Background: an optimization exercise with open tools, aiming at a short achievable clock period and few clock cycles. Do not read the settings as production practice. Function was checked by simulation only, so behaviour that the tests miss may differ from the original. Not every run is shown, and edits may drop behaviour that the tests do not exercise.

==> flow/flow/run.sh <==
#!/bin/bash
# The standard layout (standard.sh, all steps) with two changes to how
# it is made: the port buffers are buf_8 cells, and the setup repair aims for
# slack beyond the clock period so that the achieved period shrinks.
set -euo pipefail
bash standard.sh SETUP_SLACK_MARGIN=9.2 "BUFFER_PORTS_ARGS=-buffer_cell sky130_fd_sc_hd__buf_8" > standard_make.log 2>&1
==> flow/standard.sh <==
#!/bin/bash
# synth_recipe.tcl (not shown) runs the flow's synth.tcl, then flattens the netlist and writes it again
# the make line also repeats each setting of config.mk as NAME=value (left out here)
make -C /OpenROAD-flow-scripts/flow DESIGN_CONFIG=/design/flow/config.mk WORK_HOME=/design/flow/orfs CLKGATE_MAP_FILE= SYNTH_SCRIPT=/design/flow/synth_recipe.tcl "${@:-finish}"
==> flow/config.mk <==
export PLATFORM = sky130hd
export DESIGN_NAME = top
export DESIGN_NICKNAME = top
export VERILOG_FILES = /design/flow/design.v
export SDC_FILE = /design/flow/constraint.sdc
export NUM_CORES = 8
export LEC_CHECK = 0
export CAP_MARGIN = 20
export CORE_MARGIN = 2
export CORE_UTILIZATION = 40
export PLACE_DENSITY = 0.6
export SLEW_MARGIN = 20
export SYNTH_HIERARCHICAL = 1
==> flow/constraint.sdc <==
create_clock -name core_clock -period 13.0 [get_ports {clk}]
set_input_delay 2.6000 -clock core_clock [delete_from_list [all_inputs] [get_ports {clk}]]
set_output_delay 2.6000 -clock core_clock [all_outputs]
set_load 0.01 [all_outputs]
==> flow/design.v <==
module top (
	input clk,     
	input rst_n,   
	output wire [31:0] imem_addr,
	input  wire [31:0] imem_rdata,
	output wire [31:0] dmem_addr,
	output wire [31:0] dmem_wdata,
	output wire        dmem_we,
	input  wire [31:0] dmem_rdata
);
reg  [29:0] pcF;                  
reg  [29:0] pcO;                  
reg  [31:0] irD;
reg  [29:0] pcD;
reg         predD;
reg         vD;
reg  [31:0] s1D, s2D;             
reg  [31:0] sxD;                  
reg  [4:0]  rxD;                  
reg         bzD;                  
reg         zpD;                  
reg  [31:0] aE, bE, sE;           
reg  [29:0] altE;
reg  [4:0]  rdE;
reg         wrE, lmE, brE, stE, ldE, eldE, mulE, predE;
reg         addE, subE, andE, orE, sltE, oneE;
reg  [2:0]  fa, ha, ga;           
reg  [2:0]  fb, hb, gb, kb;       
reg  [2:0]  fs;                   
reg  [31:0] resM;
reg  [4:0]  rdM;
reg         wrM, ldM, mulM;
reg  [191:0] mulv;                
reg  [31:0] daddrM, dwdataM;
reg         dweM;
reg  [31:0] resW;
reg  [4:0]  rdW;
reg         wrW;
reg  [31:0] rf [1:31];
reg  [31:1] zf;                   
reg  [31:1] of;                   
wire [31:0] insF = imem_rdata;
wire [29:0] pc1F;
wire [21:0] hiP1F, hiM1F;
wire [31:0] s1F, s2F;
pc_inc     u_pcinc (.pc(pcF), .pc1(pc1F), .hip1(hiP1F), .him1(hiM1F));
dec5       u_dec1  (.a(insF[19:15]), .y(s1F));
dec5       u_dec2  (.a(insF[24:20]), .y(s2F));
wire        r1zF = insF[19:15] == 5'd0;
wire        r2zF = insF[24:20] == 5'd0;
wire [4:0]  rxF  = r2zF ? insF[19:15] : insF[24:20];
wire        bzF  = (insF[6:0] == 7'b1100011) & (r1zF | r2zF);
wire [31:0] sxF;
dec5       u_decx  (.a(rxF), .y(sxF));
wire        zdD;                
wire        predF, cF, cO;
wire [7:0]  tloF, eloF, tloO, eloO;
wire        pc1c = &pcF[7:0];
fetch_pred u_fpred (.ins(insF), .zd(zdD), .rd(irD[11:7]), .pred(predF));
fetch_tgt  u_ftF (.ins(insF), .pclo(pcF[7:0]), .pc1lo(pc1F[7:0]), .stall(stallD),
                  .c(cF), .tlo(tloF), .elo(eloF));
fetch_tgt  u_ftO (.ins(insF), .pclo(pcF[7:0]), .pc1lo(pc1F[7:0]), .stall(stallD),
                  .c(cO), .tlo(tloO), .elo(eloO));
wire [21:0] t1F, t0F, nphF, t1O, t0O, nphO, ctF, ctO;
hi_prep u_hpF (.sgn(insF[31]), .stall(stallD), .pc1c(pc1c), .hi(pcF[29:8]),
               .hip1(hiP1F), .him1(hiM1F), .t1(t1F), .t0(t0F), .nph(nphF));
hi_prep u_hpO (.sgn(insF[31]), .stall(stallD), .pc1c(pc1c), .hi(pcF[29:8]),
               .hip1(hiP1F), .him1(hiM1F), .t1(t1O), .t0(t0O), .nph(nphO));
mux2w #(.W(22)) u_cF (.s(cF), .a(t1F), .b(t0F), .y(ctF));
mux2w #(.W(22)) u_cO (.s(cO), .a(t1O), .b(t0O), .y(ctO));
assign imem_addr = {pcO, 2'b00};
wire [6:0] opD  = irD[6:0];
wire [4:0] rdD  = irD[11:7];
wire [2:0] f3D  = irD[14:12];
wire [4:0] rs1D = irD[19:15];
wire [4:0] rs2D = irD[24:20];
wire [6:0] f7D  = irD[31:25];
wire ldD  = opD == 7'b0000011;
wire stD  = opD == 7'b0100011;
wire rD   = opD == 7'b0110011;
wire iD   = opD == 7'b0010011;
wire brD  = opD == 7'b1100011;
wire jalD = opD == 7'b1101111;
wire aluD = rD | iD;
wire wrD = (ldD | aluD | jalD) & (rdD != 5'd0);
wire u1D = ldD | stD | aluD | brD;
wire u2D = stD | rD | brD;
wire immUseD = ldD | stD | iD | jalD;
wire eldD = ldD & (rs1D == 5'd0) & ~stE & ~ldE;
wire nldD = ldD & ~eldD;
wire f3_0 = f3D == 3'b000;
wire subD = rD & f3_0 & f7D[5];
wire mulD = rD & f3_0 & ~f7D[5] & f7D[0];
wire addD = (iD & f3_0) | (rD & f3_0 & ~f7D[5] & ~f7D[0]) | nldD | stD | jalD;
wire sltD = aluD & (f3D == 3'b010);
wire orD  = aluD & (f3D == 3'b110);
wire andD = aluD & (f3D == 3'b111);
wire oneD = aluD & ~f3_0 & (f3D != 3'b010) & (f3D != 3'b110) & (f3D != 3'b111);
wire [31:0] immID = {{20{irD[31]}}, irD[31:20]};
wire [31:0] immSD = {{20{irD[31]}}, irD[31:25], irD[11:7]};
wire [29:0] immBD = {{20{irD[31]}}, irD[7], irD[30:25], irD[11:9]};
wire [29:0] immJD = {{12{irD[31]}}, irD[19:12], irD[20], irD[30:22]};
wire [29:0] pc1D  = pcD + 30'd1;
wire [31:0] immD  = jalD ? {pc1D, 2'b00} : stD ? immSD : immID;
wire [29:0] altD  = predD ? pc1D : pcD + immBD;
wire [29:0] tgtD  = pcD + immJD;
wire [32*32-1:0] rf_flat;
wire [31:0] rfr1, rfr2;
rf_read u_rd1 (.sel(s1D), .rf_flat(rf_flat), .y(rfr1));
rf_read u_rd2 (.sel(s2D), .rf_flat(rf_flat), .y(rfr2));
wire byp1 = wrW & (rdW == rs1D);
wire byp2 = wrW & (rdW == rs2D);
wire [31:0] rf1 = byp1 ? resW : rfr1;
wire [31:0] rf2 = byp2 ? resW : rfr2;
genvar g;
generate
	assign rf_flat[31:0] = 32'd0;
	for (g = 1; g < 32; g = g + 1) begin : rff
		assign rf_flat[32*g +: 32] = rf[g];
	end
endgenerate
wire        zfF = s1F[0] | (|(s1F[31:1] & zf));
wire        ofF = |(s1F[31:1] & of);
wire        im0F = insF[31:20] == 12'h000;
wire        im1F = insF[31:20] == 12'hfff;
wire        zsF = (im0F & zfF) | (im1F & ofF);
wire        hzF = (vD & wrD & (rdD == insF[19:15])) | (wrE & (rdE == insF[19:15])) |
                  (wrM & (rdM == insF[19:15])) | (wrW & (rdW == insF[19:15]));
assign zdD = vD & iD & f3_0 & wrD & zpD;
wire stallD = vD & lmE & ((u1D & (rs1D == rdE)) | (u2D & (rs2D == rdE)));
wire [2:0] fa_n, ha_n, ga_n, fb_n, hb_n, gb_n, kb_n, fs_n;
src_sel u_sfa (.use_(u1D), .rs(rs1D), .wrE(wrE), .rdE(rdE), .wrM(wrM), .rdM(rdM), .sel(fa_n));
src_sel u_sha (.use_(u1D), .rs(rs1D), .wrE(wrE), .rdE(rdE), .wrM(wrM), .rdM(rdM), .sel(ha_n));
src_sel u_sga (.use_(u1D), .rs(rs1D), .wrE(wrE), .rdE(rdE), .wrM(wrM), .rdM(rdM), .sel(ga_n));
src_sel u_sfb (.use_(u2D & ~immUseD), .rs(rs2D), .wrE(wrE), .rdE(rdE), .wrM(wrM), .rdM(rdM), .sel(fb_n));
src_sel u_shb (.use_(u2D & ~immUseD), .rs(rs2D), .wrE(wrE), .rdE(rdE), .wrM(wrM), .rdM(rdM), .sel(hb_n));
src_sel u_sgb (.use_(u2D & ~immUseD), .rs(rs2D), .wrE(wrE), .rdE(rdE), .wrM(wrM), .rdM(rdM), .sel(gb_n));
src_sel u_skb (.use_(u2D & ~immUseD), .rs(rs2D), .wrE(wrE), .rdE(rdE), .wrM(wrM), .rdM(rdM), .sel(kb_n));
src_sel u_sfs (.use_(stD), .rs(rs2D), .wrE(wrE), .rdE(rdE), .wrM(wrM), .rdM(rdM), .sel(fs_n));
wire [31:0] A, Ah, Am, B, Bh, S;
fwd3 u_fa  (.sm(fa[0]), .sw(fa[1]), .s0(fa[2]), .vm(resM), .vw(resW), .v0(aE), .y(A));
fwd3 u_fah (.sm(ha[0]), .sw(ha[1]), .s0(ha[2]), .vm(resM), .vw(resW), .v0(aE), .y(Ah));
fwd3 u_fam (.sm(ga[0]), .sw(ga[1]), .s0(ga[2]), .vm(resM), .vw(resW), .v0(aE), .y(Am));
fwd3 u_fb  (.sm(fb[0]), .sw(fb[1]), .s0(fb[2]), .vm(resM), .vw(resW), .v0(bE), .y(B));
fwd3 u_fbh (.sm(hb[0]), .sw(hb[1]), .s0(hb[2]), .vm(resM), .vw(resW), .v0(bE), .y(Bh));
fwd3 u_fs  (.sm(fs[0]), .sw(fs[1]), .s0(fs[2]), .vm(resM), .vw(resW), .v0(sE), .y(S));
wire [31:0] resE, sumE;
wire        zresE;
wire [31:0] aluE;
wire        zaluE;
alu_core u_alu (.a(A), .b(B), .ah(Ah), .bh(Bh),
                .op_add(addE), .op_sub(subE), .op_and(andE), .op_or(orE),
                .op_slt(sltE), .op_one(oneE),
                .res(aluE), .sum(sumE), .zero(zaluE));
assign resE  = aluE | ({32{eldE}} & dmem_rdata);
assign zresE = zaluE;
wire unkE = sltE | lmE | eldE;
wire eqE    = Ah == Bh;
wire redirE = brE & (eqE != predE);
wire [31:0] Bml, Bmh;
wire [47:0] encl, ench;
fwd3 u_fbml (.sm(gb[0]), .sw(gb[1]), .s0(gb[2]), .vm(resM), .vw(resW), .v0(bE), .y(Bml));
fwd3 u_fbmh (.sm(kb[0]), .sw(kb[1]), .s0(kb[2]), .vm(resM), .vw(resW), .v0(bE), .y(Bmh));
booth_enc u_encl (.b(Bml), .e(encl));
booth_enc u_ench (.b(Bmh), .e(ench));
wire [191:0] mulvE;
mul_part1 u_mul1 (.a(Am), .el(encl), .eh(ench), .v(mulvE));
wire [31:0] mulres;
mul_part2 u_mul2 (.v(mulv), .p(mulres));
wire fromE = wrE & (rdE == rxD);
wire fromM = wrM & (rdM == rxD);
wire fromW = wrW & (rdW == rxD);
wire zresM, zW;
zero32 u_zm  (.x(resM), .z(zresM));
zero32 u_zw  (.x(resW), .z(zW));
wire oW;
zero32 u_ow  (.x(resW ^ 32'd1), .z(oW));
wire zfx    = sxD[0] | (|(sxD[31:1] & zf));
wire zOth   = fromM ? zresM : fromW ? zW : zfx;
wire unkM   = fromM & (mulM | ldM);
wire unkD   = fromE ? unkE : unkM;
wire resolvD = vD & bzD & ~unkD;
wire redirBD;
wire bzsE   = vD & bzD & fromE & ~unkE;
wire bzearly = vD & bzD & ~fromE & ~unkM & (zOth ^ predD);
late_sel u_rbd (.s(bzsE), .late(zresE ^ predD), .early(bzearly), .y(redirBD));
wire redirJD = vD & jalD & ~predD;
wire redirD  = redirBD | redirJD;
wire takeX, takeF1, takeF2, takeO1, takeO2;
wire [29:0] npcF, npcO;
wire [29:0] xpc = redirE ? altE : jalD ? tgtD : altD;
wire tk_early = bzearly | redirJD;
take_calc u_tk  (.brE(brE), .eqE(eqE), .predE(predE), .bzsE(bzsE), .zE(zresE), .predD(predD),
                 .early(tk_early), .take(takeX));
take_calc u_tkf1 (.brE(brE), .eqE(eqE), .predE(predE), .bzsE(bzsE), .zE(zresE), .predD(predD),
                  .early(tk_early), .take(takeF1));
take_calc u_tkf2 (.brE(brE), .eqE(eqE), .predE(predE), .bzsE(bzsE), .zE(zresE), .predD(predD),
                  .early(tk_early), .take(takeF2));
take_calc u_tko1 (.brE(brE), .eqE(eqE), .predE(predE), .bzsE(bzsE), .zE(zresE), .predD(predD),
                  .early(tk_early), .take(takeO1));
take_calc u_tko2 (.brE(brE), .eqE(eqE), .predE(predE), .bzsE(bzsE), .zE(zresE), .predD(predD),
                  .early(tk_early), .take(takeO2));
wire [29:0] othF, othO;
wire [29:0] ordF = {nphF, eloF};
wire [29:0] ordO = {nphO, eloO};
mux2w #(.W(15)) u_othF1 (.s(takeF1), .a(xpc[14:0]),  .b(ordF[14:0]),  .y(othF[14:0]));
mux2w #(.W(15)) u_othF2 (.s(takeF2), .a(xpc[29:15]), .b(ordF[29:15]), .y(othF[29:15]));
mux2w #(.W(15)) u_othO1 (.s(takeO1), .a(xpc[14:0]),  .b(ordO[14:0]),  .y(othO[14:0]));
mux2w #(.W(15)) u_othO2 (.s(takeO2), .a(xpc[29:15]), .b(ordO[29:15]), .y(othO[29:15]));
wire tpF1, tpF2, tpO1, tpO2;
pred_tp u_tpF1 (.ins(insF), .stall(stallD), .zd(zdD), .rd(irD[11:7]), .take(takeF1), .tp(tpF1));
pred_tp u_tpF2 (.ins(insF), .stall(stallD), .zd(zdD), .rd(irD[11:7]), .take(takeF2), .tp(tpF2));
pred_tp u_tpO1 (.ins(insF), .stall(stallD), .zd(zdD), .rd(irD[11:7]), .take(takeO1), .tp(tpO1));
pred_tp u_tpO2 (.ins(insF), .stall(stallD), .zd(zdD), .rd(irD[11:7]), .take(takeO2), .tp(tpO2));
wire [29:0] tgtF = {ctF, tloF};
wire [29:0] tgtO = {ctO, tloO};
mux2w #(.W(15)) u_nF1 (.s(tpF1), .a(tgtF[14:0]),  .b(othF[14:0]),  .y(npcF[14:0]));
mux2w #(.W(15)) u_nF2 (.s(tpF2), .a(tgtF[29:15]), .b(othF[29:15]), .y(npcF[29:15]));
mux2w #(.W(15)) u_nO1 (.s(tpO1), .a(tgtO[14:0]),  .b(othO[14:0]),  .y(npcO[14:0]));
mux2w #(.W(15)) u_nO2 (.s(tpO2), .a(tgtO[29:15]), .b(othO[29:15]), .y(npcO[29:15]));
wire killD = ~vD | stallD | redirE;
always @(posedge clk or negedge rst_n) begin
	if (~rst_n) begin
		pcF <= 30'd0;
		pcO <= 30'd0;
		vD  <= 1'b0;
	end else begin
		pcF <= npcF;
		pcO <= npcO;
		vD  <= ~takeX & (vD | ~stallD);
	end
end
always @(posedge clk) begin
	if (~stallD) begin
		irD   <= insF;
		pcD   <= pcF;
		predD <= predF;
		s1D   <= s1F;
		s2D   <= s2F;
		sxD   <= sxF;
		rxD   <= rxF;
		bzD   <= bzF;
		zpD   <= zsF & ~hzF;
	end
end
always @(posedge clk or negedge rst_n) begin
	if (~rst_n) begin
		wrE <= 1'b0; lmE <= 1'b0; brE <= 1'b0; stE <= 1'b0;
		ldE <= 1'b0; eldE <= 1'b0; mulE <= 1'b0;
	end else begin
		wrE  <= wrD & ~killD;
		lmE  <= (nldD | mulD) & wrD & ~killD;
		brE  <= brD & ~resolvD & ~killD;
		stE  <= stD & ~killD;
		ldE  <= nldD & ~killD;
		eldE <= eldD & ~killD;
		mulE <= mulD & ~killD;
	end
end
always @(posedge clk) begin
	aE <= jalD ? 32'd0 : rf1;
	bE <= immUseD ? immD : rf2;
	sE <= rf2;
	altE <= altD;
	rdE <= rdD;
	predE <= predD;
	addE <= addD; subE <= subD; andE <= andD; orE <= orD;
	sltE <= sltD; oneE <= oneD;
	fa <= fa_n; ha <= ha_n; ga <= ga_n;
	fb <= fb_n; hb <= hb_n; gb <= gb_n; kb <= kb_n;
	fs <= fs_n;
end
always @(posedge clk or negedge rst_n) begin
	if (~rst_n) begin
		wrM <= 1'b0; ldM <= 1'b0; mulM <= 1'b0; dweM <= 1'b0;
		wrW <= 1'b0;
	end else begin
		wrM  <= wrE;
		ldM  <= ldE;
		mulM <= mulE;
		dweM <= stE;
		wrW  <= wrM;
	end
end
always @(posedge clk) begin
	resM <= resE;
	rdM  <= rdE;
	mulv <= mulvE;
	daddrM  <= eldD ? immID : sumE;
	dwdataM <= S;
	resW <= ldM ? dmem_rdata : mulM ? mulres : resM;
	rdW  <= rdM;
end
integer i;
always @(posedge clk or negedge rst_n) begin
	if (~rst_n) begin
		for (i = 1; i < 32; i = i + 1) rf[i] <= 32'd0;
		zf <= {31{1'b1}};
		of <= {31{1'b0}};
	end else if (wrW) begin
		rf[rdW] <= resW;
		zf[rdW] <= zW;
		of[rdW] <= oW;
	end
end
assign dmem_addr  = daddrM;
assign dmem_wdata = dwdataM;
assign dmem_we    = dweM;
endmodule
module ks_pg (
	input  [31:0] a,
	input  [31:0] b,
	input         cin,
	output [31:0] g,
	output [31:0] p,      
	output [31:0] h       
);
assign h = a ^ b;
assign g = {a[31:1] & b[31:1], (a[0] & b[0]) | (h[0] & cin)};
assign p = {h[31:1], 1'b0};
endmodule
module ks_lvl #(
	parameter D = 1
) (
	input  [31:0] gi,
	input  [31:0] pi,
	output [31:0] go,
	output [31:0] po
);
assign go = {gi[31:D] | (pi[31:D] & gi[31-D:0]), gi[D-1:0]};
assign po = {pi[31:D] & pi[31-D:0], pi[D-1:0]};
endmodule
module ks_sum (
	input  [31:0] h,
	input  [31:0] g,      
	input         cin,
	output [31:0] s,
	output        cout
);
assign s = h ^ {g[30:0], cin};
assign cout = g[31];
endmodule
module ks_add32 (
	input  [31:0] a,
	input  [31:0] b,
	input         cin,
	output [31:0] s,
	output        cout
);
wire [31:0] g0, p0, h, g1, p1, g2, p2, g3, p3, g4, p4, g5, p5;
ks_pg            u0 (.a(a), .b(b), .cin(cin), .g(g0), .p(p0), .h(h));
ks_lvl #(.D(1))  u1 (.gi(g0), .pi(p0), .go(g1), .po(p1));
ks_lvl #(.D(2))  u2 (.gi(g1), .pi(p1), .go(g2), .po(p2));
ks_lvl #(.D(4))  u3 (.gi(g2), .pi(p2), .go(g3), .po(p3));
ks_lvl #(.D(8))  u4 (.gi(g3), .pi(p3), .go(g4), .po(p4));
ks_lvl #(.D(16)) u5 (.gi(g4), .pi(p4), .go(g5), .po(p5));
ks_sum           u6 (.h(h), .g(g5), .cin(cin), .s(s), .cout(cout));
endmodule
module ks_add8 (
	input  [7:0] a,
	input  [7:0] b,
	output [7:0] s,
	output       cout
);
wire [7:0] h = a ^ b;
wire [7:0] g0 = a & b;
wire [7:0] p0 = {h[7:1], 1'b0};
wire [7:0] g1, p1, g2, p2, g3, p3;
ks_lvl8 #(.D(1)) u1 (.gi(g0), .pi(p0), .go(g1), .po(p1));
ks_lvl8 #(.D(2)) u2 (.gi(g1), .pi(p1), .go(g2), .po(p2));
ks_lvl8 #(.D(4)) u3 (.gi(g2), .pi(p2), .go(g3), .po(p3));
assign s = h ^ {g3[6:0], 1'b0};
assign cout = g3[7];
endmodule
module ks_lvl8 #(
	parameter D = 1
) (
	input  [7:0] gi,
	input  [7:0] pi,
	output [7:0] go,
	output [7:0] po
);
assign go = {gi[7:D] | (pi[7:D] & gi[7-D:0]), gi[D-1:0]};
assign po = {pi[7:D] & pi[7-D:0], pi[D-1:0]};
endmodule
module pc_inc (
	input  [29:0] pc,
	output [29:0] pc1,        
	output [21:0] hip1,       
	output [21:0] him1        
);
assign pc1  = pc + 30'd1;
assign hip1 = pc[29:8] + 22'd1;
assign him1 = pc[29:8] - 22'd1;
endmodule
module fetch_tgt (
	input  [31:0] ins,
	input  [7:0]  pclo,
	input  [7:0]  pc1lo,      
	input         stall,
	output        c,          
	output [7:0]  tlo,        
	output [7:0]  elo         
);
wire [7:0] sJ, sB;
wire       cJ, cB;
ks_add8 u_aj (.a(pclo), .b(ins[29:22]), .s(sJ), .cout(cJ));
ks_add8 u_ab (.a(pclo), .b({ins[29:25], ins[11:9]}), .s(sB), .cout(cB));
assign c   = ins[2] ? cJ : cB;
assign tlo = ins[2] ? sJ : sB;
assign elo = stall ? pclo : pc1lo;
endmodule
module fetch_pred (
	input  [31:0] ins,
	input         zd,         
	input  [4:0]  rd,
	output        pred
);
wire isjal = ins[6:0] == 7'b1101111;
wire isbr  = ins[6:0] == 7'b1100011;
wire sgn   = ins[31];
wire smallJ = (ins[30] == sgn) & (ins[20] == sgn) & (ins[19:12] == {8{sgn}});
wire smallB = (ins[30] == sgn) & (ins[7] == sgn);
wire zt;
zcmp u_zt (.rs1(ins[19:15]), .rs2(ins[24:20]), .rd(rd), .zd(zd), .y(zt));
assign pred = (isjal & smallJ) | (isbr & smallB & ((ins[19:15] == ins[24:20]) | sgn | zt));
endmodule
module pred_tp (
	input  [31:0] ins,
	input         stall,
	input         zd,
	input  [4:0]  rd,
	input         take,       
	output        tp
);
wire isjal = ins[6:0] == 7'b1101111;
wire isbr  = ins[6:0] == 7'b1100011;
wire sgn   = ins[31];
wire smallJ, smallB;
allsame #(.N(10)) u_sj (.x({ins[30], ins[20], ins[19:12]}), .s(sgn), .y(smallJ));
allsame #(.N(2))  u_sb (.x({ins[30], ins[7]}), .s(sgn), .y(smallB));
wire t_a = ~stall & ((isjal & smallJ) | (isbr & smallB & sgn));
wire t_b = ~stall & isbr & smallB;
wire eq, zt, p;
eq5 u_eq (.a(ins[19:15]), .b(ins[24:20]), .y(eq));
zcmp u_zt (.rs1(ins[19:15]), .rs2(ins[24:20]), .rd(rd), .zd(zd), .y(zt));
ao21 u_p (.a(t_b), .b(eq | zt), .c(t_a), .y(p));
andn2 u_tp (.a(p), .b(take), .y(tp));
endmodule
module allsame #(
	parameter N = 2
) (
	input  [N-1:0] x,
	input          s,
	output         y
);
assign y = &(~(x ^ {N{s}}));
endmodule
module andn2 (
	input  a,
	input  b,
	output y
);
assign y = a & ~b;
endmodule
module zcmp (
	input  [4:0] rs1,
	input  [4:0] rs2,
	input  [4:0] rd,
	input        zd,
	output       y
);
wire e, z;
eq5   u_e (.a(rs1), .b(rd), .y(e));
zero5 u_z (.a(rs2), .y(z));
assign y = zd & e & z;
endmodule
module zero5 (
	input  [4:0] a,
	output       y
);
assign y = ~(a[0] | a[1] | a[2] | a[3] | a[4]);
endmodule
module eq5 (
	input  [4:0] a,
	input  [4:0] b,
	output       y
);
assign y = a == b;
endmodule
module ao21 (
	input  a,
	input  b,
	input  c,
	output y
);
assign y = (a & b) | c;
endmodule
module hi_prep (
	input         sgn,
	input         stall,
	input         pc1c,       
	input  [21:0] hi,
	input  [21:0] hip1,
	input  [21:0] him1,
	output [21:0] t1,
	output [21:0] t0,
	output [21:0] nph
);
assign nph = (~stall & pc1c) ? hip1 : hi;
assign t1  = sgn ? hi : hip1;
assign t0  = sgn ? him1 : hi;
endmodule
module mux2w #(
	parameter W = 1
) (
	input          s,
	input  [W-1:0] a,
	input  [W-1:0] b,
	output [W-1:0] y
);
assign y = s ? a : b;
endmodule
module pc_next (
	input         take,
	input  [29:0] xpc,
	input  [29:0] fpc,
	output [29:0] npc
);
assign npc = take ? xpc : fpc;
endmodule
module rf_read (
	input  [31:0]      sel,
	input  [32*32-1:0] rf_flat,
	output [31:0]      y
);
reg [31:0] acc;
integer i;
always @(*) begin
	acc = 32'd0;
	for (i = 0; i < 32; i = i + 1)
		acc = acc | ({32{sel[i]}} & rf_flat[32*i +: 32]);
end
assign y = acc;
endmodule
module dec5 (
	input  [4:0]  a,
	output [31:0] y
);
assign y = 32'd1 << a;
endmodule
module fwd3 #(
	parameter W = 32
) (
	input          sm, sw, s0,
	input  [W-1:0] vm, vw, v0,
	output [W-1:0] y
);
wire [W-1:0] nm, nw, n0;
nand2v #(.W(W)) u_m (.a({W{sm}}), .b(vm), .y(nm));
nand2v #(.W(W)) u_w (.a({W{sw}}), .b(vw), .y(nw));
nand2v #(.W(W)) u_0 (.a({W{s0}}), .b(v0), .y(n0));
nand3v #(.W(W)) u_y (.a(nm), .b(nw), .c(n0), .y(y));
endmodule
module nand2v #(
	parameter W = 1
) (
	input  [W-1:0] a,
	input  [W-1:0] b,
	output [W-1:0] y
);
assign y = ~(a & b);
endmodule
module nand3v #(
	parameter W = 1
) (
	input  [W-1:0] a,
	input  [W-1:0] b,
	input  [W-1:0] c,
	output [W-1:0] y
);
assign y = ~(a & b & c);
endmodule
module late_sel (
	input  s,
	input  late,
	input  early,
	output y
);
assign y = s ? late : early;
endmodule
module src_sel (
	input        use_,
	input  [4:0] rs,
	input        wrE,
	input  [4:0] rdE,
	input        wrM,
	input  [4:0] rdM,
	output [2:0] sel
);
wire m = use_ & wrE & (rdE == rs);
wire w = use_ & wrM & (rdM == rs) & ~m;
assign sel = {~m & ~w, w, m};
endmodule
module take_calc (
	input  brE, eqE, predE,
	input  bzsE, zE, predD,
	input  early,
	output take
);
assign take = (brE & (eqE ^ predE)) | (bzsE ? (zE ^ predD) : early);
endmodule
module csa_level #(
	parameter N_IN = 3
) (
	input  [32*N_IN-1:0] din,
	output [32*(N_IN-N_IN/3)-1:0] dout
);
localparam G = N_IN / 3;
localparam R = N_IN - 3*G;
genvar g;
generate
	for (g = 0; g < G; g = g + 1) begin : grp
		wire [31:0] x = din[32*(3*g)   +: 32];
		wire [31:0] y = din[32*(3*g+1) +: 32];
		wire [31:0] z = din[32*(3*g+2) +: 32];
		wire [31:0] m = (x & y) | (x & z) | (y & z);
		assign dout[32*(2*g)   +: 32] = x ^ y ^ z;
		assign dout[32*(2*g+1) +: 32] = {m[30:0], 1'b0};
	end
	for (g = 0; g < R; g = g + 1) begin : rest
		assign dout[32*(2*G+g) +: 32] = din[32*(3*G+g) +: 32];
	end
endgenerate
endmodule
module alu_core (
	input  [31:0] a,              
	input  [31:0] b,
	input  [31:0] ah,             
	input  [31:0] bh,
	input         op_add, op_sub, op_and, op_or, op_slt, op_one,
	output [31:0] res,
	output [31:0] sum,
	output        zero
);
wire [31:0] diff;
wire        nborrow, unused;
ks_add32 u_add (.a(a), .b(b), .cin(1'b0), .s(sum), .cout(unused));
ks_add32 u_sub (.a(ah), .b(~bh), .cin(1'b1), .s(diff), .cout(nborrow));
assign res = ({32{op_add}} & sum)
           | ({32{op_sub}} & diff)
           | ({32{op_and}} & (ah & bh))
           | ({32{op_or}}  & (ah | bh))
           | {31'd0, (op_slt & ~nborrow) | op_one};
wire zadd = (ah ^ bh) == {ah[30:0] | bh[30:0], 1'b0};
assign zero = (op_add & zadd) | (op_sub & (ah == bh)) | (op_and & ((ah & bh) == 32'd0))
            | (op_or & ((ah | bh) == 32'd0));
endmodule
module zero_sum (
	input  [31:0] a,
	input  [31:0] b,
	output        z
);
assign z = (a ^ b) == {a[30:0] | b[30:0], 1'b0};
endmodule
module zero32 (
	input  [31:0] x,
	output        z
);
assign z = x == 32'd0;
endmodule
module booth_enc (
	input  [31:0] b,
	output [47:0] e
);
wire [32:0] bx = {b, 1'b0};
genvar k;
generate
	for (k = 0; k < 16; k = k + 1) begin : dg
		wire x2 = bx[2*k+2];
		wire x1 = bx[2*k+1];
		wire x0 = bx[2*k];
		assign e[k]      = x1 ^ x0;
		assign e[16 + k] = (x2 & ~x1 & ~x0) | (~x2 & x1 & x0);
		assign e[32 + k] = x2 & ~(x1 & x0);
	end
endgenerate
endmodule
module mul_part1 (
	input  [31:0]  a,
	input  [47:0]  el,
	input  [47:0]  eh,
	output [191:0] v
);
wire [32*17-1:0] pp;
wire [31:0] a2 = {a[30:0], 1'b0};
genvar k;
generate
	for (k = 0; k < 16; k = k + 1) begin : ppg
		wire [31:0] one = {{16{eh[k]}}, {16{el[k]}}};
		wire [31:0] two = {{16{eh[16 + k]}}, {16{el[16 + k]}}};
		wire [31:0] neg = {{16{eh[32 + k]}}, {16{el[32 + k]}}};
		wire [31:0] mag = (one & a) | (two & a2);
		wire [31:0] p   = mag ^ neg;
		assign pp[32*k +: 32] = p << (2*k);
	end
endgenerate
wire [31:0] corr;
generate
	for (k = 0; k < 16; k = k + 1) begin : cg
		assign corr[2*k]   = el[32 + k];
		assign corr[2*k+1] = 1'b0;
	end
endgenerate
assign pp[32*16 +: 32] = corr;
wire [32*12-1:0] l1;
wire [32*8-1:0]  l2;
csa_level #(.N_IN(17)) c1 (.din(pp), .dout(l1));
csa_level #(.N_IN(12)) c2 (.din(l1), .dout(l2));
csa_level #(.N_IN(8))  c3 (.din(l2), .dout(v));
endmodule
module mul_part2 (
	input  [191:0] v,
	output [31:0]  p
);
wire [32*4-1:0] m1;
wire [32*3-1:0] m2;
wire [32*2-1:0] m3;
wire unused;
csa_level #(.N_IN(6)) c4 (.din(v), .dout(m1));
csa_level #(.N_IN(4)) c5 (.din(m1), .dout(m2));
csa_level #(.N_IN(3)) c6 (.din(m2), .dout(m3));
ks_add32 u_add (.a(m3[31:0]), .b(m3[63:32]), .cin(1'b0), .s(p), .cout(unused));
endmodule
==> run notes, run 1 <==
* Remaining antenna violation count at 0
* Min Clock Period, post-route at about 4200 ps
* R2R depth at 17
* Post-Syn Area at 0.119 mm2
* Synth Instances at 11.1k
* Largest net degree at the start of global routing at 164
* Drt first-iter violations at about 13k
* Core ar. at 0.297 mm2
* Fin area at between 0.1 and 0.15 mm2
* Hold EP: mulM
* Syn-to-layout area delta at 14.9%
* Pre-CTS setup slack at 7320 ps
* Arrival @ worst endpoint at 1600 ps
* Setup TNS at 0 ps
* Worst Tran Pin Value at 1140 ps
* Worst reg2reg path startpoint: ha[2]
* Initial antenna violation count at 35
* Clock buffer depth at 4
* CP delay by family, top: flip-flops
* Skew-Pair Late Insertion Delay at 960 ps
* DP Wirelength at 325 mm
* Crit-path max FO at 1
* Depth of the worst hold-timing path at 0
* Share of cells above drive strength 1 at 28.1%
* Post-route DRC at 0
* Slowest stage cell, crit path: dfrtp_2
* TritonCTS clock tree: yes
* Via Count at approximately 97k
* Pre-antenna DRT Iters at 9
* CTS Hold Bufs at 0
* Initial core utilization at 40.2%
* Kind of critical path: reg -> out
* Hold WC Path Type: reg -> reg
* Final hold vios at 0
* RSZ-0062 raised after global routing: yes
* Post-Place Cell Area at 0.123 mm2
* Crit end category: output pin
* Outcome: no timing/DRC/antenna violations
* GPL Wtd Cong at 0.992
* Tcrit/Tclk final at around a third
* Final setup margin at between 8000 and 9000 ps
* Slowest stage delay, CP at 490 ps
* Clk_skew at 102 ps
* Sink Count at 1,785
* GRT Residual Overflow at 0
* Final setup viols at 0
* Startpoint Class: flip-flop
* Max Cap Viol at 0
* Fmax at 238 MHz
* Global-route wire length before repair at 702 mm
* Number of port buffers at 160
* Final-report max-slew violation count at 0
* Synth warnings at 9
* Wire per inst at approximately 33 um
* CTS buffer count at 202
* Reg2reg end: pcO[8]
* Critical-path cell list: buf_8
* Global Route Usage Sum at 31.9%
* Hold Startpoint: mulE
* Crit path buffers/inverters at 1
* Smallest hold slack at 352 ps
* Most frequent cells in the layout: a22oi_1, mux2_2, dfrtp_1
* CTS Root Cell: clkbuf_16
* Vias/cell at roughly 6.4
* WP depth at 1
* Clock-pin slew on the worst setup and hold paths at 70 ps
* Vias in the first global route at 96.0k
* WL final at 501 mm
* Row count at 200
* Commonest non-fill, non-tap cell in the layout: a22oi_1
* Nets@finish at 12.0k
* Avg Cell Area, Syn at 10.8 um2
* CP Data Required Time at ~10,000 ps
* H-tree Lvls at 4
* Slew HR at 23.6%
Testbench counts for the RTL of run 1, summed over its fixed seeds: cycles 19,925.
## run 1: area by class of cell
type,instances,area [um2]
antenna,18,45.0
clock buffer,288,5940
clock inverter,86,1060
fill,27111,160000
inverter,106,408
multi-input combinational,8453,74100
sequential,1785,43300
tap,3939,4930
timing repair buffer,600,7400
## run 1: per-stage QoR
| step | util, % | instances |
|---|---|---|
| 4_1_cts | 45.3 | 15161 |
| 5_1_grt | 46.2 | 15262 |
| 3_3_place_gp | 41.4 | 14654 |
| 2_1_floorplan | - | 11437 |
| 6_report | 46.2 | 15275 |
| 3_5_place_dp | 41.4 | 14654 |
## run 1: per-layer routing
| layer | global-route usage, % | vias to the layer above | wire length [um] |
|---|---|---|---|
| met3 | 8.84 | 1705 | 54800 |
| met1 | 40.6 | 49192 | 192000 |
| li1 | - | 39776 | - |
| met5 | 0 | - | 210 |
| met4 | 20.2 | 34 | 38800 |
| met2 | 47.6 | 6336 | 215000 |
## run 1: timing repair
| item | in CTS | in global routing |
|---|---|---|
| buffers inserted | 109 | 85 |
| endpoints found under the setup margin | 934 | 719 |
| pin swaps | 155 | 124 |
| cloned | 24 | 11 |
| resized for setup | 596 | 339 |
## run 1: sequential cells by signal, indices dropped and copies added, names as in the netlist, 30 cells and up
| name | flops |
|---|---|
| rf | 992 |
| of | 31 |
| resW | 32 |
| pcO | 30 |
| pcF | 30 |
| pcD | 30 |
| aE | 32 |
| bE | 32 |
| dwdataM | 32 |
| sE | 32 |
| s2D | 32 |
| daddrM | 32 |
| sxD | 32 |
| zf | 31 |
| s1D | 32 |
| irD | 32 |
| mulv | 192 |
| altE | 30 |
| resM | 32 |
## run 1: how the worst max path moves through the flow
| stage | startpoint | to | slack [ps] |
|---|---|---|---|
| 6_report | dweM | dmem_we | 8800 |
| 5_1_grt | dweM | dmem_we | 8800 |
| 4_1_cts | dweM | dmem_we | 8770 |
| 3_5_place_dp | imem_rdata[31] | pcO[17] | 7320 |
| 3_3_place_gp | imem_rdata[31] | pcO[16] | 7320 |
| 2_1_floorplan | irD[20] | pcF[10] | 8390 |
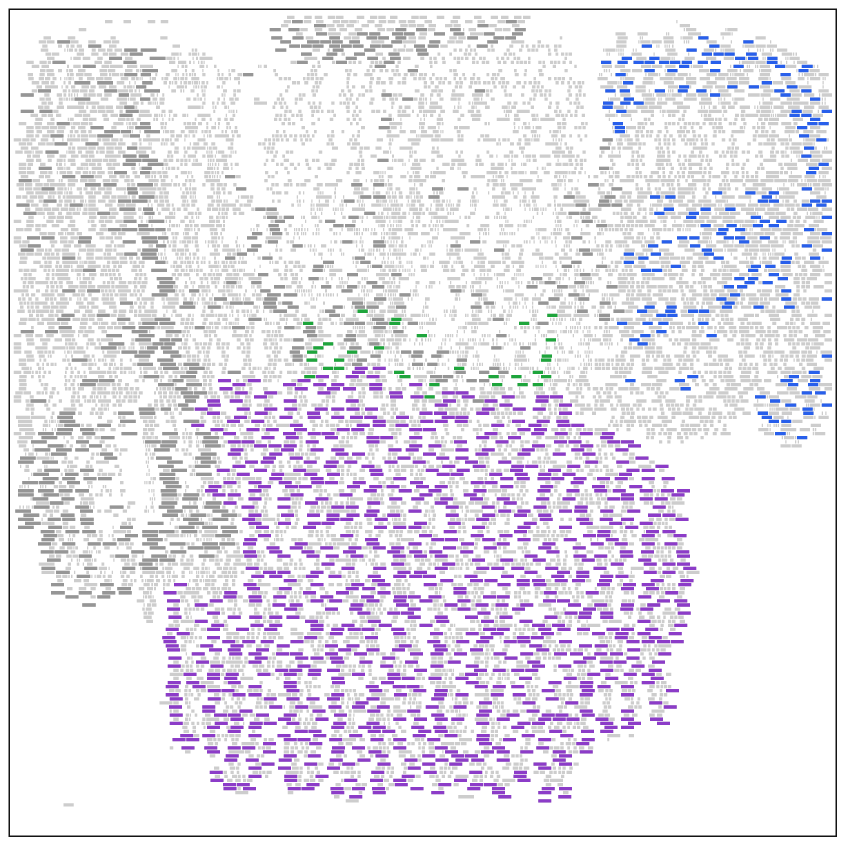
Run 1: where the registers sit
Drawn at 1.5 px/um. Other sequential cells in the stronger gray, the rest of the logic in the fainter gray.
Key: blue = `mulv` [flops 192]; purple = `rf` [flops 992]; green = `aE` [flops 32, where middle]
Another 569 sequential cells are not colored.

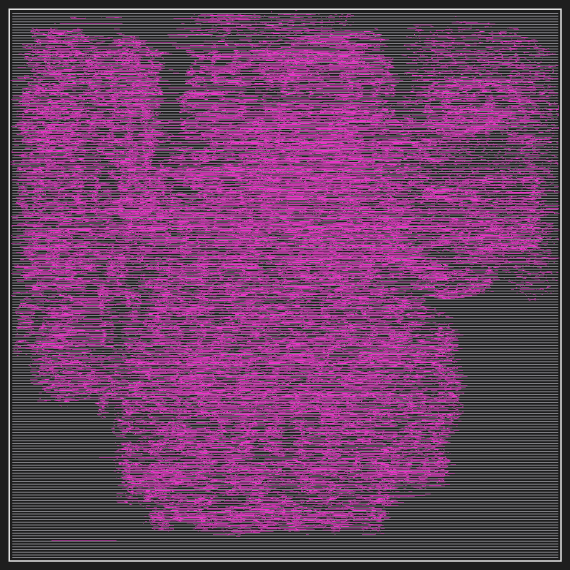
Run 1: the metal 1 layer
Drawn at 1 px/um. Supply wires on this layer in gray.
The longest straight run is 154 um. 11,157 nets have wire on it. The layer holds 38% of the routed length.

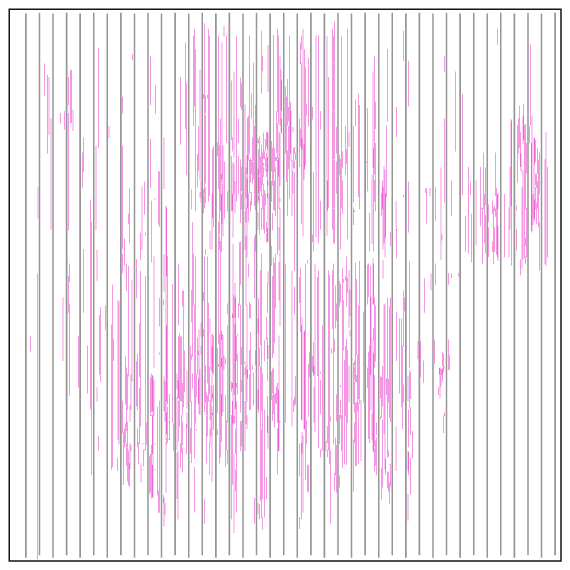
Run 1: metal 4
Drawn at 1 px/um. Supply wires on this layer in gray.
The wires run mostly vertical. The layer carries 38.8 mm of wire.

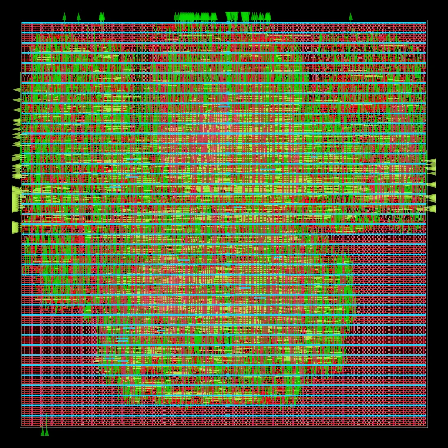
Run 1: final layout
Die Wd: 550 um
Die Y: 550 um
Layout Utilization: 46.2%
area of the die: 0.303 mm2
Top-Level Pins: 163

==> inputs of run 2 (changes only) <==
--- a/flow/design.v
+++ b/flow/design.v
@@ -290,3 +290,3 @@
 	dwdataM <= S;
-	resW <= ldM ? dmem_rdata : mulM ? mulres : resM;
+	resW <= mulM ? mulres : ldM ? dmem_rdata : resM;
 	rdW  <= rdM;
@@ -317,6 +317,26 @@
 );
-assign h = a ^ b;
-assign g = {a[31:1] & b[31:1], (a[0] & b[0]) | (h[0] & cin)};
+wire [31:0] ab;
+xorv #(.W(32)) u_h (.a(a), .b(b), .y(h));
+andv #(.W(32)) u_g (.a(a), .b(b), .y(ab));
+assign g = {ab[31:1], ab[0] | (h[0] & cin)};
 assign p = {h[31:1], 1'b0};
 endmodule
+module xorv #(
+	parameter W = 1
+) (
+	input  [W-1:0] a,
+	input  [W-1:0] b,
+	output [W-1:0] y
+);
+assign y = a ^ b;
+endmodule
+module andv #(
+	parameter W = 1
+) (
+	input  [W-1:0] a,
+	input  [W-1:0] b,
+	output [W-1:0] y
+);
+assign y = a & b;
+endmodule
 module ks_lvl #(
--- a/flow/config.mk
+++ b/flow/config.mk
@@ -9,4 +9,6 @@
 export CORE_MARGIN = 2
-export CORE_UTILIZATION = 40
-export PLACE_DENSITY = 0.6
+export CORE_UTILIZATION = 55
+export CTS_CLUSTER_DIAMETER = 150
+export CTS_CLUSTER_SIZE = 20
+export PLACE_DENSITY = 0.7
 export SLEW_MARGIN = 20
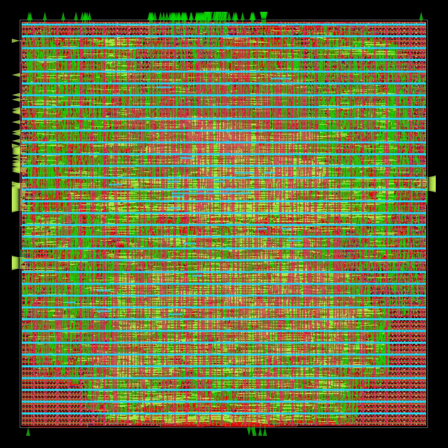
Run 2: final layout
row count: 171
area of the die: 0.221 mm2
fin area: 0.132 mm2
Layout Utilization: 60.9%

==> run 2 against run 1 <==
Against the previous run:
- hold slack better by 11 ps
- sequential cell count stayed put
- largest cell class unchanged
- design area is 3.9% lower
- clock skew is 51 ps lower
- via count is 0.59% higher
- clock-buffer cell count is 133 lower
==> run notes, run 2 <==
* Global Route Usage Sum at 41.0%
* Max Cap Viol at 0
* Final-report max-slew violation count at 0
* Smallest hold slack at 364 ps
* Crit end category: output pin
* Hold EP: mulM
* R2R depth at 12
* Critical-path cell list: buf_8
* Via Count at ~98k
* CTS buffer count at 100
* Fmax at ~240 MHz
* Slowest stage cell, crit path: dfrtp_2
* Depth of the worst hold-timing path at 0
* Synth warnings at 9
* Most flops, register: rf
* RSZ-0062 raised after global routing: yes
* Initial antenna violation count at 38
* WL final at 473 mm
* Min Clock Period, post-route at 4090 ps
* Die Y at 470 um
* Worst reg2reg path startpoint: resW[6]
* Clk_skew at 51.4 ps
* Post-route DRC at 0
* Largest net degree at the start of global routing at 161
* Worst Tran Pin Value at between 1000 and 1500 ps
* Skew-Pair Late Insertion Delay at 840 ps
* Sink Count at 1,785
* Crit path buffers/inverters at 1
* Share of cells above drive strength 1 at approximately a quarter
* Kind of critical path: reg -> out
* Final setup viols at 0
* CTS Hold Bufs at 0
* Slowest stage delay, CP at 520 ps
* Syn-to-layout area delta at 10.3%
* Synth Instances at around 11k
* CP Data Required Time at approximately 10,000 ps
* Tcrit/Tclk final at 31.5%
* Vias in the first global route at between 90k and 100k
* Number of port buffers at 160
* Initial core utilization at 55.2%
* Reg2reg end: resM[17]
* Drt first-iter violations at 14.6k
* Clock-pin slew on the worst setup and hold paths at 90 ps
* Core ar. at 0.217 mm2
* Crit-path max FO at 1
* Remaining antenna violation count at 0
* Arrival @ worst endpoint at 1490 ps
* Wire per inst at 33.6 um
* Die Wd at 470 um
* Most frequent cells in the layout: a22oi_1, mux2_2, dfrtp_1
* Post-Syn Area at about 0.12 mm2
* GPL Wtd Cong at 1.06
* Global-route wire length before repair at 668 mm
* Pre-antenna DRT Iters at 9
* Final hold vios at 0
* Post-Place Cell Area at 0.122 mm2
* Setup TNS at 0 ps
* TritonCTS clock tree: yes
* Hold Startpoint: mulE
* GRT Residual Overflow at 0
* CP delay by family, top: flip-flops
* Avg Cell Area, Syn at 10.7 um2
* DP Wirelength at 312 mm
* Slew HR at 22.9%
* Commonest non-fill, non-tap cell in the layout: a22oi_1
* Hold WC Path Type: reg -> reg
* Largest register FFs at 992
* H-tree Lvls at 3
* Clock buffer depth at 3
* Largest regs: rf: 992 flops, mulv: 192 flops
* Top-Level Pins at about 160
* Startpoint Class: flip-flop
* Vias/cell at 6.94
* Outcome: no timing/DRC/antenna violations
* Nets@finish at 11.8k
* CTS Root Cell: clkbuf_16
Testbench counts for the RTL of run 2, summed over its fixed seeds: cycles 19,925.
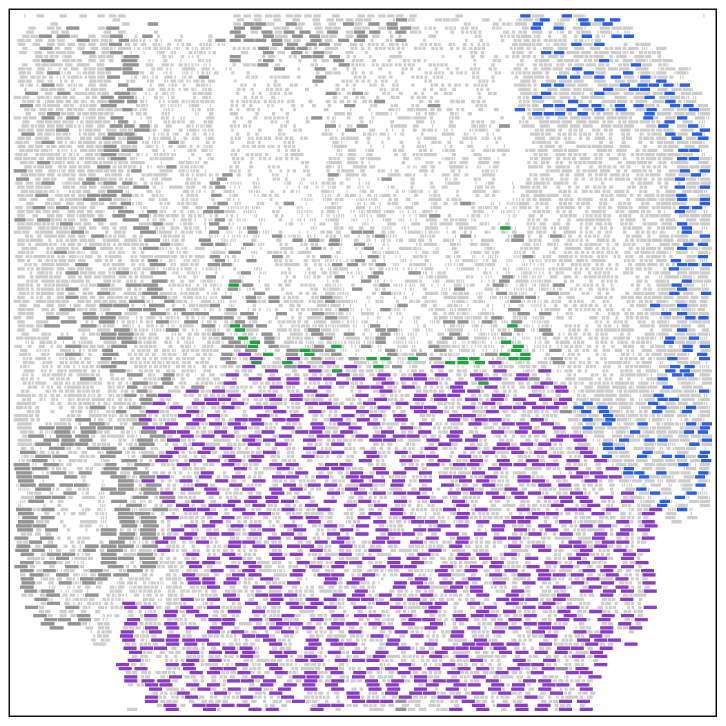
Run 2: where the registers sit
Drawn at 1.5 px/um. Other sequential cells in the stronger gray, the rest of the logic in the fainter gray.
Key: green = `aE` [flops 32]; purple = `rf` [flops 992]; blue = `mulv` [flops 192]
Another 569 sequential cells are not colored.

## run 2: cell count changes in the layout (fill, tap and decap cells not counted), sizes merged, moves of 11 or more
| cell | delta |
|---|---|
| and2 | +94 |
| clkinvlp | -11 |
| clkinv | -38 |
| xor2 | +96 |
| bufinv | -18 |
| ha | -96 |
| clkbuf | -123 |
| buf | -21 |
## run 2: layout make-up
class	instances	area [um2]
inverter	106	398
multi-input combinational	8544	74200
timing repair buffer	594	7380
antenna	14	35.0
clock buffer	155	2730
clock inverter	11	193
tap	2854	3570
sequential	1785	43400
fill	17486	84800
## run 2: worst reg2reg max path: cells and delay by family (launching register included)
kind	cells	cell delay, ps
simple gates	6	1100
xor+xnor	2	1070
compound gates	3	730
flops	1	530
buf+inv	1	490
## run 2: worst max-delay path by stage
stage	start	endpoint	slack [ps]	cells past startpoint
floorplan	irD[20]	pcF[10]	8390	13
global placement	imem_rdata[31]	pcF[27]	7670	8
detailed placement	ha[0]	pcO[0]	7680	10
CTS	dweM	dmem_we	8910	1
global route	dweM	dmem_we	8870	1
finish	dweM	dmem_we	8910	1
## run 2: through the flow
step                      setup WS [ps]  std cells
after detailed placement           7680      13655
after floorplan                    8390      11531
after global placement             7670      13655
final                              8910      14063
after global routing               8870      14052
after CTS                          8910      13931
## run 2: metal layers
| layer | vias to the layer above | wire length, um | share of wire, % | track usage (%) |
|---|---|---|---|---|
| li1 | 39632 | - | - | - |
| met1 | 48821 | 169000 | 36 | 50.7 |
| met2 | 7158 | 204000 | 43 | 61.3 |
| met3 | 1967 | 56500 | 12 | 11.9 |
| met4 | 40 | 42100 | 8.9 | 29.4 |
| met5 | - | 327 | 0.069 | 0 |
## run 2: repair_timing
action | CTS | global route
pin swaps | 60 | 151
setup buffers | 85 | 96
gates resized for setup | 494 | 403
gates cloned | 25 | 22
setup endpoints to repair | 1051 | 775
==> inputs of run 3 (changes only) <==
--- a/flow/design.v
+++ b/flow/design.v
@@ -29,3 +29,3 @@
 reg  [2:0]  fs;                   
-reg  [31:0] resM;
+reg  [31:0] resM, resMx;           
 reg  [4:0]  rdM;
@@ -35,3 +35,3 @@
 reg         dweM;
-reg  [31:0] resW;
+reg  [31:0] resW, resWx;           
 reg  [4:0]  rdW;
@@ -112,4 +112,4 @@
 wire byp2 = wrW & (rdW == rs2D);
-wire [31:0] rf1 = byp1 ? resW : rfr1;
-wire [31:0] rf2 = byp2 ? resW : rfr2;
+wire [31:0] rf1 = byp1 ? resWx : rfr1;
+wire [31:0] rf2 = byp2 ? resWx : rfr2;
 genvar g;
@@ -141,7 +141,7 @@
 fwd3 u_fa  (.sm(fa[0]), .sw(fa[1]), .s0(fa[2]), .vm(resM), .vw(resW), .v0(aE), .y(A));
-fwd3 u_fah (.sm(ha[0]), .sw(ha[1]), .s0(ha[2]), .vm(resM), .vw(resW), .v0(aE), .y(Ah));
-fwd3 u_fam (.sm(ga[0]), .sw(ga[1]), .s0(ga[2]), .vm(resM), .vw(resW), .v0(aE), .y(Am));
+fwd3 u_fah (.sm(ha[0]), .sw(ha[1]), .s0(ha[2]), .vm(resMx), .vw(resWx), .v0(aE), .y(Ah));
+fwd3 u_fam (.sm(ga[0]), .sw(ga[1]), .s0(ga[2]), .vm(resMx), .vw(resWx), .v0(aE), .y(Am));
 fwd3 u_fb  (.sm(fb[0]), .sw(fb[1]), .s0(fb[2]), .vm(resM), .vw(resW), .v0(bE), .y(B));
-fwd3 u_fbh (.sm(hb[0]), .sw(hb[1]), .s0(hb[2]), .vm(resM), .vw(resW), .v0(bE), .y(Bh));
-fwd3 u_fs  (.sm(fs[0]), .sw(fs[1]), .s0(fs[2]), .vm(resM), .vw(resW), .v0(sE), .y(S));
+fwd3 u_fbh (.sm(hb[0]), .sw(hb[1]), .s0(hb[2]), .vm(resMx), .vw(resWx), .v0(bE), .y(Bh));
+fwd3 u_fs  (.sm(fs[0]), .sw(fs[1]), .s0(fs[2]), .vm(resMx), .vw(resWx), .v0(sE), .y(S));
 wire [31:0] resE, sumE;
@@ -154,3 +154,10 @@
                 .res(aluE), .sum(sumE), .zero(zaluE));
-assign resE  = aluE | ({32{eldE}} & dmem_rdata);
+wire [31:0] resEx;
+res_or u_ro  (.alu(aluE), .ld(eldE), .rdata(dmem_rdata), .y(resE));
+res_or u_rox (.alu(aluE), .ld(eldE), .rdata(dmem_rdata), .y(resEx));
+wire [31:0] Aa, Ba, addrE;
+wire        unused_ca;
+fwd3 u_faa (.sm(fa[0]), .sw(fa[1]), .s0(fa[2]), .vm(resMx), .vw(resWx), .v0(aE), .y(Aa));
+fwd3 u_fba (.sm(fb[0]), .sw(fb[1]), .s0(fb[2]), .vm(resMx), .vw(resWx), .v0(bE), .y(Ba));
+ks_add32 u_addr (.a(Aa), .b(Ba), .cin(1'b0), .s(addrE), .cout(unused_ca));
 assign zresE = zaluE;
@@ -161,4 +168,4 @@
 wire [47:0] encl, ench;
-fwd3 u_fbml (.sm(gb[0]), .sw(gb[1]), .s0(gb[2]), .vm(resM), .vw(resW), .v0(bE), .y(Bml));
-fwd3 u_fbmh (.sm(kb[0]), .sw(kb[1]), .s0(kb[2]), .vm(resM), .vw(resW), .v0(bE), .y(Bmh));
+fwd3 u_fbml (.sm(gb[0]), .sw(gb[1]), .s0(gb[2]), .vm(resMx), .vw(resWx), .v0(bE), .y(Bml));
+fwd3 u_fbmh (.sm(kb[0]), .sw(kb[1]), .s0(kb[2]), .vm(resMx), .vw(resWx), .v0(bE), .y(Bmh));
 booth_enc u_encl (.b(Bml), .e(encl));
@@ -169,2 +176,5 @@
 mul_part2 u_mul2 (.v(mulv), .p(mulres));
+wire [31:0] resWn, resWxn;
+w_sel u_ws  (.mul(mulM), .mulres(mulres), .ld(ldM), .rdata(dmem_rdata), .res(resMx), .y(resWn));
+w_sel u_wsx (.mul(mulM), .mulres(mulres), .ld(ldM), .rdata(dmem_rdata), .res(resMx), .y(resWxn));
 wire fromE = wrE & (rdE == rxD);
@@ -173,6 +183,6 @@
 wire zresM, zW;
-zero32 u_zm  (.x(resM), .z(zresM));
-zero32 u_zw  (.x(resW), .z(zW));
+zero32 u_zm  (.x(resMx), .z(zresM));
+zero32 u_zw  (.x(resWx), .z(zW));
 wire oW;
-zero32 u_ow  (.x(resW ^ 32'd1), .z(oW));
+zero32 u_ow  (.x(resWx ^ 32'd1), .z(oW));
 wire zfx    = sxD[0] | (|(sxD[31:1] & zf));
@@ -285,8 +295,10 @@
 always @(posedge clk) begin
-	resM <= resE;
+	resM  <= resE;
+	resMx <= resEx;
 	rdM  <= rdE;
 	mulv <= mulvE;
-	daddrM  <= eldD ? immID : sumE;
+	daddrM  <= eldD ? immID : addrE;
 	dwdataM <= S;
-	resW <= mulM ? mulres : ldM ? dmem_rdata : resM;
+	resW  <= resWn;
+	resWx <= resWxn;
 	rdW  <= rdM;
@@ -300,3 +312,3 @@
 	end else if (wrW) begin
-		rf[rdW] <= resW;
+		rf[rdW] <= resWx;
 		zf[rdW] <= zW;
@@ -632,2 +644,20 @@
 endmodule
+module res_or (
+	input  [31:0] alu,
+	input         ld,
+	input  [31:0] rdata,
+	output [31:0] y
+);
+assign y = alu | ({32{ld}} & rdata);
+endmodule
+module w_sel (
+	input         mul,
+	input  [31:0] mulres,
+	input         ld,
+	input  [31:0] rdata,
+	input  [31:0] res,
+	output [31:0] y
+);
+assign y = mul ? mulres : ld ? rdata : res;
+endmodule
 module csa_level #(
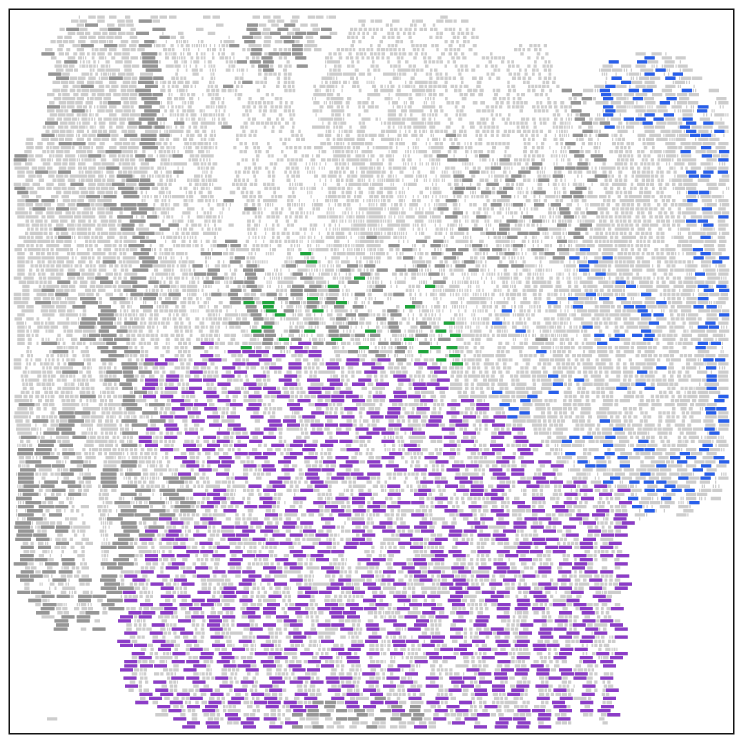
Run 3: where the registers sit
Drawn at 1.5 px/um. Other sequential cells in the stronger gray, the rest of the logic in the fainter gray.
Key: purple = `rf` [flops 992]; blue = `mulv` [flops 192]; green = `aE` [flops 32, where middle]
Another 633 sequential cells are not colored.

==> run 3 against run 2 <==
Against the previous run:
- fmax is 1.2% higher
- sequential cell count up 64
- critical path type unchanged
- clock skew is 67 ps higher
- synthesized cell count increased by 7.7%
- hold slack worse by 4.6 ps
- global-route usage up 1.0 points
==> run notes, run 3 <==
* Vias in the first global route at 102k
* Tcrit/Tclk final at 31.1%
* Slew HR at 22.3%
* CP delay by family, top: flip-flops
* Clock-pin slew on the worst setup and hold paths at around 100 ps
* Area of the die at 0.232 mm2
* CTS Root Cell: clkbuf_16
* TritonCTS clock tree: yes
* Arrival @ worst endpoint at around 1400 ps
* Largest register FFs at 992
* Slowest stage cell, crit path: dfrtp_1
* Top-Level Pins at roughly 160
* Synth warnings at 9
* Global-route wire length before repair at 711 mm
* Final setup viols at 0
* Setup TNS at 0 ps
* Initial core utilization at 55.3%
* Crit path buffers/inverters at 1
* Nets@finish at 12.7k
* Avg Cell Area, Syn at 10.4 um2
* Slowest stage delay, CP at 460 ps
* Initial antenna violation count at between 70 and 80
* Final hold vios at 0
* Largest regs: rf: 992 flops, mulv: 192 flops
* Die Y at 482 um
* Critical-path cell list: buf_8
* Largest net degree at the start of global routing at 150
* Post-route DRC at 0
* CTS buffer count at 102
* Wire per inst at between 30 and 40 um
* Worst Tran Pin Value at 1160 ps
* Row count at roughly 180
* Register area at around 0.045 mm2
* Clk_skew at 118 ps
* Pre-antenna DRT Iters at 20
* Crit end category: output pin
* Most flops, register: rf
* Sink Count at between 1.5k and 2k
* Commonest non-fill, non-tap cell in the layout: a22oi_1
* CP Data Required Time at approximately 10,000 ps
* Final-report max-slew violation count at 0
* Crit-path max FO at 1
* Outcome: no timing/DRC/antenna violations
* Clock buffer depth at 3
* Most frequent cells in the layout: a22oi_1, nand2_1, mux2_2
* Remaining antenna violation count at 0
* Fmax at around 250 MHz
* Core ar. at 0.227 mm2
Testbench counts for the RTL of run 3, summed over its fixed seeds: cycles 19,925.
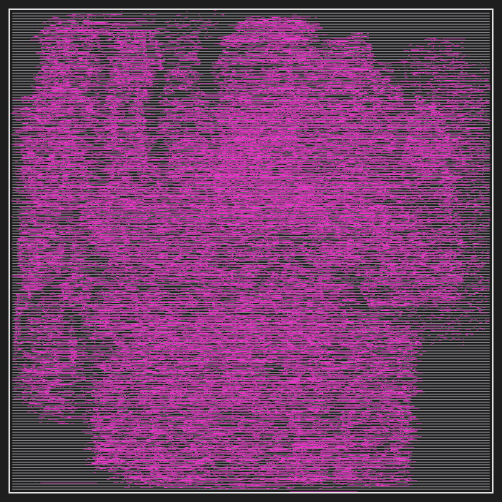
Run 3: the metal 1 layer
Drawn at 1 px/um. Supply wires on this layer in gray.
The wires run mostly horizontal. The longest straight run is 139 um.

[run 3: cell types whose count changed in the layout (fill, tap and decap cells not counted), sizes merged, moves of 58 or more]
cell / before / now
nand2: 980 / 1241
o21ai: 137 / 196
buf: 560 / 626
xor2: 429 / 487
and2: 425 / 555
dfxtp: 492 / 556
a21o: 525 / 679
[run 3: path summary, 6_finish.rpt]
kind | start | endpoint | slack (ps) | cells past startpoint
worst max-delay path | pcO[20] | imem_addr[22] | 8960 | 1
min in group asynchronous | rst_n | rf[22][25] | 1700 | 1
worst max register to register | bE[18] | pcF[5] | 8980 | 15
worst min-delay path | mulE | mulM | 360 | 0
max in group asynchronous | rst_n | rf[23][10] | 9370 | 3
worst min register to register | mulE | mulM | 360 | 0
[run 3: layout make-up]
cell class                      instances  share of cell area [%]
Multi-Input combinational cell       9260                    56.6
Sequential cell                      1849                    32.2
Timing Repair Buffer                  663                    5.89
Tap cell                             3009                    2.71
Clock buffer                          168                    2.02
Inverter                              108                   0.301
Clock inverter                          9                   0.146
Antenna cell                           56                   0.101
[run 3: per-stage QoR]
stage | worst slack [ps] | std cells | hold WS (ps) | instance area [um2]
2_1_floorplan | 8390 | 12395 | 331 | 127000
3_3_place_gp | 7650 | 14619 | 338 | 128000
3_5_place_dp | 7710 | 14619 | 338 | 128000
4_1_cts | 8930 | 14938 | 360 | 136000
5_1_grt | 8940 | 15088 | 380 | 139000
6_report | 8960 | 15122 | 359 | 139000
[run 3: repair_timing]
item                       4_1_cts  5_1_grt
pin swaps                      107      210
resized for setup              660      382
setup buffers                  105      106
hold buffers                     0        0
setup endpoints to repair      909      591
gates cloned                    37       22
[run 3: per-layer routing]
metal  global-route usage, %  up-vias  part of all wire [%]
met4                    32.4       54                   9.6
met1                    50.7    52372                    35
met3                    16.8     2435                    14
met5                   0.837        -                  0.17
met2                    59.6     8306                    41
li1                        -    42464                     -
==> inputs of run 4 (changes only) <==
--- a/flow/design.v
+++ b/flow/design.v
@@ -676,4 +676,7 @@
 		wire [31:0] z = din[32*(3*g+2) +: 32];
-		wire [31:0] m = (x & y) | (x & z) | (y & z);
-		assign dout[32*(2*g)   +: 32] = x ^ y ^ z;
+		wire [31:0] t, s, m;
+		xorv #(.W(32)) u_t (.a(x), .b(y), .y(t));
+		xorv #(.W(32)) u_s (.a(t), .b(z), .y(s));
+		csa_carry      u_m (.x(x), .y(y), .t(t), .z(z), .m(m));
+		assign dout[32*(2*g)   +: 32] = s;
 		assign dout[32*(2*g+1) +: 32] = {m[30:0], 1'b0};
@@ -685,2 +688,11 @@
 endmodule
+module csa_carry (
+	input  [31:0] x,
+	input  [31:0] y,
+	input  [31:0] t,
+	input  [31:0] z,
+	output [31:0] m
+);
+assign m = (x & y) | (t & z);
+endmodule
 module alu_core (
==> flow/flow/run.sh (replaced) <==
#!/bin/bash
# The standard layout (standard.sh) with three changes to how it is made:
# the port buffers are buf_8 cells; after placement each output port's buffer
# is moved next to the flip-flop driving it (the long wire to the pin is then
# driven by the buffer); and the setup repair aims for slack beyond the clock
# period so that the achieved period shrinks.
set -euo pipefail
ARGS=(SETUP_SLACK_MARGIN=9.2 "BUFFER_PORTS_ARGS=-buffer_cell sky130_fd_sc_hd__buf_8")
bash standard.sh "${ARGS[@]}" place > standard_place.log 2>&1
RES_DIR=orfs/results/sky130hd/top/base openroad -no_init -exit flow/move_run.tcl > move_outbuf.log 2>&1
bash standard.sh "${ARGS[@]}" > standard_finish.log 2>&1
==> flow/flow/move_outbuf.tcl (new file) <==
# Move each output port's buffer next to the flip-flop that drives it, then
# legalize: the long wire to the pin is then driven by the buffer.
set block [ord::get_db_block]
set n 0
foreach term [$block getBTerms] {
  if { [$term getIoType] != "OUTPUT" } { continue }
  set net [$term getNet]
  foreach it [$net getITerms] {
    if { ![$it isOutputSignal] } { continue }
    set buf [$it getInst]
    foreach bit [$buf getITerms] {
      if { ![$bit isInputSignal] } { continue }
      set inet [$bit getNet]
      if { $inet == "NULL" } { continue }
      foreach dit [$inet getITerms] {
        if { ![$dit isOutputSignal] } { continue }
        set drv [$dit getInst]
        set loc [$drv getLocation]
        $buf setLocation [lindex $loc 0] [lindex $loc 1]
        incr n
      }
    }
  }
}
puts "moved $n output buffers"
==> flow/flow/move_run.tcl (new file) <==
# after placement: move each output port's buffer next to the flip-flop
# that drives it (see move_outbuf.tcl), legalize, and write the placement back
set r $::env(RES_DIR)
read_db $r/3_place.odb
source [file dirname [info script]]/move_outbuf.tcl
detailed_placement
check_placement
write_db $r/3_place.odb
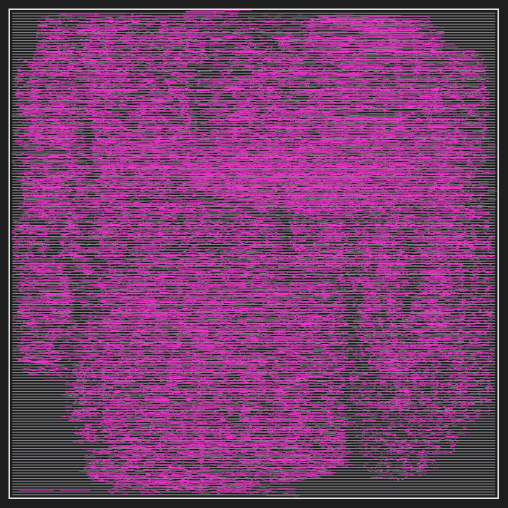
Run 4: the metal 1 layer
Drawn at 1 px/um. Supply wires on this layer in gray.
12,666 nets have wire on it. The layer carries 189 mm of wire.
WL final: 521 mm
Via Count: 110k
met1 Use GR: 50.2%

==> run 4 against run 3 <==
Against the previous run:
- register-to-register slack better by 40 ps
- clock-buffer cell count shrank 13
- die area rose by 2.3%
- fmax increased by 0.37%
- non-clock buffer count is 24 higher
- first-iteration DRC count down 6.1%
- worst setup slack gained 15 ps
- sequential cell count unchanged
- critical endpoint is now imem_addr[8]
- largest cell class unchanged
- highest routed layer unchanged
==> run notes, run 4 <==
* Outcome: no timing/DRC/antenna violations
* Global Route Usage Sum at 41.1%
* Layout Utilization at 61.4%
* Post-Place Cell Area at 0.131 mm2
* Top-Level Pins at 163
* Arrival @ worst endpoint at approximately 1400 ps
* Setup TNS at 0 ps
* Die Y at 488 um
* Vias/cell at 6.80
* Sink Count at 1,849
* GPL Wtd Cong at 1.09
* Slowest stage delay, CP at 410 ps
* Global-route wire length before repair at 723 mm
* Number of port buffers at 160
* Pre-antenna DRT Iters at 15
* Fmax at 248 MHz
* Die Wd at 488 um
* Nets@finish at 13.3k
* Crit-path max FO at 1
* Critical-path cell list: buf_8
* Most flops, register: rf
* Skew-Pair Late Insertion Delay at 880 ps
* Avg Cell Area, Syn at approximately 9.9 um2
* Crit path buffers/inverters at 1
* Largest regs: rf: 992 flops, mulv: 192 flops
* Largest register FFs at 992
* Slew HR at 19.2%
* CP delay by family, top: flip-flops
* Post-route DRC at 0
* Kind of critical path: reg -> out
* H-tree Lvls at 3
* CTS Root Cell: clkbuf_16
* Worst Tran Pin Value at about 1200 ps
* Row count at 177
* Synth Instances at 12.9k
* Post-Syn Area at 0.129 mm2
* Startpoint Class: flip-flop
* CP Data Required Time at 10,400 ps
* RSZ-0062 raised after global routing: yes
* Final hold vios at 0
* Hold WC Path Type: reg -> reg
* Commonest non-fill, non-tap cell in the layout: xor2_1
* Initial core utilization at 55.3%
* Syn-to-layout area delta at 11.1%
* Wire per inst at 32.1 um
* Most frequent cells in the layout: xor2_1, a22oi_1, nand2_1
* TritonCTS clock tree: yes
* GRT Residual Overflow at 0
* Final setup viols at 0
* Area of the die at 0.238 mm2
* Min Clock Period, post-route at 4030 ps
* Slowest stage cell, crit path: dfrtp_1
* Fin area at 0.143 mm2
* Vias in the first global route at between 100k and 150k
* Share of cells above drive strength 1 at 24.1%
* Largest net degree at the start of global routing at 202
* Clock-pin slew on the worst setup and hold paths at 100 ps
* CTS buffer count at 102
* Synth warnings at 9
* Clk_skew at 79.9 ps
* Remaining antenna violation count at 0
* Initial antenna violation count at 66
* Clock buffer depth at 3
* Final-report max-slew violation count at 0
Testbench counts for the RTL of run 4, summed over its fixed seeds: cycles 19,925.
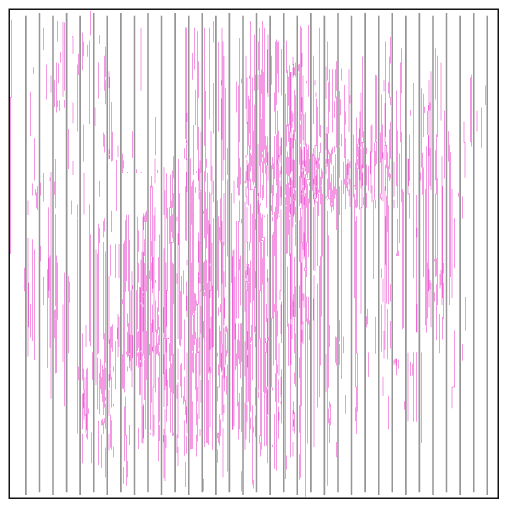
Run 4: metal 4
Drawn at 1 px/um. Supply wires on this layer in gray.
663 nets have wire on it. The layer carries 47.0 mm of wire.

run 4: area by class of cell:
cell class | instances | area (um2)
fillers | 19034 | 89700
multi-input cells | 10346 | 82500
clock buffers | 155 | 2760
inverters | 109 | 427
diodes | 49 | 123
repair buffers | 687 | 8330
flip-flops and latches | 1849 | 44700
well taps | 3043 | 3810
clock inverters | 9 | 156
run 4: per-stage QoR:
step                      worst slack, ps  instances  hold slack [ps]
final                                8970      16247              358
after global placement               7590      15744              335
after detailed placement             7440      15744              335
after floorplan                      8390      13479              331
after CTS                            8950      16034              354
after global routing                 8940      16220              376
run 4: path summary, 6_finish.rpt:
kind                          start            to  slack (ps)  depth (start not counted)
setup / recovery             pcO[6]  imem_addr[8]        8970                          1
hold / removal                 mulE          mulM         360                          0
setup reg to reg           mulv[25]      resW[30]        9020                         17
hold reg to reg                mulE          mulM         360                          0
max in group asynchronous     rst_n     rf[21][9]        9500                          4
min in group asynchronous     rst_n     rf[5][23]        1670                          1
run 4: repair_timing:
| item | in CTS | in global routing |
|---|---|---|
| resized for setup | 570 | 499 |
| setup endpoints to repair | 978 | 539 |
| pin swaps | 80 | 224 |
| hold buffers | 0 | 0 |
| gates cloned | 23 | 29 |
| setup buffers | 103 | 133 |
run 4: per-layer routing:
layer  part of all wire [%]  routed length [um]  global-route usage (%)
met1                     36              189000                    50.2
met2                     42              217000                    60.1
met3                     13               67300                    14.8
met4                    9.0               47000                    28.6
met5                   0.15                 800                   0.694
==> inputs of run 5 (changes only) <==
--- a/flow/design.v
+++ b/flow/design.v
@@ -488,3 +488,22 @@
 );
-assign y = &(~(x ^ {N{s}}));
+wire [N-1:0] e;
+xnorv #(.W(N)) u_e (.a(x), .b({N{s}}), .y(e));
+andall #(.N(N)) u_a (.x(e), .y(y));
+endmodule
+module xnorv #(
+	parameter W = 1
+) (
+	input  [W-1:0] a,
+	input  [W-1:0] b,
+	output [W-1:0] y
+);
+assign y = ~(a ^ b);
+endmodule
+module andall #(
+	parameter N = 2
+) (
+	input  [N-1:0] x,
+	output         y
+);
+assign y = &x;
 endmodule
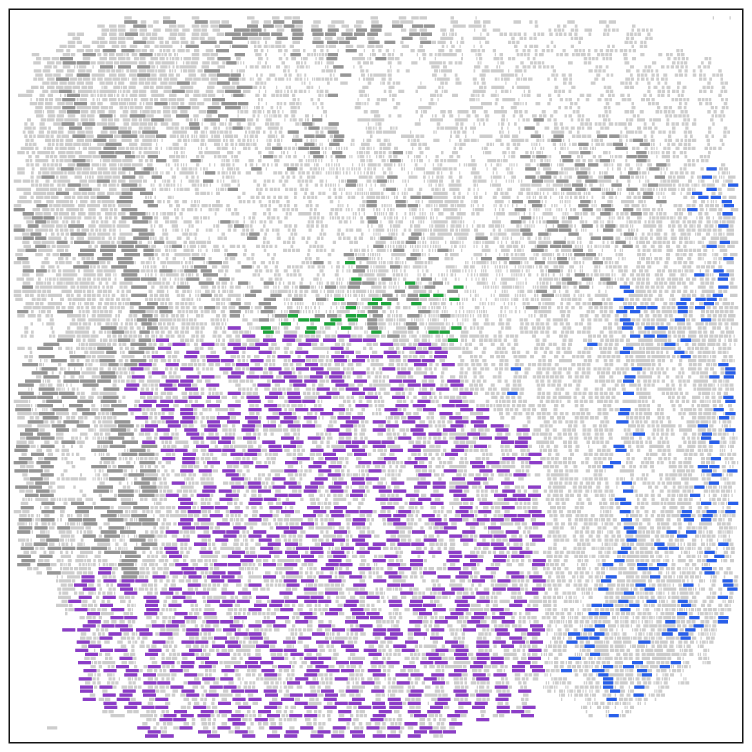
Run 5: where the registers sit
Drawn at 1.5 px/um. Other sequential cells in the stronger gray, the rest of the logic in the fainter gray.
Key: purple = `rf` [flops 992]; green = `aE` [flops 32, where middle]; blue = `mulv` [flops 192]
Another 633 sequential cells are not colored.

==> run 5 against run 4 <==
Against the previous run:
- still clean
- routed wire length increased by 1.3%
- synthesized cell count up 0.19%
- synthesized area rose by 0.23%
- die area grew 0.23%
- fmax fell by 3.5%
- cell count is 0.97% higher
- first-iteration DRC count is 3.3% lower
- largest cell class unchanged
- highest routed layer unchanged
==> run notes, run 5 <==
* Synth Instances at 13.0k
* Crit-path max FO at 8
* Slew HR at a little over a quarter
* Syn-to-layout area delta at 12.1%
* CTS Hold Bufs at 0
* Min Clock Period, post-route at 4170 ps
* Remaining antenna violation count at 0
* Top-Level Pins at around 160
* Initial antenna violation count at 60
* Die Wd at 488 um
* Worst Tran Pin Value at 1110 ps
* Kind of critical path: in -> reg
* CP Data Required Time at ~14,000 ps
* Post-route DRC at 0
* Avg Cell Area, Syn at just under 10 um2
* Row count at 177
* GRT Residual Overflow at 0
* Synth warnings at 9
* Hold WC Path Type: reg -> reg
* Share of cells above drive strength 1 at 24.7%
* Commonest non-fill, non-tap cell in the layout: xor2_1
* Startpoint Class: primary input
* Nets@finish at roughly 13k
* Wire per inst at 32.2 um
* Critical-path cell list: buf_16 > clkbuf_16 > xnor2_1 > nand4_1 > nor3_2 > nand3_1 > a211oi_2 > a21o_1 > nor2b_4 > clkbuf_16 > mux2_4
* Pre-antenna DRT Iters at 17
* Clock buffer depth at 3
* Drt first-iter violations at 16.1k
* Fin area at 0.145 mm2
* Fillers at 18.9k
* Outcome: no timing/DRC/antenna violations
* Setup TNS at 0 ps
* Most flops, register: rf
* Largest net degree at the start of global routing at around 180
* Clock-pin slew on the worst setup and hold paths at 90 ps
* Core ar. at 0.233 mm2
* Post-Syn Area at approximately 0.13 mm2
* Grt met2 use at 61.2%
* Largest regs: rf: 992 flops, mulv: 192 flops
* Fmax at 240 MHz
* Max Cap Viol at 0
* DP Wirelength at roughly 340 mm
* Arrival @ worst endpoint at 4880 ps
* GPL Wtd Cong at 1.05
* Final-report max-slew violation count at 0
* R2R depth at 15
* Skew-Pair Late Insertion Delay at 890 ps
* Initial core utilization at 55.4%
* Sink Count at roughly 1.8k
* Vias/cell at 6.79
* Layer with the highest usage: met2
* Clk_skew at 91.5 ps
* Largest register FFs at 992
* RSZ-0062 raised after global routing: yes
* Depth of the worst hold-timing path at 0
Testbench counts for the RTL of run 5, summed over its fixed seeds: cycles 19,925.
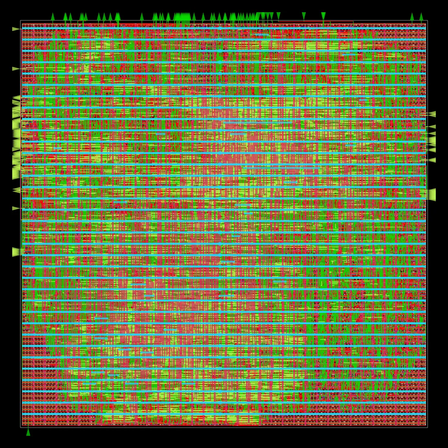
Run 5: final layout
WL final: 528 mm
Die Y: 488 um
area of the die: 0.238 mm2
Layout Utilization: 62.1%

run 5: worst paths after layout:
path | start | endpoint
max in group asynchronous | rst_n | rf[23][18]
hold / removal | mulE | mulM
hold reg to reg | mulE | mulM
min in group asynchronous | rst_n | rf[17][3]
setup reg to reg | aE[14] | pcF[7]
setup / recovery | imem_rdata[31] | pcO[28]
run 5: cell type report:
type,instances,area [um2],area share (%)
diodes,25,62.6,0.0433
repair buffers,747,9340,6.46
inverters,109,438,0.303
multi-input cells,10373,83000,57.5
clock inverters,10,221,0.153
well taps,3132,3920,2.71
flip-flops and latches,1849,44700,30.9
clock buffers,159,2810,1.94
run 5: metal layers:
metal | routed length (um) | vias to the layer above
met5 | 516 | -
met4 | 45600 | 58
met3 | 72100 | 2130
met2 | 217000 | 7911
met1 | 193000 | 54954
li1 | - | 46298
run 5: metrics by stage:
| stage | setup slack, ps | cells | hold WS, ps |
|---|---|---|---|
| final | 8830 | 16404 | 357 |
| after global routing | 8830 | 16386 | 363 |
| after CTS | 8980 | 16234 | 357 |
| after detailed placement | 6660 | 15851 | 337 |
| after global placement | 6610 | 15850 | 333 |
| after floorplan | 8390 | 13503 | 331 |
run 5: what timing repair did:
action | CTS | global route
buffers inserted | 154 | 139
endpoints found under the setup margin | 794 | 596
gates cloned | 60 | 6
resized for setup | 771 | 362
pin swaps | 118 | 243
run 5: critical path: cells and delay by family:
family,cells,cell delay (ps)
AO/OA/AOI/OAI,2,450
XOR/XNOR,1,200
buffers and inverters,3,550
multiplexers,1,300
AND/OR/NAND/NOR,4,770
==> inputs of run 6 (changes only) <==
--- a/flow/flow/run.sh
+++ b/flow/flow/run.sh
@@ -7,3 +7,3 @@
 set -euo pipefail
-ARGS=(SETUP_SLACK_MARGIN=9.2 "BUFFER_PORTS_ARGS=-buffer_cell sky130_fd_sc_hd__buf_8")
+ARGS=(SETUP_SLACK_MARGIN=9.45 "BUFFER_PORTS_ARGS=-buffer_cell sky130_fd_sc_hd__buf_8")
 bash standard.sh "${ARGS[@]}" place > standard_place.log 2>&1
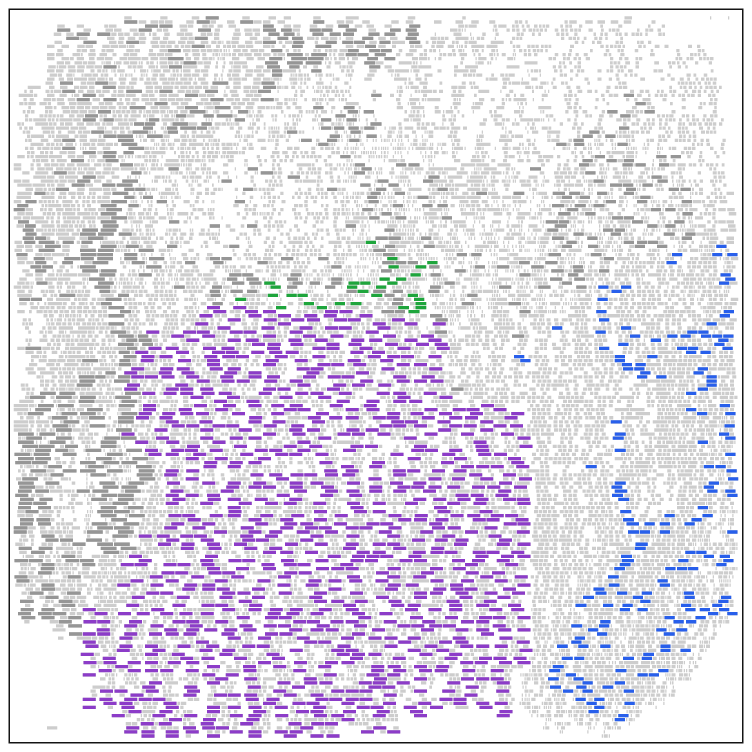
Run 6: where the registers sit
Drawn at 1.5 px/um. Other sequential cells in the stronger gray, the rest of the logic in the fainter gray.
proportion of cell area occupied by registers: 30.4%
register area: 0.0447 mm2
Layout Utilization: 63.2%

==> run 6 against run 5 <==
Against the previous run:
- still clean on timing, DRC and antenna
- die area did not move
- worst setup slack better by 170 ps
- via count is 0.84% higher
- register-to-register slack better by 80 ps
- hold slack better by 9.4 ps
==> run notes, run 6 <==
* Smallest hold slack at approximately 370 ps
* Number of port buffers at 160
* Max Cap Viol at 0
* Largest regs: rf: 992 flops, mulv: 192 flops
* Share of cells above drive strength 1 at 26.7%
* Crit path from: imem_rdata[20]
* Final-report max-slew violation count at 0
* Global-route wire length before repair at 748 mm
* Outcome: no timing/DRC/antenna violations
* Worst Tran Pin Value at 1410 ps
* Fin area at about 0.15 mm2
* Slew HR at under 10%
* Core ar. at 0.233 mm2
* CTS Root Cell: clkbuf_16
* Worst reg2reg path startpoint: hb[2]
* Die Wd at 488 um
* Arrival @ worst endpoint at between 4000 and 5000 ps
* Crit-path max FO at 15
* Synth warnings at 9
* DP Wirelength at 343 mm
* Drt first-iter violations at 17.1k
* Commonest non-fill, non-tap cell in the layout: a22oi_1
* Post-Place Cell Area at 0.132 mm2
* WL final at 539 mm
* Initial antenna violation count at 71
* Pre-antenna DRT Iters at 16
* Row count at 177
* Initial core utilization at between 50% and 60%
* Slowest stage delay, CP at between 300 and 400 ps
* Vias in the first global route at 108k
* Most flops, register: rf
* Fmax at 250 MHz
* Synth Instances at 13.0k
* Clk_skew at roughly 77 ps
* Fin cells at 16.5k
* Critical-path cell list: buf_16 > buf_8 > xnor2_1 > nand4_1 > nor3_2 > nand3_1 > a211oi_2 > a21o_1 > nor2b_4 > buf_12 > mux2_2
* Depth of the worst hold-timing path at 0
* Remaining antenna violation count at 0
* RSZ-0062 raised after global routing: yes
* Reg2reg end: pcO[28]
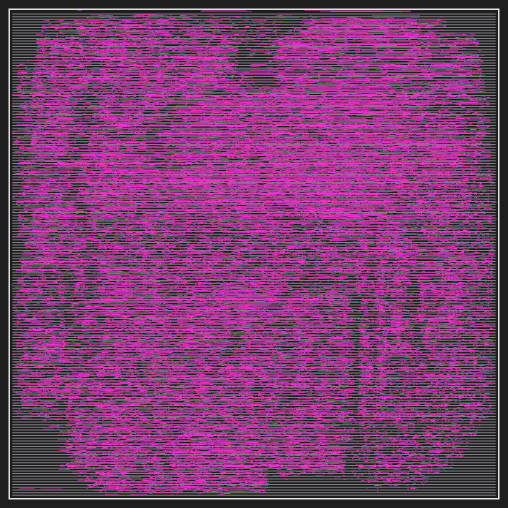
Run 6: the metal 1 layer
Drawn at 1 px/um. Supply wires on this layer in gray.
Via Count: 112k
met1 Use GR: 52.0%

[run 6: repair_timing]
action	CTS	global route
cloned	56	16
buffers inserted	248	143
resized for setup	956	466
setup endpoints to repair	1011	716
pin swaps	280	292
[run 6: metrics by stage]
| step | setup WS, ps |
|---|---|
| 4_1_cts | 9010 |
| 3_3_place_gp | 7510 |
| 5_1_grt | 8870 |
| 2_1_floorplan | 8390 |
| 6_report | 8990 |
| 3_5_place_dp | 7440 |
[run 6: worst max-delay path by stage]
| stage | endpoint | slack, ps | cells after the start |
|---|---|---|---|
| after floorplan | pcF[10] | 8390 | 13 |
| after global placement | pcF[29] | 7510 | 6 |
| after detailed placement | pcF[29] | 7440 | 6 |
| after CTS | imem_addr[24] | 9010 | 1 |
| after global routing | resWx[27] | 8870 | 15 |
| final | pcF[17] | 8990 | 11 |
[run 6: final cells by class]
type                       count  area (um2)
clock inverter                 9         164
multi-input combinational  10373       84300
clock buffer                 174        2870
inverter                     109         424
tap                         3132        3920
sequential                  1849       44700
timing repair buffer         867       10600
fill                       18669       85700
antenna                       30        75.1
[run 6: metal layers]
layer | global-route usage (%) | routed length (um)
met1 | 52.0 | 195000
met2 | 62.0 | 222000
met5 | 0.490 | 590
met4 | 30.7 | 48500
met3 | 16.6 | 72700
[run 6: worst register-to-register path: stages (launching register included)]
cell and delay, ps:
dfxtp_4 420, buf_12 160, buf_16 140, nand2_1 90
nand3_2 140, xor2_1 200, nor4_2 390, nand4_1 350
nor2_4 210, buf_12 140, xor2_2 190, nand2_4 120
buf_12 170, and2_4 200, a221o_1 400, mux2_4 280
mux2_4 260
==> inputs of run 7 (changes only) <==
--- a/flow/design.v
+++ b/flow/design.v
@@ -469,12 +469,14 @@
 wire isbr  = ins[6:0] == 7'b1100011;
-wire sgn   = ins[31];
-wire smallJ, smallB;
-allsame #(.N(10)) u_sj (.x({ins[30], ins[20], ins[19:12]}), .s(sgn), .y(smallJ));
-allsame #(.N(2))  u_sb (.x({ins[30], ins[7]}), .s(sgn), .y(smallB));
-wire t_a = ~stall & ((isjal & smallJ) | (isbr & smallB & sgn));
-wire t_b = ~stall & isbr & smallB;
-wire eq, zt, p;
+wire j1, j0, b1, b0;      
+andall #(.N(10)) u_j1 (.x({ins[30], ins[20], ins[19:12]}), .y(j1));
+andall #(.N(10)) u_j0 (.x(~{ins[30], ins[20], ins[19:12]}), .y(j0));
+andall #(.N(2))  u_b1 (.x({ins[30], ins[7]}), .y(b1));
+andall #(.N(2))  u_b0 (.x(~{ins[30], ins[7]}), .y(b0));
+wire p1 = ~stall & ((isjal & j1) | (isbr & b1));
+wire eq, zt, p0;
 eq5 u_eq (.a(ins[19:15]), .b(ins[24:20]), .y(eq));
 zcmp u_zt (.rs1(ins[19:15]), .rs2(ins[24:20]), .rd(rd), .zd(zd), .y(zt));
-ao21 u_p (.a(t_b), .b(eq | zt), .c(t_a), .y(p));
+ao21 u_p0 (.a(~stall & isbr & b0), .b(eq | zt), .c(~stall & isjal & j0), .y(p0));
+wire p;
+mux2w #(.W(1)) u_p (.s(ins[31]), .a(p1), .b(p0), .y(p));
 andn2 u_tp (.a(p), .b(take), .y(tp));
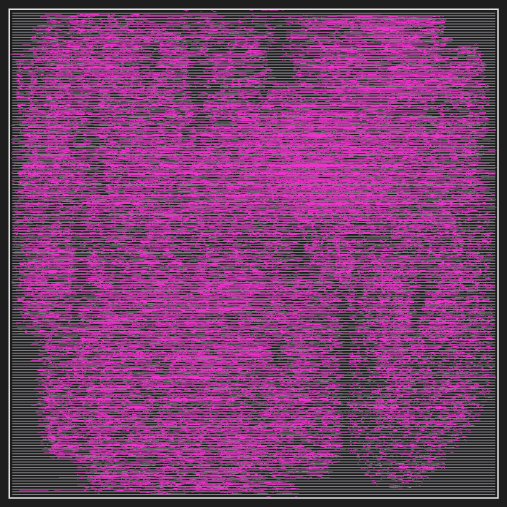
Run 7: the metal 1 layer
Drawn at 1 px/um. Supply wires on this layer in gray.
12,944 nets have wire on it. The wires run mostly horizontal. The layer holds 36% of the routed length. The longest straight run is 132 um. The layer carries 195 mm of wire.
met1 Use GR: 51.7%
Via Count: 114k
WL final: 540 mm

==> run 7 against run 6 <==
Against the previous run:
- clock-buffer cell count shrank 17
- fmax shrank 0.72%
- utilization shrank 0.18 points
- first-iteration DRC count grew 2.5%
- global-route usage shrank 0.15 points
- synthesized cell count grew 0.12%
- critical path depth is the same
- cell count is the same
- non-clock buffer count grew 55
- via count grew 1.2%
- clock skew grew 18 ps
- critical path type unchanged
==> run notes, run 7 <==
* Synth warnings at 9
* Initial antenna violation count at 69
* Crit end category: flip-flop
* TritonCTS clock tree: yes
* Die Wd at approximately 490 um
* Skew-Pair Late Insertion Delay at just under 900 ps
* Avg Cell Area, Syn at ~9.9 um2
* Drt first-iter violations at ~18k
* Remaining antenna violation count at 0
* CTS Root Cell: clkbuf_16
* Sink Count at about 1.8k
* Core ar. at roughly 0.23 mm2
* Most frequent cells in the layout: a22oi_1, xor2_1, mux2_2
* Crit-path max FO at 8
* Synth Instances at 13.0k
* DP Wirelength at between 300 and 400 mm
* Global Route Usage Sum at 42.8%
* Largest register FFs at 992
* CTS Hold Bufs at 0
* Worst Tran Pin Value at 1090 ps
* Arrival @ worst endpoint at 4770 ps
* Pre-antenna DRT Iters at 22
* Met3 Usage GRT at 16.4%
* Startpoint Class: primary input
* Nets@finish at 13.6k
* Vias/cell at 6.87
* Commonest non-fill, non-tap cell in the layout: a22oi_1
* Final hold vios at 0
* Clock buffer depth at 3
* Max Cap Viol at 0
* Die Y at 487 um
* Syn-to-layout area delta at 14.0%
* Fillers at 18.5k
* Layer with the highest usage: met2
* CP Data Required Time at 13,730 ps
* Post-Syn Area at 0.128 mm2
* Largest regs: rf: 992 flops, mulv: 192 flops
* Wire per inst at between 30 and 40 um
* Most flops, register: rf
* Placed Instances at 15.8k
* RSZ-0062 raised after global routing: yes
* Area of the die at approximately 0.24 mm2
* Vias in the first global route at 108k
* Slew HR at 27.3%
* Number of port buffers at 160
* Outcome: no timing/DRC/antenna violations
* Final setup viols at 0
* Share of cells above drive strength 1 at 27.0%
* Hold WC Path Type: reg -> reg
* Tcrit/Tclk final at 31.0%
* Top-Level Pins at 163
* GRT Residual Overflow at 0
* Grt met2 use at a little over three fifths
* Kind of critical path: in -> reg
* Fmax at 248 MHz
* Final-report max-slew violation count at 0
* CTS buffer count at 102
* Row count at between 150 and 200
* Clock-pin slew on the worst setup and hold paths at 100 ps
* Initial core utilization at 55.2%
* Clk_skew at 95.4 ps
* Global-route wire length before repair at 747 mm
* H-tree Lvls at 3
* Largest net degree at the start of global routing at 120
* Fin cells at around 17k
* GPL Wtd Cong at 1.08
* Min Clock Period, post-route at 4040 ps
* Setup TNS at 0 ps
* Post-route DRC at 0
Testbench counts for the RTL of run 7, summed over its fixed seeds: cycles 19,925.
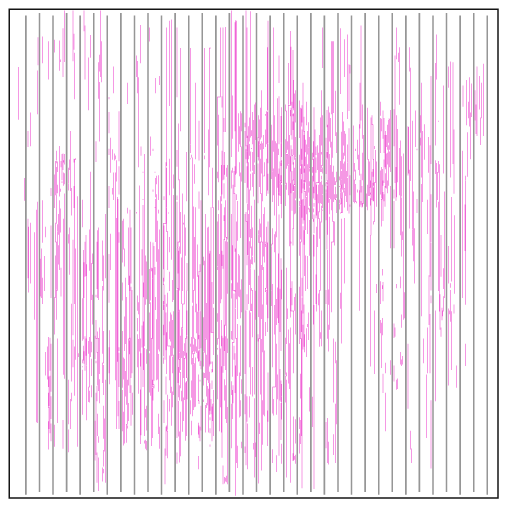
Run 7: metal 4
Drawn at 1 px/um. Supply wires on this layer in gray.
The longest straight run is 250 um. The wires run mostly vertical.

## run 7: critical path, stage by stage
cell and delay [ps]:
buf_16 110, buf_8 130, or4_4 420, nor2_2 90
and3_1 190, or2_4 130, a21o_1 120, mux2_4 170
nor2b_4 270, buf_12 200, mux2_2 340
## run 7: metal layers
| layer | share of wire [%] | vias to the layer above |
|---|---|---|
| met3 | 13 | 2403 |
| met2 | 42 | 8377 |
| met1 | 36 | 56191 |
| met4 | 8.7 | 65 |
| li1 | - | 46649 |
| met5 | 0.19 | - |
## run 7: cell type report
type / count / area [um2] / area share [%]
Multi-Input combinational cell: 10351 / 83800 / 57.2
Sequential cell: 1849 / 44700 / 30.5
Timing Repair Buffer: 922 / 10500 / 7.14
Tap cell: 3043 / 3810 / 2.60
Clock buffer: 157 / 2800 / 1.91
Inverter: 149 / 601 / 0.410
Antenna cell: 65 / 163 / 0.111
Clock inverter: 7 / 155 / 0.106
## run 7: worst paths after layout
kind / endpoint / slack [ps] / cells after the start / start
max in group asynchronous: dweM / 9710 / 3 / rst_n
min in group asynchronous: rf[9][2] / 1670 / 1 / rst_n
max reg2reg: pcO[29] / 8980 / 14 / bE[18]
min: mulM / 360 / 0 / mulE
min reg2reg: mulM / 360 / 0 / mulE
max: pcO[29] / 8960 / 11 / imem_rdata[22]
## run 7: timing repair
action / in CTS / in global routing
gates resized for setup: 892 / 536
endpoints found under the setup margin: 1343 / 859
buffers inserted: 247 / 204
pin swaps: 261 / 298
cloned: 35 / 24
## run 7: through the flow
stage	hold WS (ps)	util, %	area (um2)	setup slack (ps)
after CTS	356	60.8	141000	8970
after global routing	382	63.0	146000	8920
after global placement	333	56.6	132000	7850
after detailed placement	337	56.6	132000	7780
after floorplan	331	-	131000	8120
final	361	63.0	147000	8960
==> inputs of run 8 (changes only) <==
--- a/flow/config.mk
+++ b/flow/config.mk
@@ -11,3 +11,3 @@
 export CTS_CLUSTER_DIAMETER = 150
-export CTS_CLUSTER_SIZE = 20
+export CTS_CLUSTER_SIZE = 22
 export PLACE_DENSITY = 0.7
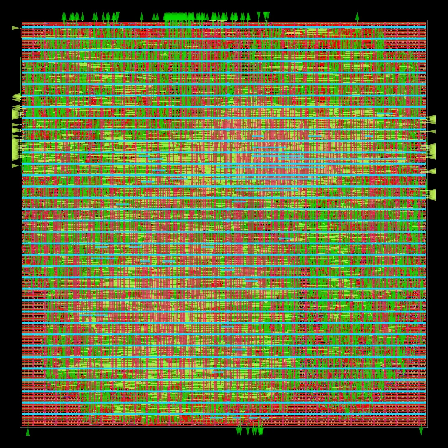
Run 8: final layout
Layout Utilization: 62.7%
fin area: 0.146 mm2
WL final: 537 mm

==> run 8 against run 7 <==
Against the previous run:
- still clean
- global-route usage fell by 0.11 points
- non-clock buffer count fell by 58
- synthesized cell count did not move
- clock-buffer cell count fell by 14
- synthesized area did not move
- die area did not move
- via count fell by 0.68%
- sequential cell count did not move
- largest cell class unchanged
==> run notes, run 8 <==
* Crit-path max FO at 16
* CP Data Required Time at around 14,000 ps
* Vias/cell at 6.86
* Placed Instances at 15.8k
* Largest regs: rf: 992 flops, mulv: 192 flops
* Fmax at 245 MHz
* Drt first-iter violations at 17.1k
* GRT Residual Overflow at 0
* Area of the die at 0.237 mm2
* Post-Place Cell Area at approximately 0.13 mm2
* CTS Hold Bufs at 0
* Tcrit/Tclk final at 31.4%
* Startpoint Class: flip-flop
* Largest register FFs at 992
* Final setup viols at 0
* Crit end category: flip-flop
* CTS Root Cell: clkbuf_16
* Most frequent cells in the layout: a22oi_1, xor2_1, mux2_2
* Global-route wire length before repair at 746 mm
* Clk_skew at 69.7 ps
* Hold Startpoint: mulE
* DP Wirelength at 349 mm
* Core ar. at between 0.2 and 0.25 mm2
* Sink Count at 1,849
* Number of port buffers at 160
* H-tree Lvls at 3
* Min Clock Period, post-route at 4090 ps
* Syn-to-layout area delta at 13.4%
* Hold WC Path Type: reg -> reg
* Global Route Usage Sum at 42.6%
* Arrival @ worst endpoint at between 4000 and 5000 ps
* Kind of critical path: reg -> reg
* RSZ-0062 raised after global routing: yes
* Avg Cell Area, Syn at 9.90 um2
* Worst Tran Pin Value at 1110 ps
* Synth Instances at 13.0k
* Nets@finish at 13.6k
* Die Wd at between 400 and 500 um
* Vias in the first global route at about 110k
* Slew HR at 26.3%
* Post-route DRC at 0
* Top-Level Pins at about 160
* Pre-antenna DRT Iters at 14
* Clock buffer depth at 3
* CTS buffer count at 94
* Initial core utilization at a little under three fifths
* Largest net degree at the start of global routing at 120
* Initial antenna violation count at 64
* Setup TNS at 0 ps
* TritonCTS clock tree: yes
* Final hold vios at 0
* Remaining antenna violation count at 0
* Synth warnings at 9
* Crit path from: bE[15]
* GPL Wtd Cong at 1.08
* Skew-Pair Late Insertion Delay at approximately 860 ps
* Critical-path cell list: nand2_1 > nand3_2 > inv_1 > ha_1 > nor4_2 > nand4_1 > nor3_1 > a41oi_2 > nand3_4 > xor2_1 > a221o_1 > buf_8 > nor2b_4 > buf_12 > mux2_4
* Commonest non-fill, non-tap cell in the layout: a22oi_1
* Die Y at 487 um
* Outcome: no timing/DRC/antenna violations
* Worst reg2reg path startpoint: bE[15]
* Final-report max-slew violation count at 0
* Max Cap Viol at 0
* Fin cells at 16.5k
* Share of cells above drive strength 1 at 26.5%
* Slowest stage delay, CP at 690 ps
* Wire per inst at 32.6 um
* Clock-pin slew on the worst setup and hold paths at about 100 ps
* Slowest stage cell, crit path: dfxtp_2
* Post-Syn Area at 0.128 mm2
* Row count at 177
* Most flops, register: rf
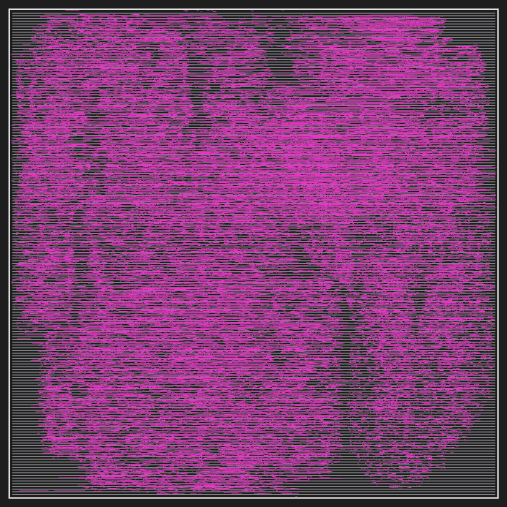
Run 8: the metal 1 layer
Drawn at 1 px/um. Supply wires on this layer in gray.
Via Count: 113k
met1 Use GR: 52.1%

[run 8: through the flow]
stage / worst slack (ps) / hold WS, ps
floorplan: 8120 / 331
global placement: 7850 / 333
detailed placement: 7780 / 337
CTS: 8970 / 340
global route: 8930 / 375
finish: 8910 / 340
[run 8: final cells by class]
type | count | area (um2)
Sequential cell | 1849 | 44700
Tap cell | 3043 | 3810
Clock buffer | 143 | 2580
Inverter | 149 | 586
Fill cell | 18657 | 86900
Clock inverter | 9 | 203
Timing Repair Buffer | 864 | 9850
Antenna cell | 47 | 118
Multi-Input combinational cell | 10351 | 83900
[run 8: worst paths after layout]
kind / endpoint / depth (start not counted)
max: pcF[28] / 15
min: mulM / 0
max reg2reg: pcF[28] / 15
min reg2reg: mulM / 0
max in group asynchronous: pcO[25] / 3
min in group asynchronous: rf[13][2] / 1
[run 8: what timing repair did]
| action | CTS | global route |
|---|---|---|
| endpoints found under the setup margin | 1346 | 875 |
| gates cloned | 32 | 15 |
| setup buffers | 244 | 161 |
| pin swaps | 274 | 292 |
| resized for setup | 898 | 540 |
[run 8: layer usage]
layer | up-vias | global-route usage, % | routed length, um
li1 | 46479 | - | -
met1 | 55812 | 52.1 | 195000
met2 | 8198 | 62.4 | 224000
met3 | 2350 | 16.0 | 71000
met4 | 73 | 28.5 | 46300
met5 | - | 1.59 | 954
[run 8: worst max-delay path, delay by kind of cell, from the launching register on]
family | cells | cell delay, ps
adders and majority gates | 1 | 350
AOI/OAI and AO/OA | 2 | 440
xor gates and xnor gates | 1 | 100
muxes | 1 | 310
and+or+nand+nor | 7 | 1550
DFF | 1 | 690
buffers and inverters | 3 | 500
==> inputs of run 9 (changes only) <==
--- a/flow/design.v
+++ b/flow/design.v
@@ -525,12 +525,5 @@
 );
-wire e, z;
-eq5   u_e (.a(rs1), .b(rd), .y(e));
-zero5 u_z (.a(rs2), .y(z));
-assign y = zd & e & z;
-endmodule
-module zero5 (
-	input  [4:0] a,
-	output       y
-);
-assign y = ~(a[0] | a[1] | a[2] | a[3] | a[4]);
+wire [9:0] e;
+xnorv #(.W(10)) u_e (.a({rs1, rs2}), .b({rd, 5'd0}), .y(e));
+andall #(.N(11)) u_a (.x({e, zd}), .y(y));
 endmodule
@@ -541,3 +534,5 @@
 );
-assign y = a == b;
+wire [4:0] e;
+xnorv #(.W(5)) u_e (.a(a), .b(b), .y(e));
+andall #(.N(5)) u_a (.x(e), .y(y));
 endmodule
--- a/flow/config.mk
+++ b/flow/config.mk
@@ -11,3 +11,3 @@
 export CTS_CLUSTER_DIAMETER = 150
-export CTS_CLUSTER_SIZE = 22
+export CTS_CLUSTER_SIZE = 20
 export PLACE_DENSITY = 0.7
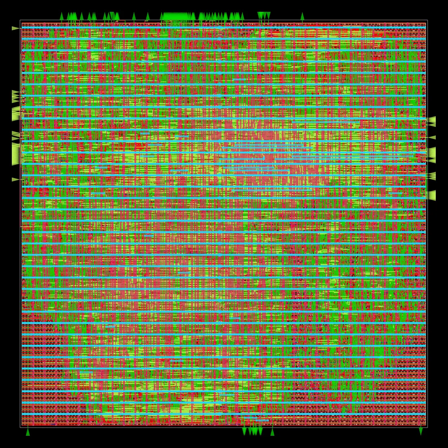
Run 9: final layout
area of the die: 0.238 mm2
WL final: 540 mm
fin area: 0.148 mm2
Layout Utilization: 63.6%

==> run 9 against run 8 <==
Against the previous run:
- sequential share of layout area shrank 0.46 points
- critical path type unchanged
- critical path depth is the same
- synthesized area grew 0.16%
- highest routed layer unchanged
==> run notes, run 9 <==
* Outcome: no timing/DRC/antenna violations
* Final-report max-slew violation count at 0
* CP Data Required Time at between 10,000 and 15,000 ps
* Largest net degree at the start of global routing at 116
* Drt first-iter violations at 17.0k
* Hold Startpoint: mulE
* Slew HR at 21.2%
* Row count at 177
* Global-route wire length before repair at 750 mm
* Die Wd at a little under 500 um
* Via Count at 113k
* Post-Place Cell Area at 0.132 mm2
* Startpoint Class: flip-flop
* Synth warnings at 9
* Nets@finish at ~14k
* Global Route Usage Sum at between 40% and 50%
* Crit end category: flip-flop
* Slowest stage delay, CP at 550 ps
* RSZ-0062 raised after global routing: yes
* Avg Cell Area, Syn at 9.90 um2
* Remaining antenna violation count at 0
* Core ar. at 0.233 mm2
* Largest regs: rf: 992 flops, mulv: 192 flops
* Commonest non-fill, non-tap cell in the layout: a22oi_1
* Clock buffer depth at 3
* Final hold vios at 0
* Worst Tran Pin Value at 1180 ps
* Min Clock Period, post-route at 4010 ps
* Reg2reg end: pcO[29]
* Smallest hold slack at between 300 and 400 ps
* Worst reg2reg path startpoint: ha[2]
* Arrival @ worst endpoint at 4730 ps
* Clock-pin slew on the worst setup and hold paths at 90 ps
* CTS buffer count at 103
* Post-route DRC at 0
* Largest register FFs at 992
* R2R depth at 15
* Die Y at 488 um
* Initial antenna violation count at 54
* CTS Hold Bufs at 0
* Syn-to-layout area delta at 15.0%
* Post-Syn Area at 0.129 mm2
* CP delay by family, top: simple AND/OR/NAND/NOR gates
* Vias/cell at 6.82
* Tcrit/Tclk final at a little under a third
* Final setup margin at 8990 ps
* Crit-path max FO at 8
Testbench counts for the RTL of run 9, summed over its fixed seeds: cycles 19,925.
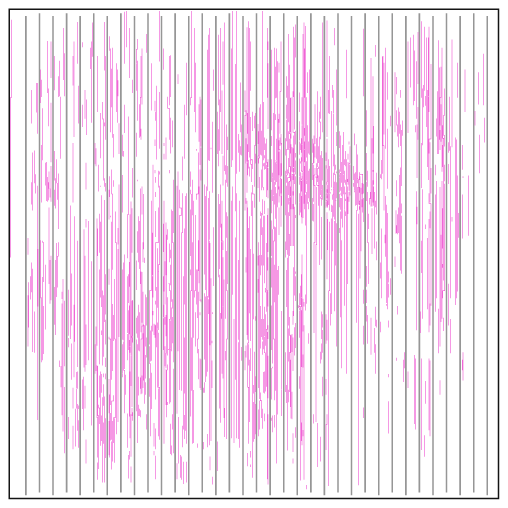
Run 9: metal 4
Drawn at 1 px/um. Supply wires on this layer in gray.
The wires run mostly vertical. The layer carries 50.9 mm of wire. The layer holds 9.4% of the routed length. 707 nets have wire on it. The longest straight run is 277 um.

==> run 9: layer usage <==
layer | part of all wire, % | GRT usage, % | up-vias
met5 | 0.20 | 0.776 | -
met4 | 9.4 | 31.6 | 54
met3 | 13 | 15.7 | 2271
met2 | 42 | 63.1 | 8042
met1 | 36 | 51.1 | 56103
li1 | - | - | 46712
==> run 9: how the worst max path moves through the flow <==
stage / startpoint / end / slack [ps] / depth (start not counted)
6_report: ha[2] / pcO[29] / 8990 / 15
5_1_grt: mulv[15] / resWx[18] / 8950 / 16
4_1_cts: dweM / dmem_we / 8990 / 1
3_5_place_dp: ha[1] / pcO[12] / 7590 / 10
3_3_place_gp: ha[1] / pcF[29] / 7530 / 14
2_1_floorplan: irD[20] / pcF[10] / 8120 / 14
==> run 9: stage by stage <==
step           std cells  util [%]
2_1_floorplan      13568         -
3_3_place_gp       15856      56.7
3_5_place_dp       15858      56.7
4_1_cts            16332      61.4
5_1_grt            16562      63.6
6_report           16599      63.6
==> run 9: worst register-to-register path, cell delays in order, from the launching register on <==
cell,delay (ps)
dfxtp_4,420
clkbuf_16,220
nand2_4,90
nand3_4,90
inv_2,90
ha_4,130
nand4_1,110
or4_1,550
nor4_2,280
a41oi_2,180
nand3_4,300
xor2_2,140
a221o_4,460
nor2b_4,270
buf_12,190
mux2_2,340
==> run 9: cell type report <==
cell class              count  area (um2)
diodes                     60         150
clock buffers             162        2840
clock inverters             8         178
fillers                 18303       84600
inverters                 149         587
multi-input cells       10402       84900
flip-flops and latches   1849       44700
well taps                3043        3810
repair buffers            926       10700
==> run 9: repair_timing <==
action | 4_1_cts | 5_1_grt
pin swaps | 263 | 339
endpoints found under the setup margin | 1101 | 948
setup buffers | 266 | 184
gates cloned | 38 | 21
gates resized for setup | 948 | 629
hold endpoints to repair | 0 | 0
==> inputs of run 10 (changes only) <==
--- a/flow/design.v
+++ b/flow/design.v
@@ -188,3 +188,5 @@
 wire zfx    = sxD[0] | (|(sxD[31:1] & zf));
-wire zOth   = fromM ? zresM : fromW ? zW : zfx;
+wire zWd;
+zero32 u_zwd (.x(resWx), .z(zWd));
+wire zOth   = fromM ? zresM : fromW ? zWd : zfx;
 wire unkM   = fromM & (mulM | ldM);
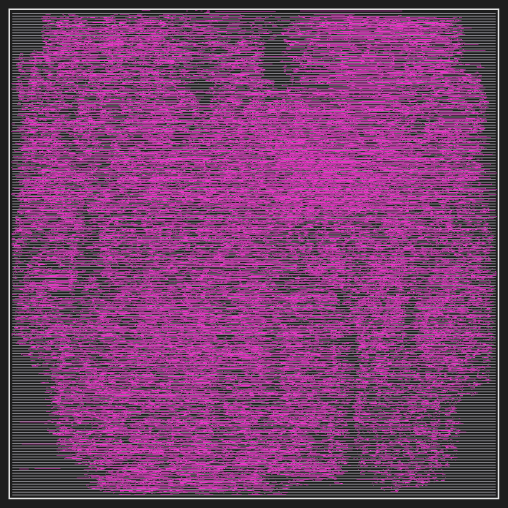
Run 10: the metal 1 layer
Drawn at 1 px/um. Supply wires on this layer in gray.
WL final: 542 mm
met1 Use GR: 52.3%

==> run 10 against run 9 <==
Against the previous run:
- synthesized cell count rose by 0.12%
- still clean
- global-route usage increased by 0.13 points
- largest cell class unchanged
- worst setup slack worse by 34 ps
- highest routed layer unchanged
==> run notes, run 10 <==
* Global Route Usage Sum at a little over two fifths
* TritonCTS clock tree: yes
* Nets@finish at 13.7k
* GRT Residual Overflow at 0
* Layer with the highest usage: met2
* H-tree Lvls at 3
* Skew-Pair Late Insertion Delay at between 800 and 900 ps
* Number of port buffers at 160
* Final hold vios at 0
* Kind of critical path: reg -> reg
* Final-report max-slew violation count at 0
* Vias in the first global route at 108k
* Pre-CTS setup slack at between 7000 and 8000 ps
* Share of cells above drive strength 1 at 27.6%
* Vias/cell at 6.81
* Drt first-iter violations at 17.7k
* Synth warnings at 9
* Crit-path max FO at 4
* Tcrit/Tclk final at between 30% and 40%
* Grt met2 use at 62.8%
* Clock buffer depth at 3
* Wire per inst at 32.4 um
* CP Data Required Time at 13,720 ps
* Area of the die at 0.238 mm2
* Largest regs: rf: 992 flops, mulv: 192 flops
* Global-route wire length before repair at 753 mm
* Min Clock Period, post-route at a little over 4000 ps
* GPL Wtd Cong at between 1 and 1.5
* Worst Tran Pin Value at 1200 ps
* Max Cap Viol at 0
* Crit path buffers/inverters at 1
* Remaining antenna violation count at 0
* Met3 Usage GRT at 15.5%
* Initial core utilization at 55.3%
* Sink Count at 1,849
* Crit end category: flip-flop
* DP Wirelength at 349 mm
* Largest net degree at the start of global routing at 137
* CP delay by family, top: XOR/XNOR gates
* Fin area at about 0.15 mm2
* Slew HR at 20.2%
* Initial antenna violation count at 64
* Pre-antenna DRT Iters at 28
* Synth Instances at 13.0k
* Top-Level Pins at roughly 160
* Most frequent cells in the layout: a22oi_1, xor2_1, nand2_1
* Most flops, register: rf
* Largest register FFs at 992
* Fmax at 247 MHz
* Final setup viols at 0
* Commonest non-fill, non-tap cell in the layout: a22oi_1
* Arrival @ worst endpoint at between 4000 and 5000 ps
* Post-route DRC at 0
* RSZ-0062 raised after global routing: yes
* Syn-to-layout area delta at 15.2%
* Avg Cell Area, Syn at 9.89 um2
* Post-Place Cell Area at approximately 0.13 mm2
* CTS buffer count at 103
* Post-Syn Area at 0.129 mm2
* Slowest stage cell, crit path: dfxtp_2
* Hold WC Path Type: reg -> reg
* Die Y at slightly below 500 um
* CTS Root Cell: clkbuf_16
* Clk_skew at about 72 ps
* Slowest stage delay, CP at 390 ps
* Outcome: no timing/DRC/antenna violations
* Core ar. at 0.233 mm2
* Final setup margin at between 8000 and 9000 ps
* Critical-path cell list: xor2_2 > xor2_1 > xor2_2 > xor2_1 > xor2_2 > buf_4 > a22o_1 > xor2_2 > a21o_1 > a21o_1 > a21o_1 > a21o_1 > a21o_4 > xor2_4 > nand2_1 > o21ai_2
* Row count at 177
* Setup TNS at 0 ps
* Die Wd at 488 um
* Clock-pin slew on the worst setup and hold paths at 100 ps
* Startpoint Class: flip-flop
Testbench counts for the RTL of run 10, summed over its fixed seeds: cycles 19,925.
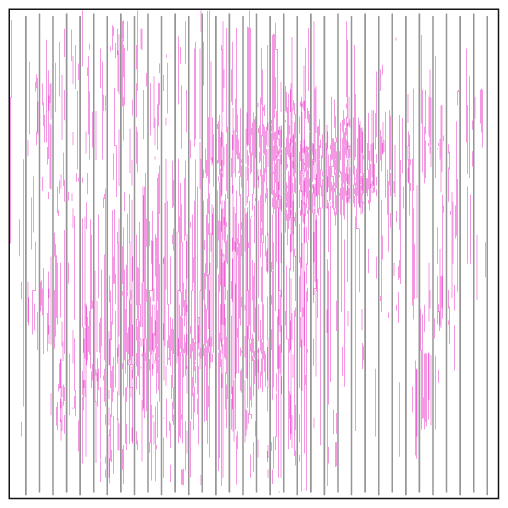
Run 10: metal 4
Drawn at 1 px/um. Supply wires on this layer in gray.
Via Count: 114k

-- run 10: cell type report --
class | count | area, um2
clock buffer | 159 | 2800
inverter | 145 | 571
clock inverter | 10 | 186
multi-input combinational | 10428 | 85300
sequential | 1849 | 44700
tap | 3132 | 3920
antenna | 55 | 138
timing repair buffer | 941 | 10800
fill | 18376 | 84400
-- run 10: metal layers --
| layer | up-vias | wire length [um] |
|---|---|---|
| met5 | - | 946 |
| met4 | 42 | 49500 |
| met3 | 2353 | 70300 |
| met2 | 8269 | 226000 |
| met1 | 56317 | 195000 |
| li1 | 46880 | - |
-- run 10: path summary, 6_finish.rpt --
| check | from | to | slack (ps) | cells past startpoint |
|---|---|---|---|---|
| max reg2reg | mulv[54] | resWx[26] | 8960 | 16 |
| min in group asynchronous | rst_n | rf[27][27] | 1700 | 1 |
| min reg2reg | mulE | mulM | 360 | 0 |
| min | mulE | mulM | 360 | 0 |
| max in group asynchronous | rst_n | rf[20][31] | 9640 | 3 |
| max | mulv[54] | resWx[26] | 8960 | 16 |
-- run 10: what timing repair did --
action / 4_1_cts / 5_1_grt
endpoints found under the setup margin: 1233 / 1046
hold buffers: 0 / 0
pin swaps: 296 / 343
buffers inserted: 300 / 183
gates resized for setup: 1073 / 520
gates cloned: 45 / 16
-- run 10: per-stage QoR --
step	hold slack [ps]	cells	utilization [%]
floorplan	331	13584	-
global placement	338	15951	56.7
detailed placement	337	15951	56.7
CTS	358	16465	61.7
global route	366	16687	63.7
finish	356	16719	63.7
==> inputs of run 11 (changes only) <==
--- a/flow/config.mk
+++ b/flow/config.mk
@@ -9,6 +9,6 @@
 export CORE_MARGIN = 2
-export CORE_UTILIZATION = 55
+export CORE_UTILIZATION = 48
 export CTS_CLUSTER_DIAMETER = 150
 export CTS_CLUSTER_SIZE = 20
-export PLACE_DENSITY = 0.7
+export PLACE_DENSITY = 0.65
 export SLEW_MARGIN = 20
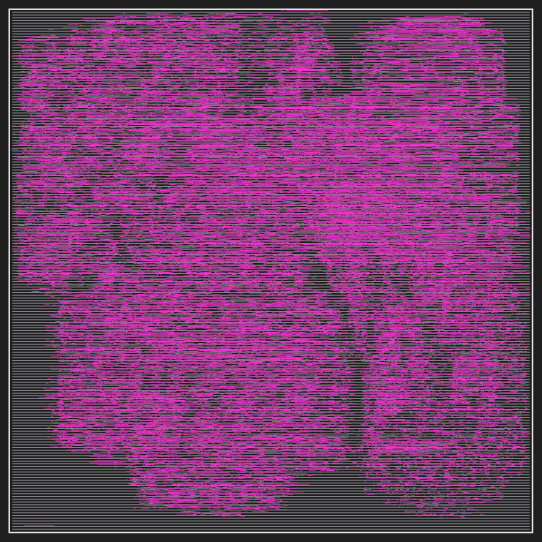
Run 11: the metal 1 layer
Drawn at 1 px/um. Supply wires on this layer in gray.
13,037 nets have wire on it. The wires run mostly horizontal. The longest straight run is 100 um.
met1 Use GR: 47.1%
WL final: 551 mm
Via Count: 113k

==> run 11 against run 10 <==
Against the previous run:
- cell count up 2.7%
- synthesized cell count unchanged
- largest cell class unchanged
- hold slack improved by 7.0 ps
- still clean
==> run notes, run 11 <==
* Outcome: no timing/DRC/antenna violations
* Kind of critical path: reg -> out
* H-tree Lvls at 3
* CTS Hold Bufs at 0
* Synth warnings at 9
* CTS buffer count at 103
* Fillers at 23.1k
* Post-route DRC at 0
* Hold WC Path Type: reg -> reg
* Syn-to-layout area delta at 16.1%
* Slowest stage delay, CP at 410 ps
* Share of cells above drive strength 1 at 28.3%
* GPL Wtd Cong at 1.05
* Largest regs: rf: 992 flops, mulv: 192 flops
* Slew HR at 27.2%
* Arrival @ worst endpoint at 1420 ps
* DP Wirelength at 357 mm
* Post-Syn Area at between 0.1 and 0.15 mm2
* TritonCTS clock tree: yes
* Largest net degree at the start of global routing at 191
* Sink Count at between 1.5k and 2k
* Worst Tran Pin Value at 1090 ps
* Tcrit/Tclk final at between 30% and 40%
* RSZ-0062 raised after global routing: yes
* Final-report max-slew violation count at 0
* Top-Level Pins at 163
* Clock buffer depth at 3
* Crit-path max FO at 1
* Vias in the first global route at 107k
* Synth Instances at 13.0k
* Avg Cell Area, Syn at roughly 9.9 um2
* Final hold vios at 0
* Initial antenna violation count at 53
* Fmax at between 200 and 250 MHz
* Pre-antenna DRT Iters at 17
* Critical-path cell list: buf_8
* Crit path buffers/inverters at 1
* Die Wd at 522 um
* Wire per inst at between 30 and 40 um
* Multi-input logic area at 0.0854 mm2
* Largest register FFs at around 990
* Crit end category: output pin
* Vias/cell at 6.55
* Startpoint Class: flip-flop
* Skew-Pair Late Insertion Delay at 870 ps
* Fin cells at 17.2k
* Placed Instances at around 16k
* Most flops, register: rf
* GRT Residual Overflow at 0
* Initial core utilization at 48.1%
* Register area at 0.0447 mm2
* Number of port buffers at 160
* Commonest non-fill, non-tap cell in the layout: a22oi_1
* Final setup viols at 0
* Clock-pin slew on the worst setup and hold paths at 110 ps
* Global-route wire length before repair at 765 mm
* Setup TNS at 0 ps
* Min Clock Period, post-route at 4020 ps
* Clk_skew at 120 ps
* CP Data Required Time at 10,400 ps
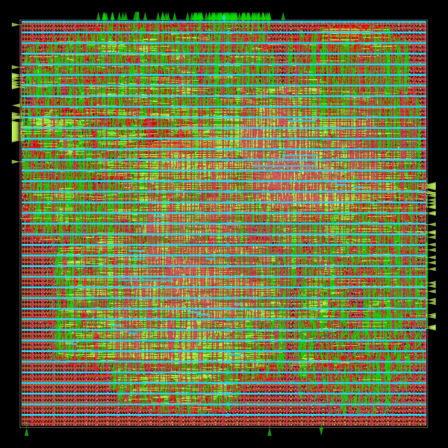
Run 11: final layout
row count: 190
Layout Utilization: 55.9%
Die Y: 522 um
area of the die: 0.272 mm2

## run 11: per-layer routing
metal | vias up | part of all wire [%] | track usage, %
met3 | 1895 | 12 | 13.2
met4 | 35 | 8.2 | 24.6
met5 | - | 0.070 | 0.176
met2 | 7426 | 42 | 56.9
li1 | 46978 | - | -
met1 | 56170 | 37 | 47.1
## run 11: worst register-to-register path, delay by kind of cell, from the launching register on
family / cells / cell delay, ps
muxes: 2 / 540
and+or+nand+nor: 6 / 1030
AOI/OAI and AO/OA: 1 / 370
adders and majority gates: 1 / 300
xor gates and xnor gates: 2 / 270
buffers and inverters: 6 / 850
DFF: 1 / 470
## run 11: timing repair
| item | CTS | global route |
|---|---|---|
| endpoints found under the setup margin | 1064 | 797 |
| resized for setup | 1069 | 575 |
| gates cloned | 39 | 26 |
| pin swaps | 279 | 326 |
| setup buffers | 278 | 220 |
## run 11: per-stage QoR
stage / utilization, % / worst slack, ps / instance area [um2] / hold slack (ps)
floorplan: - / 8120 / 131000 / 331
global placement: 49.6 / 7510 / 133000 / 340
detailed placement: 49.6 / 7550 / 133000 / 343
CTS: 53.8 / 8950 / 144000 / 364
global route: 55.9 / 8950 / 149000 / 365
finish: 55.9 / 8980 / 149000 / 363
## run 11: final timing paths
path	from	end	cells past startpoint
worst min register to register	mulE	mulM	0
worst min-delay path	mulE	mulM	0
min in group asynchronous	rst_n	rf[8][13]	1
worst max-delay path	dweM	dmem_we	1
max in group asynchronous	rst_n	rf[4][19]	3
worst max register to register	hb[2]	pcO[1]	18
## run 11: area by class of cell
type                    count  share of cell area, %
diodes                     32                 0.0536
flip-flops and latches   1849                   29.9
clock buffers             159                   1.89
repair buffers            996                   7.49
clock inverters            10                  0.110
multi-input cells       10426                   57.2
well taps                3552                   2.97
inverters                 145                  0.386
==> inputs of run 12 (changes only) <==
--- a/flow/config.mk
+++ b/flow/config.mk
@@ -9,6 +9,6 @@
 export CORE_MARGIN = 2
-export CORE_UTILIZATION = 48
+export CORE_UTILIZATION = 44
 export CTS_CLUSTER_DIAMETER = 150
 export CTS_CLUSTER_SIZE = 20
-export PLACE_DENSITY = 0.65
+export PLACE_DENSITY = 0.62
 export SLEW_MARGIN = 20
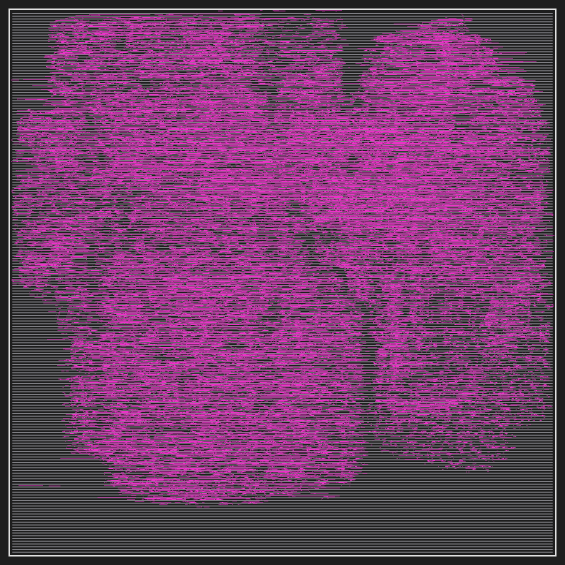
Run 12: the metal 1 layer
Drawn at 1 px/um. Supply wires on this layer in gray.
12,951 nets have wire on it. The layer carries 204 mm of wire. The wires run mostly horizontal. The layer holds 38% of the routed length.

==> run 12 against run 11 <==
Against the previous run:
- the layout now fails its checks (antenna violations)
- non-clock buffer count down 93
- utilization fell by 5.0 points
- sequential share of layout area rose by 0.31 points
- worst setup slack worse by 53 ps
- critical path type is now reg -> reg
- critical endpoint is now pcF[23]
==> run notes, run 12 <==
* TritonCTS clock tree: yes
* Die Wd at around 540 um
* CP most frequent cell: buf_6
* Failed Checks: antenna violations
* R2R depth at 19
* Wire per inst at 30.5 um
* Nets@finish at 13.7k
* Fillers at 26.4k
* Outcome: complete, but fails checks
* Largest net degree at the start of global routing at 142
* Arrival @ worst endpoint at 4810 ps
* Hold EP: mulM
* Startpoint Class: flip-flop
* Commonest non-fill, non-tap cell in the layout: a22oi_1
* Post-route DRC at 0
* Area of the die at 0.297 mm2
* Depth of the worst hold-timing path at 0
* Slowest stage cell, crit path: or4_4
* Initial core utilization at roughly 44%
* Clock-pin slew on the worst setup and hold paths at 100 ps
* Clock buffer depth at 3
* Clk_skew at 85.3 ps
* Vias/cell at 6.31
* CTS Root Cell: clkbuf_16
* Post-Syn Area at 0.129 mm2
* Worst reg2reg path startpoint: hb[2]
* Final setup viols at 0
* Most flops, register: rf
* Kind of critical path: reg -> reg
* Slew HR at 18.0%
* Syn-to-layout area delta at 15.0%
* Critical-path cell list: buf_6 > buf_16 > nand2_4 > nand3_4 > inv_4 > ha_4 > nand4_1 > or4_4 > nor4_4 > a41oi_2 > nand3_4 > buf_6 > buf_6 > xor2_1 > a221o_1 > buf_12 > nor2b_4 > clkbuf_16 > mux2_4
* Fmax at 246 MHz
* Initial antenna violation count at 60
* Pre-antenna DRT Iters at 14
* Share of cells above drive strength 1 at 26.5%
* Reg2reg end: pcF[23]
* Slowest stage delay, CP at 570 ps
* Vias in the first global route at about 100k
* Row count at around 200
* Final-report max-slew violation count at 0
* Remaining antenna violation count at 2
* Global-route wire length before repair at roughly 730 mm
* Global Route Usage Sum at around a third
* CTS buffer count at 103
* H-tree Lvls at 3
* Core ar. at 0.291 mm2
* Largest regs: rf: 992 flops, mulv: 192 flops
* Skew-Pair Late Insertion Delay at 860 ps
* Max Cap Viol at 0
* Worst Tran Pin Value at 1230 ps
* Sink Count at 1,849
* GPL Wtd Cong at 1.00
* DP Wirelength at 340 mm
* Crit-path max FO at 8
* Number of port buffers at 160
* GRT Residual Overflow at 0
* Synth Instances at 13.0k
* CP Data Required Time at between 10,000 and 15,000 ps
* Crit end category: flip-flop
* Top-Level Pins at between 150 and 200
* Setup TNS at 0 ps
* CP delay by family, top: simple AND/OR/NAND/NOR gates
* Crit path buffers/inverters at 7
* Min Clock Period, post-route at 4070 ps
* Synth warnings at 9
* Die Y at 545 um
* Hold WC Path Type: reg -> reg
* Hold Startpoint: mulE
* Largest register FFs at about 990
* Most frequent cells in the layout: a22oi_1, xor2_1, nand2_1
* Final hold vios at 0
* Avg Cell Area, Syn at 9.89 um2
* RSZ-0062 raised after global routing: yes
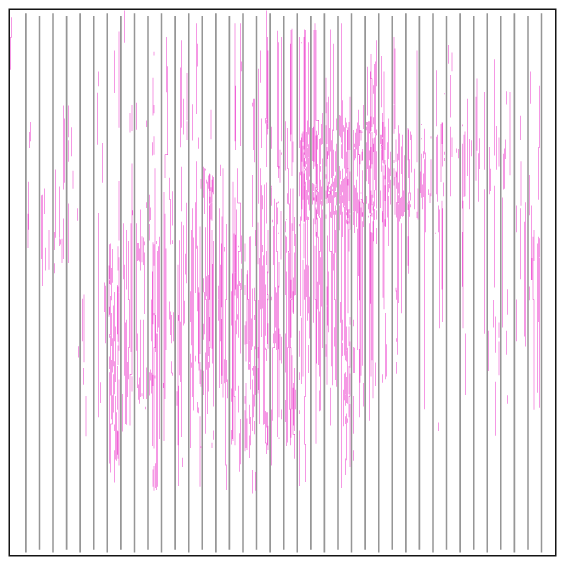
Run 12: metal 4
Drawn at 1 px/um. Supply wires on this layer in gray.
The layer carries 41.1 mm of wire. The longest straight run is 307 um. The wires run mostly vertical.
Via Count: 110k
WL final: 533 mm

==> run 12: how the worst max path moves through the flow <==
stage	end	cells past startpoint	startpoint
finish	pcF[23]	19	hb[2]
detailed placement	mulM	3	rst_n
global route	pcF[23]	19	hb[2]
global placement	zpD	10	imem_rdata[17]
CTS	imem_addr[19]	1	pcO[17]
floorplan	pcF[10]	14	irD[20]
==> run 12: metal layers <==
layer,vias to the layer above,part of all wire (%),track usage [%]
li1,46784,-,-
met1,54494,38,43.3
met2,6832,41,49.4
met3,1793,13,11.3
met4,40,7.7,19.8
met5,-,0.069,0.114
==> run 12: per-stage QoR <==
stage	setup WS, ps	instance area [um2]	std cells	utilization [%]	hold WS, ps
floorplan	8120	131000	13584	-	331
global placement	7840	133000	16740	45.7	338
detailed placement	7850	133000	16740	45.7	343
CTS	8970	143000	17174	49.3	365
global route	8890	148000	17406	50.8	385
finish	8930	148000	17435	50.8	366
==> run 12: cell type report <==
type / count / area (um2) / area share, %
multi-input cells: 10422 / 84000 / 56.7
flip-flops and latches: 1849 / 44700 / 30.2
repair buffers: 903 / 10800 / 7.28
well taps: 3900 / 4880 / 3.30
clock buffers: 151 / 2760 / 1.86
inverters: 145 / 562 / 0.380
clock inverters: 11 / 179 / 0.121
diodes: 54 / 135 / 0.0913
==> run 12: repair_timing <==
item	CTS	global route
hold buffers	0	0
setup endpoints to repair	1201	843
gates resized for setup	977	497
pin swaps	217	329
cloned	46	23
buffers inserted	226	184

## separate check: timing with driven ports
The flow's constraints put no driver on any port. The routed layouts listed below were extracted and timed again, unchanged, in two steps. Step 1, drivers: a clkbuf_16 drives clk and a buf_2 each remaining input, both assumed. Step 2 times the ports against the registers' clock, not the clock port: input delays grow and output delays shrink by t, the midpoint of the rising clock arrivals with the driver on. a / b / c = no drivers / after step 1 / after step 2; a / b = the first two.
| run | t (ns) | slack for setup (ns) | worst setup path at the end | worst register clock-pin slew, ns | worst slew at a driven data input, ns |
|---|---|---|---|---|---|
| run 1 | 1.016 | 8.805 / 8.691 / 8.140 | input to register | 0.07 / 0.07 | 0.24 |
| run 2 | 0.907 | 8.909 / 8.815 / 8.195 | input to register | 0.10 / 0.10 | 0.21 |
| run 3 | 0.956 | 8.957 / 8.850 / 8.025 | input to register | 0.11 / 0.11 | 0.36 |
| run 4 | 0.935 | 8.972 / 8.874 / 8.058 | input to register | 0.11 / 0.11 | 0.23 |
| run 5 | 0.942 | 8.828 / 8.744 / 7.803 | input to register | 0.11 / 0.11 | 0.25 |
| run 6 | 0.934 | 8.994 / 8.723 / 7.789 | input to register | 0.11 / 0.11 | 0.50 |
| run 7 | 0.933 | 8.965 / 8.885 / 7.993 | input to register | 0.12 / 0.12 | 0.32 |
| run 8 | 0.928 | 8.915 / 8.910 / 7.988 | input to register | 0.12 / 0.12 | 0.26 |
| run 9 | 0.942 | 8.989 / 8.902 / 8.129 | input to register | 0.11 / 0.11 | 0.29 |
| run 10 | 0.925 | 8.955 / 8.892 / 8.056 | input to register | 0.11 / 0.11 | 0.29 |
| run 11 | 0.914 | 8.981 / 8.880 / 8.127 | input to register | 0.11 / 0.11 | 0.32 |
| run 12 | 0.925 | 8.928 / 8.894 / 7.994 | input to register | 0.11 / 0.11 | 0.29 |
For run 6, which loses most, drivers alone change the setup slack by -0.271 ns; drivers and shift together by -1.205 ns.
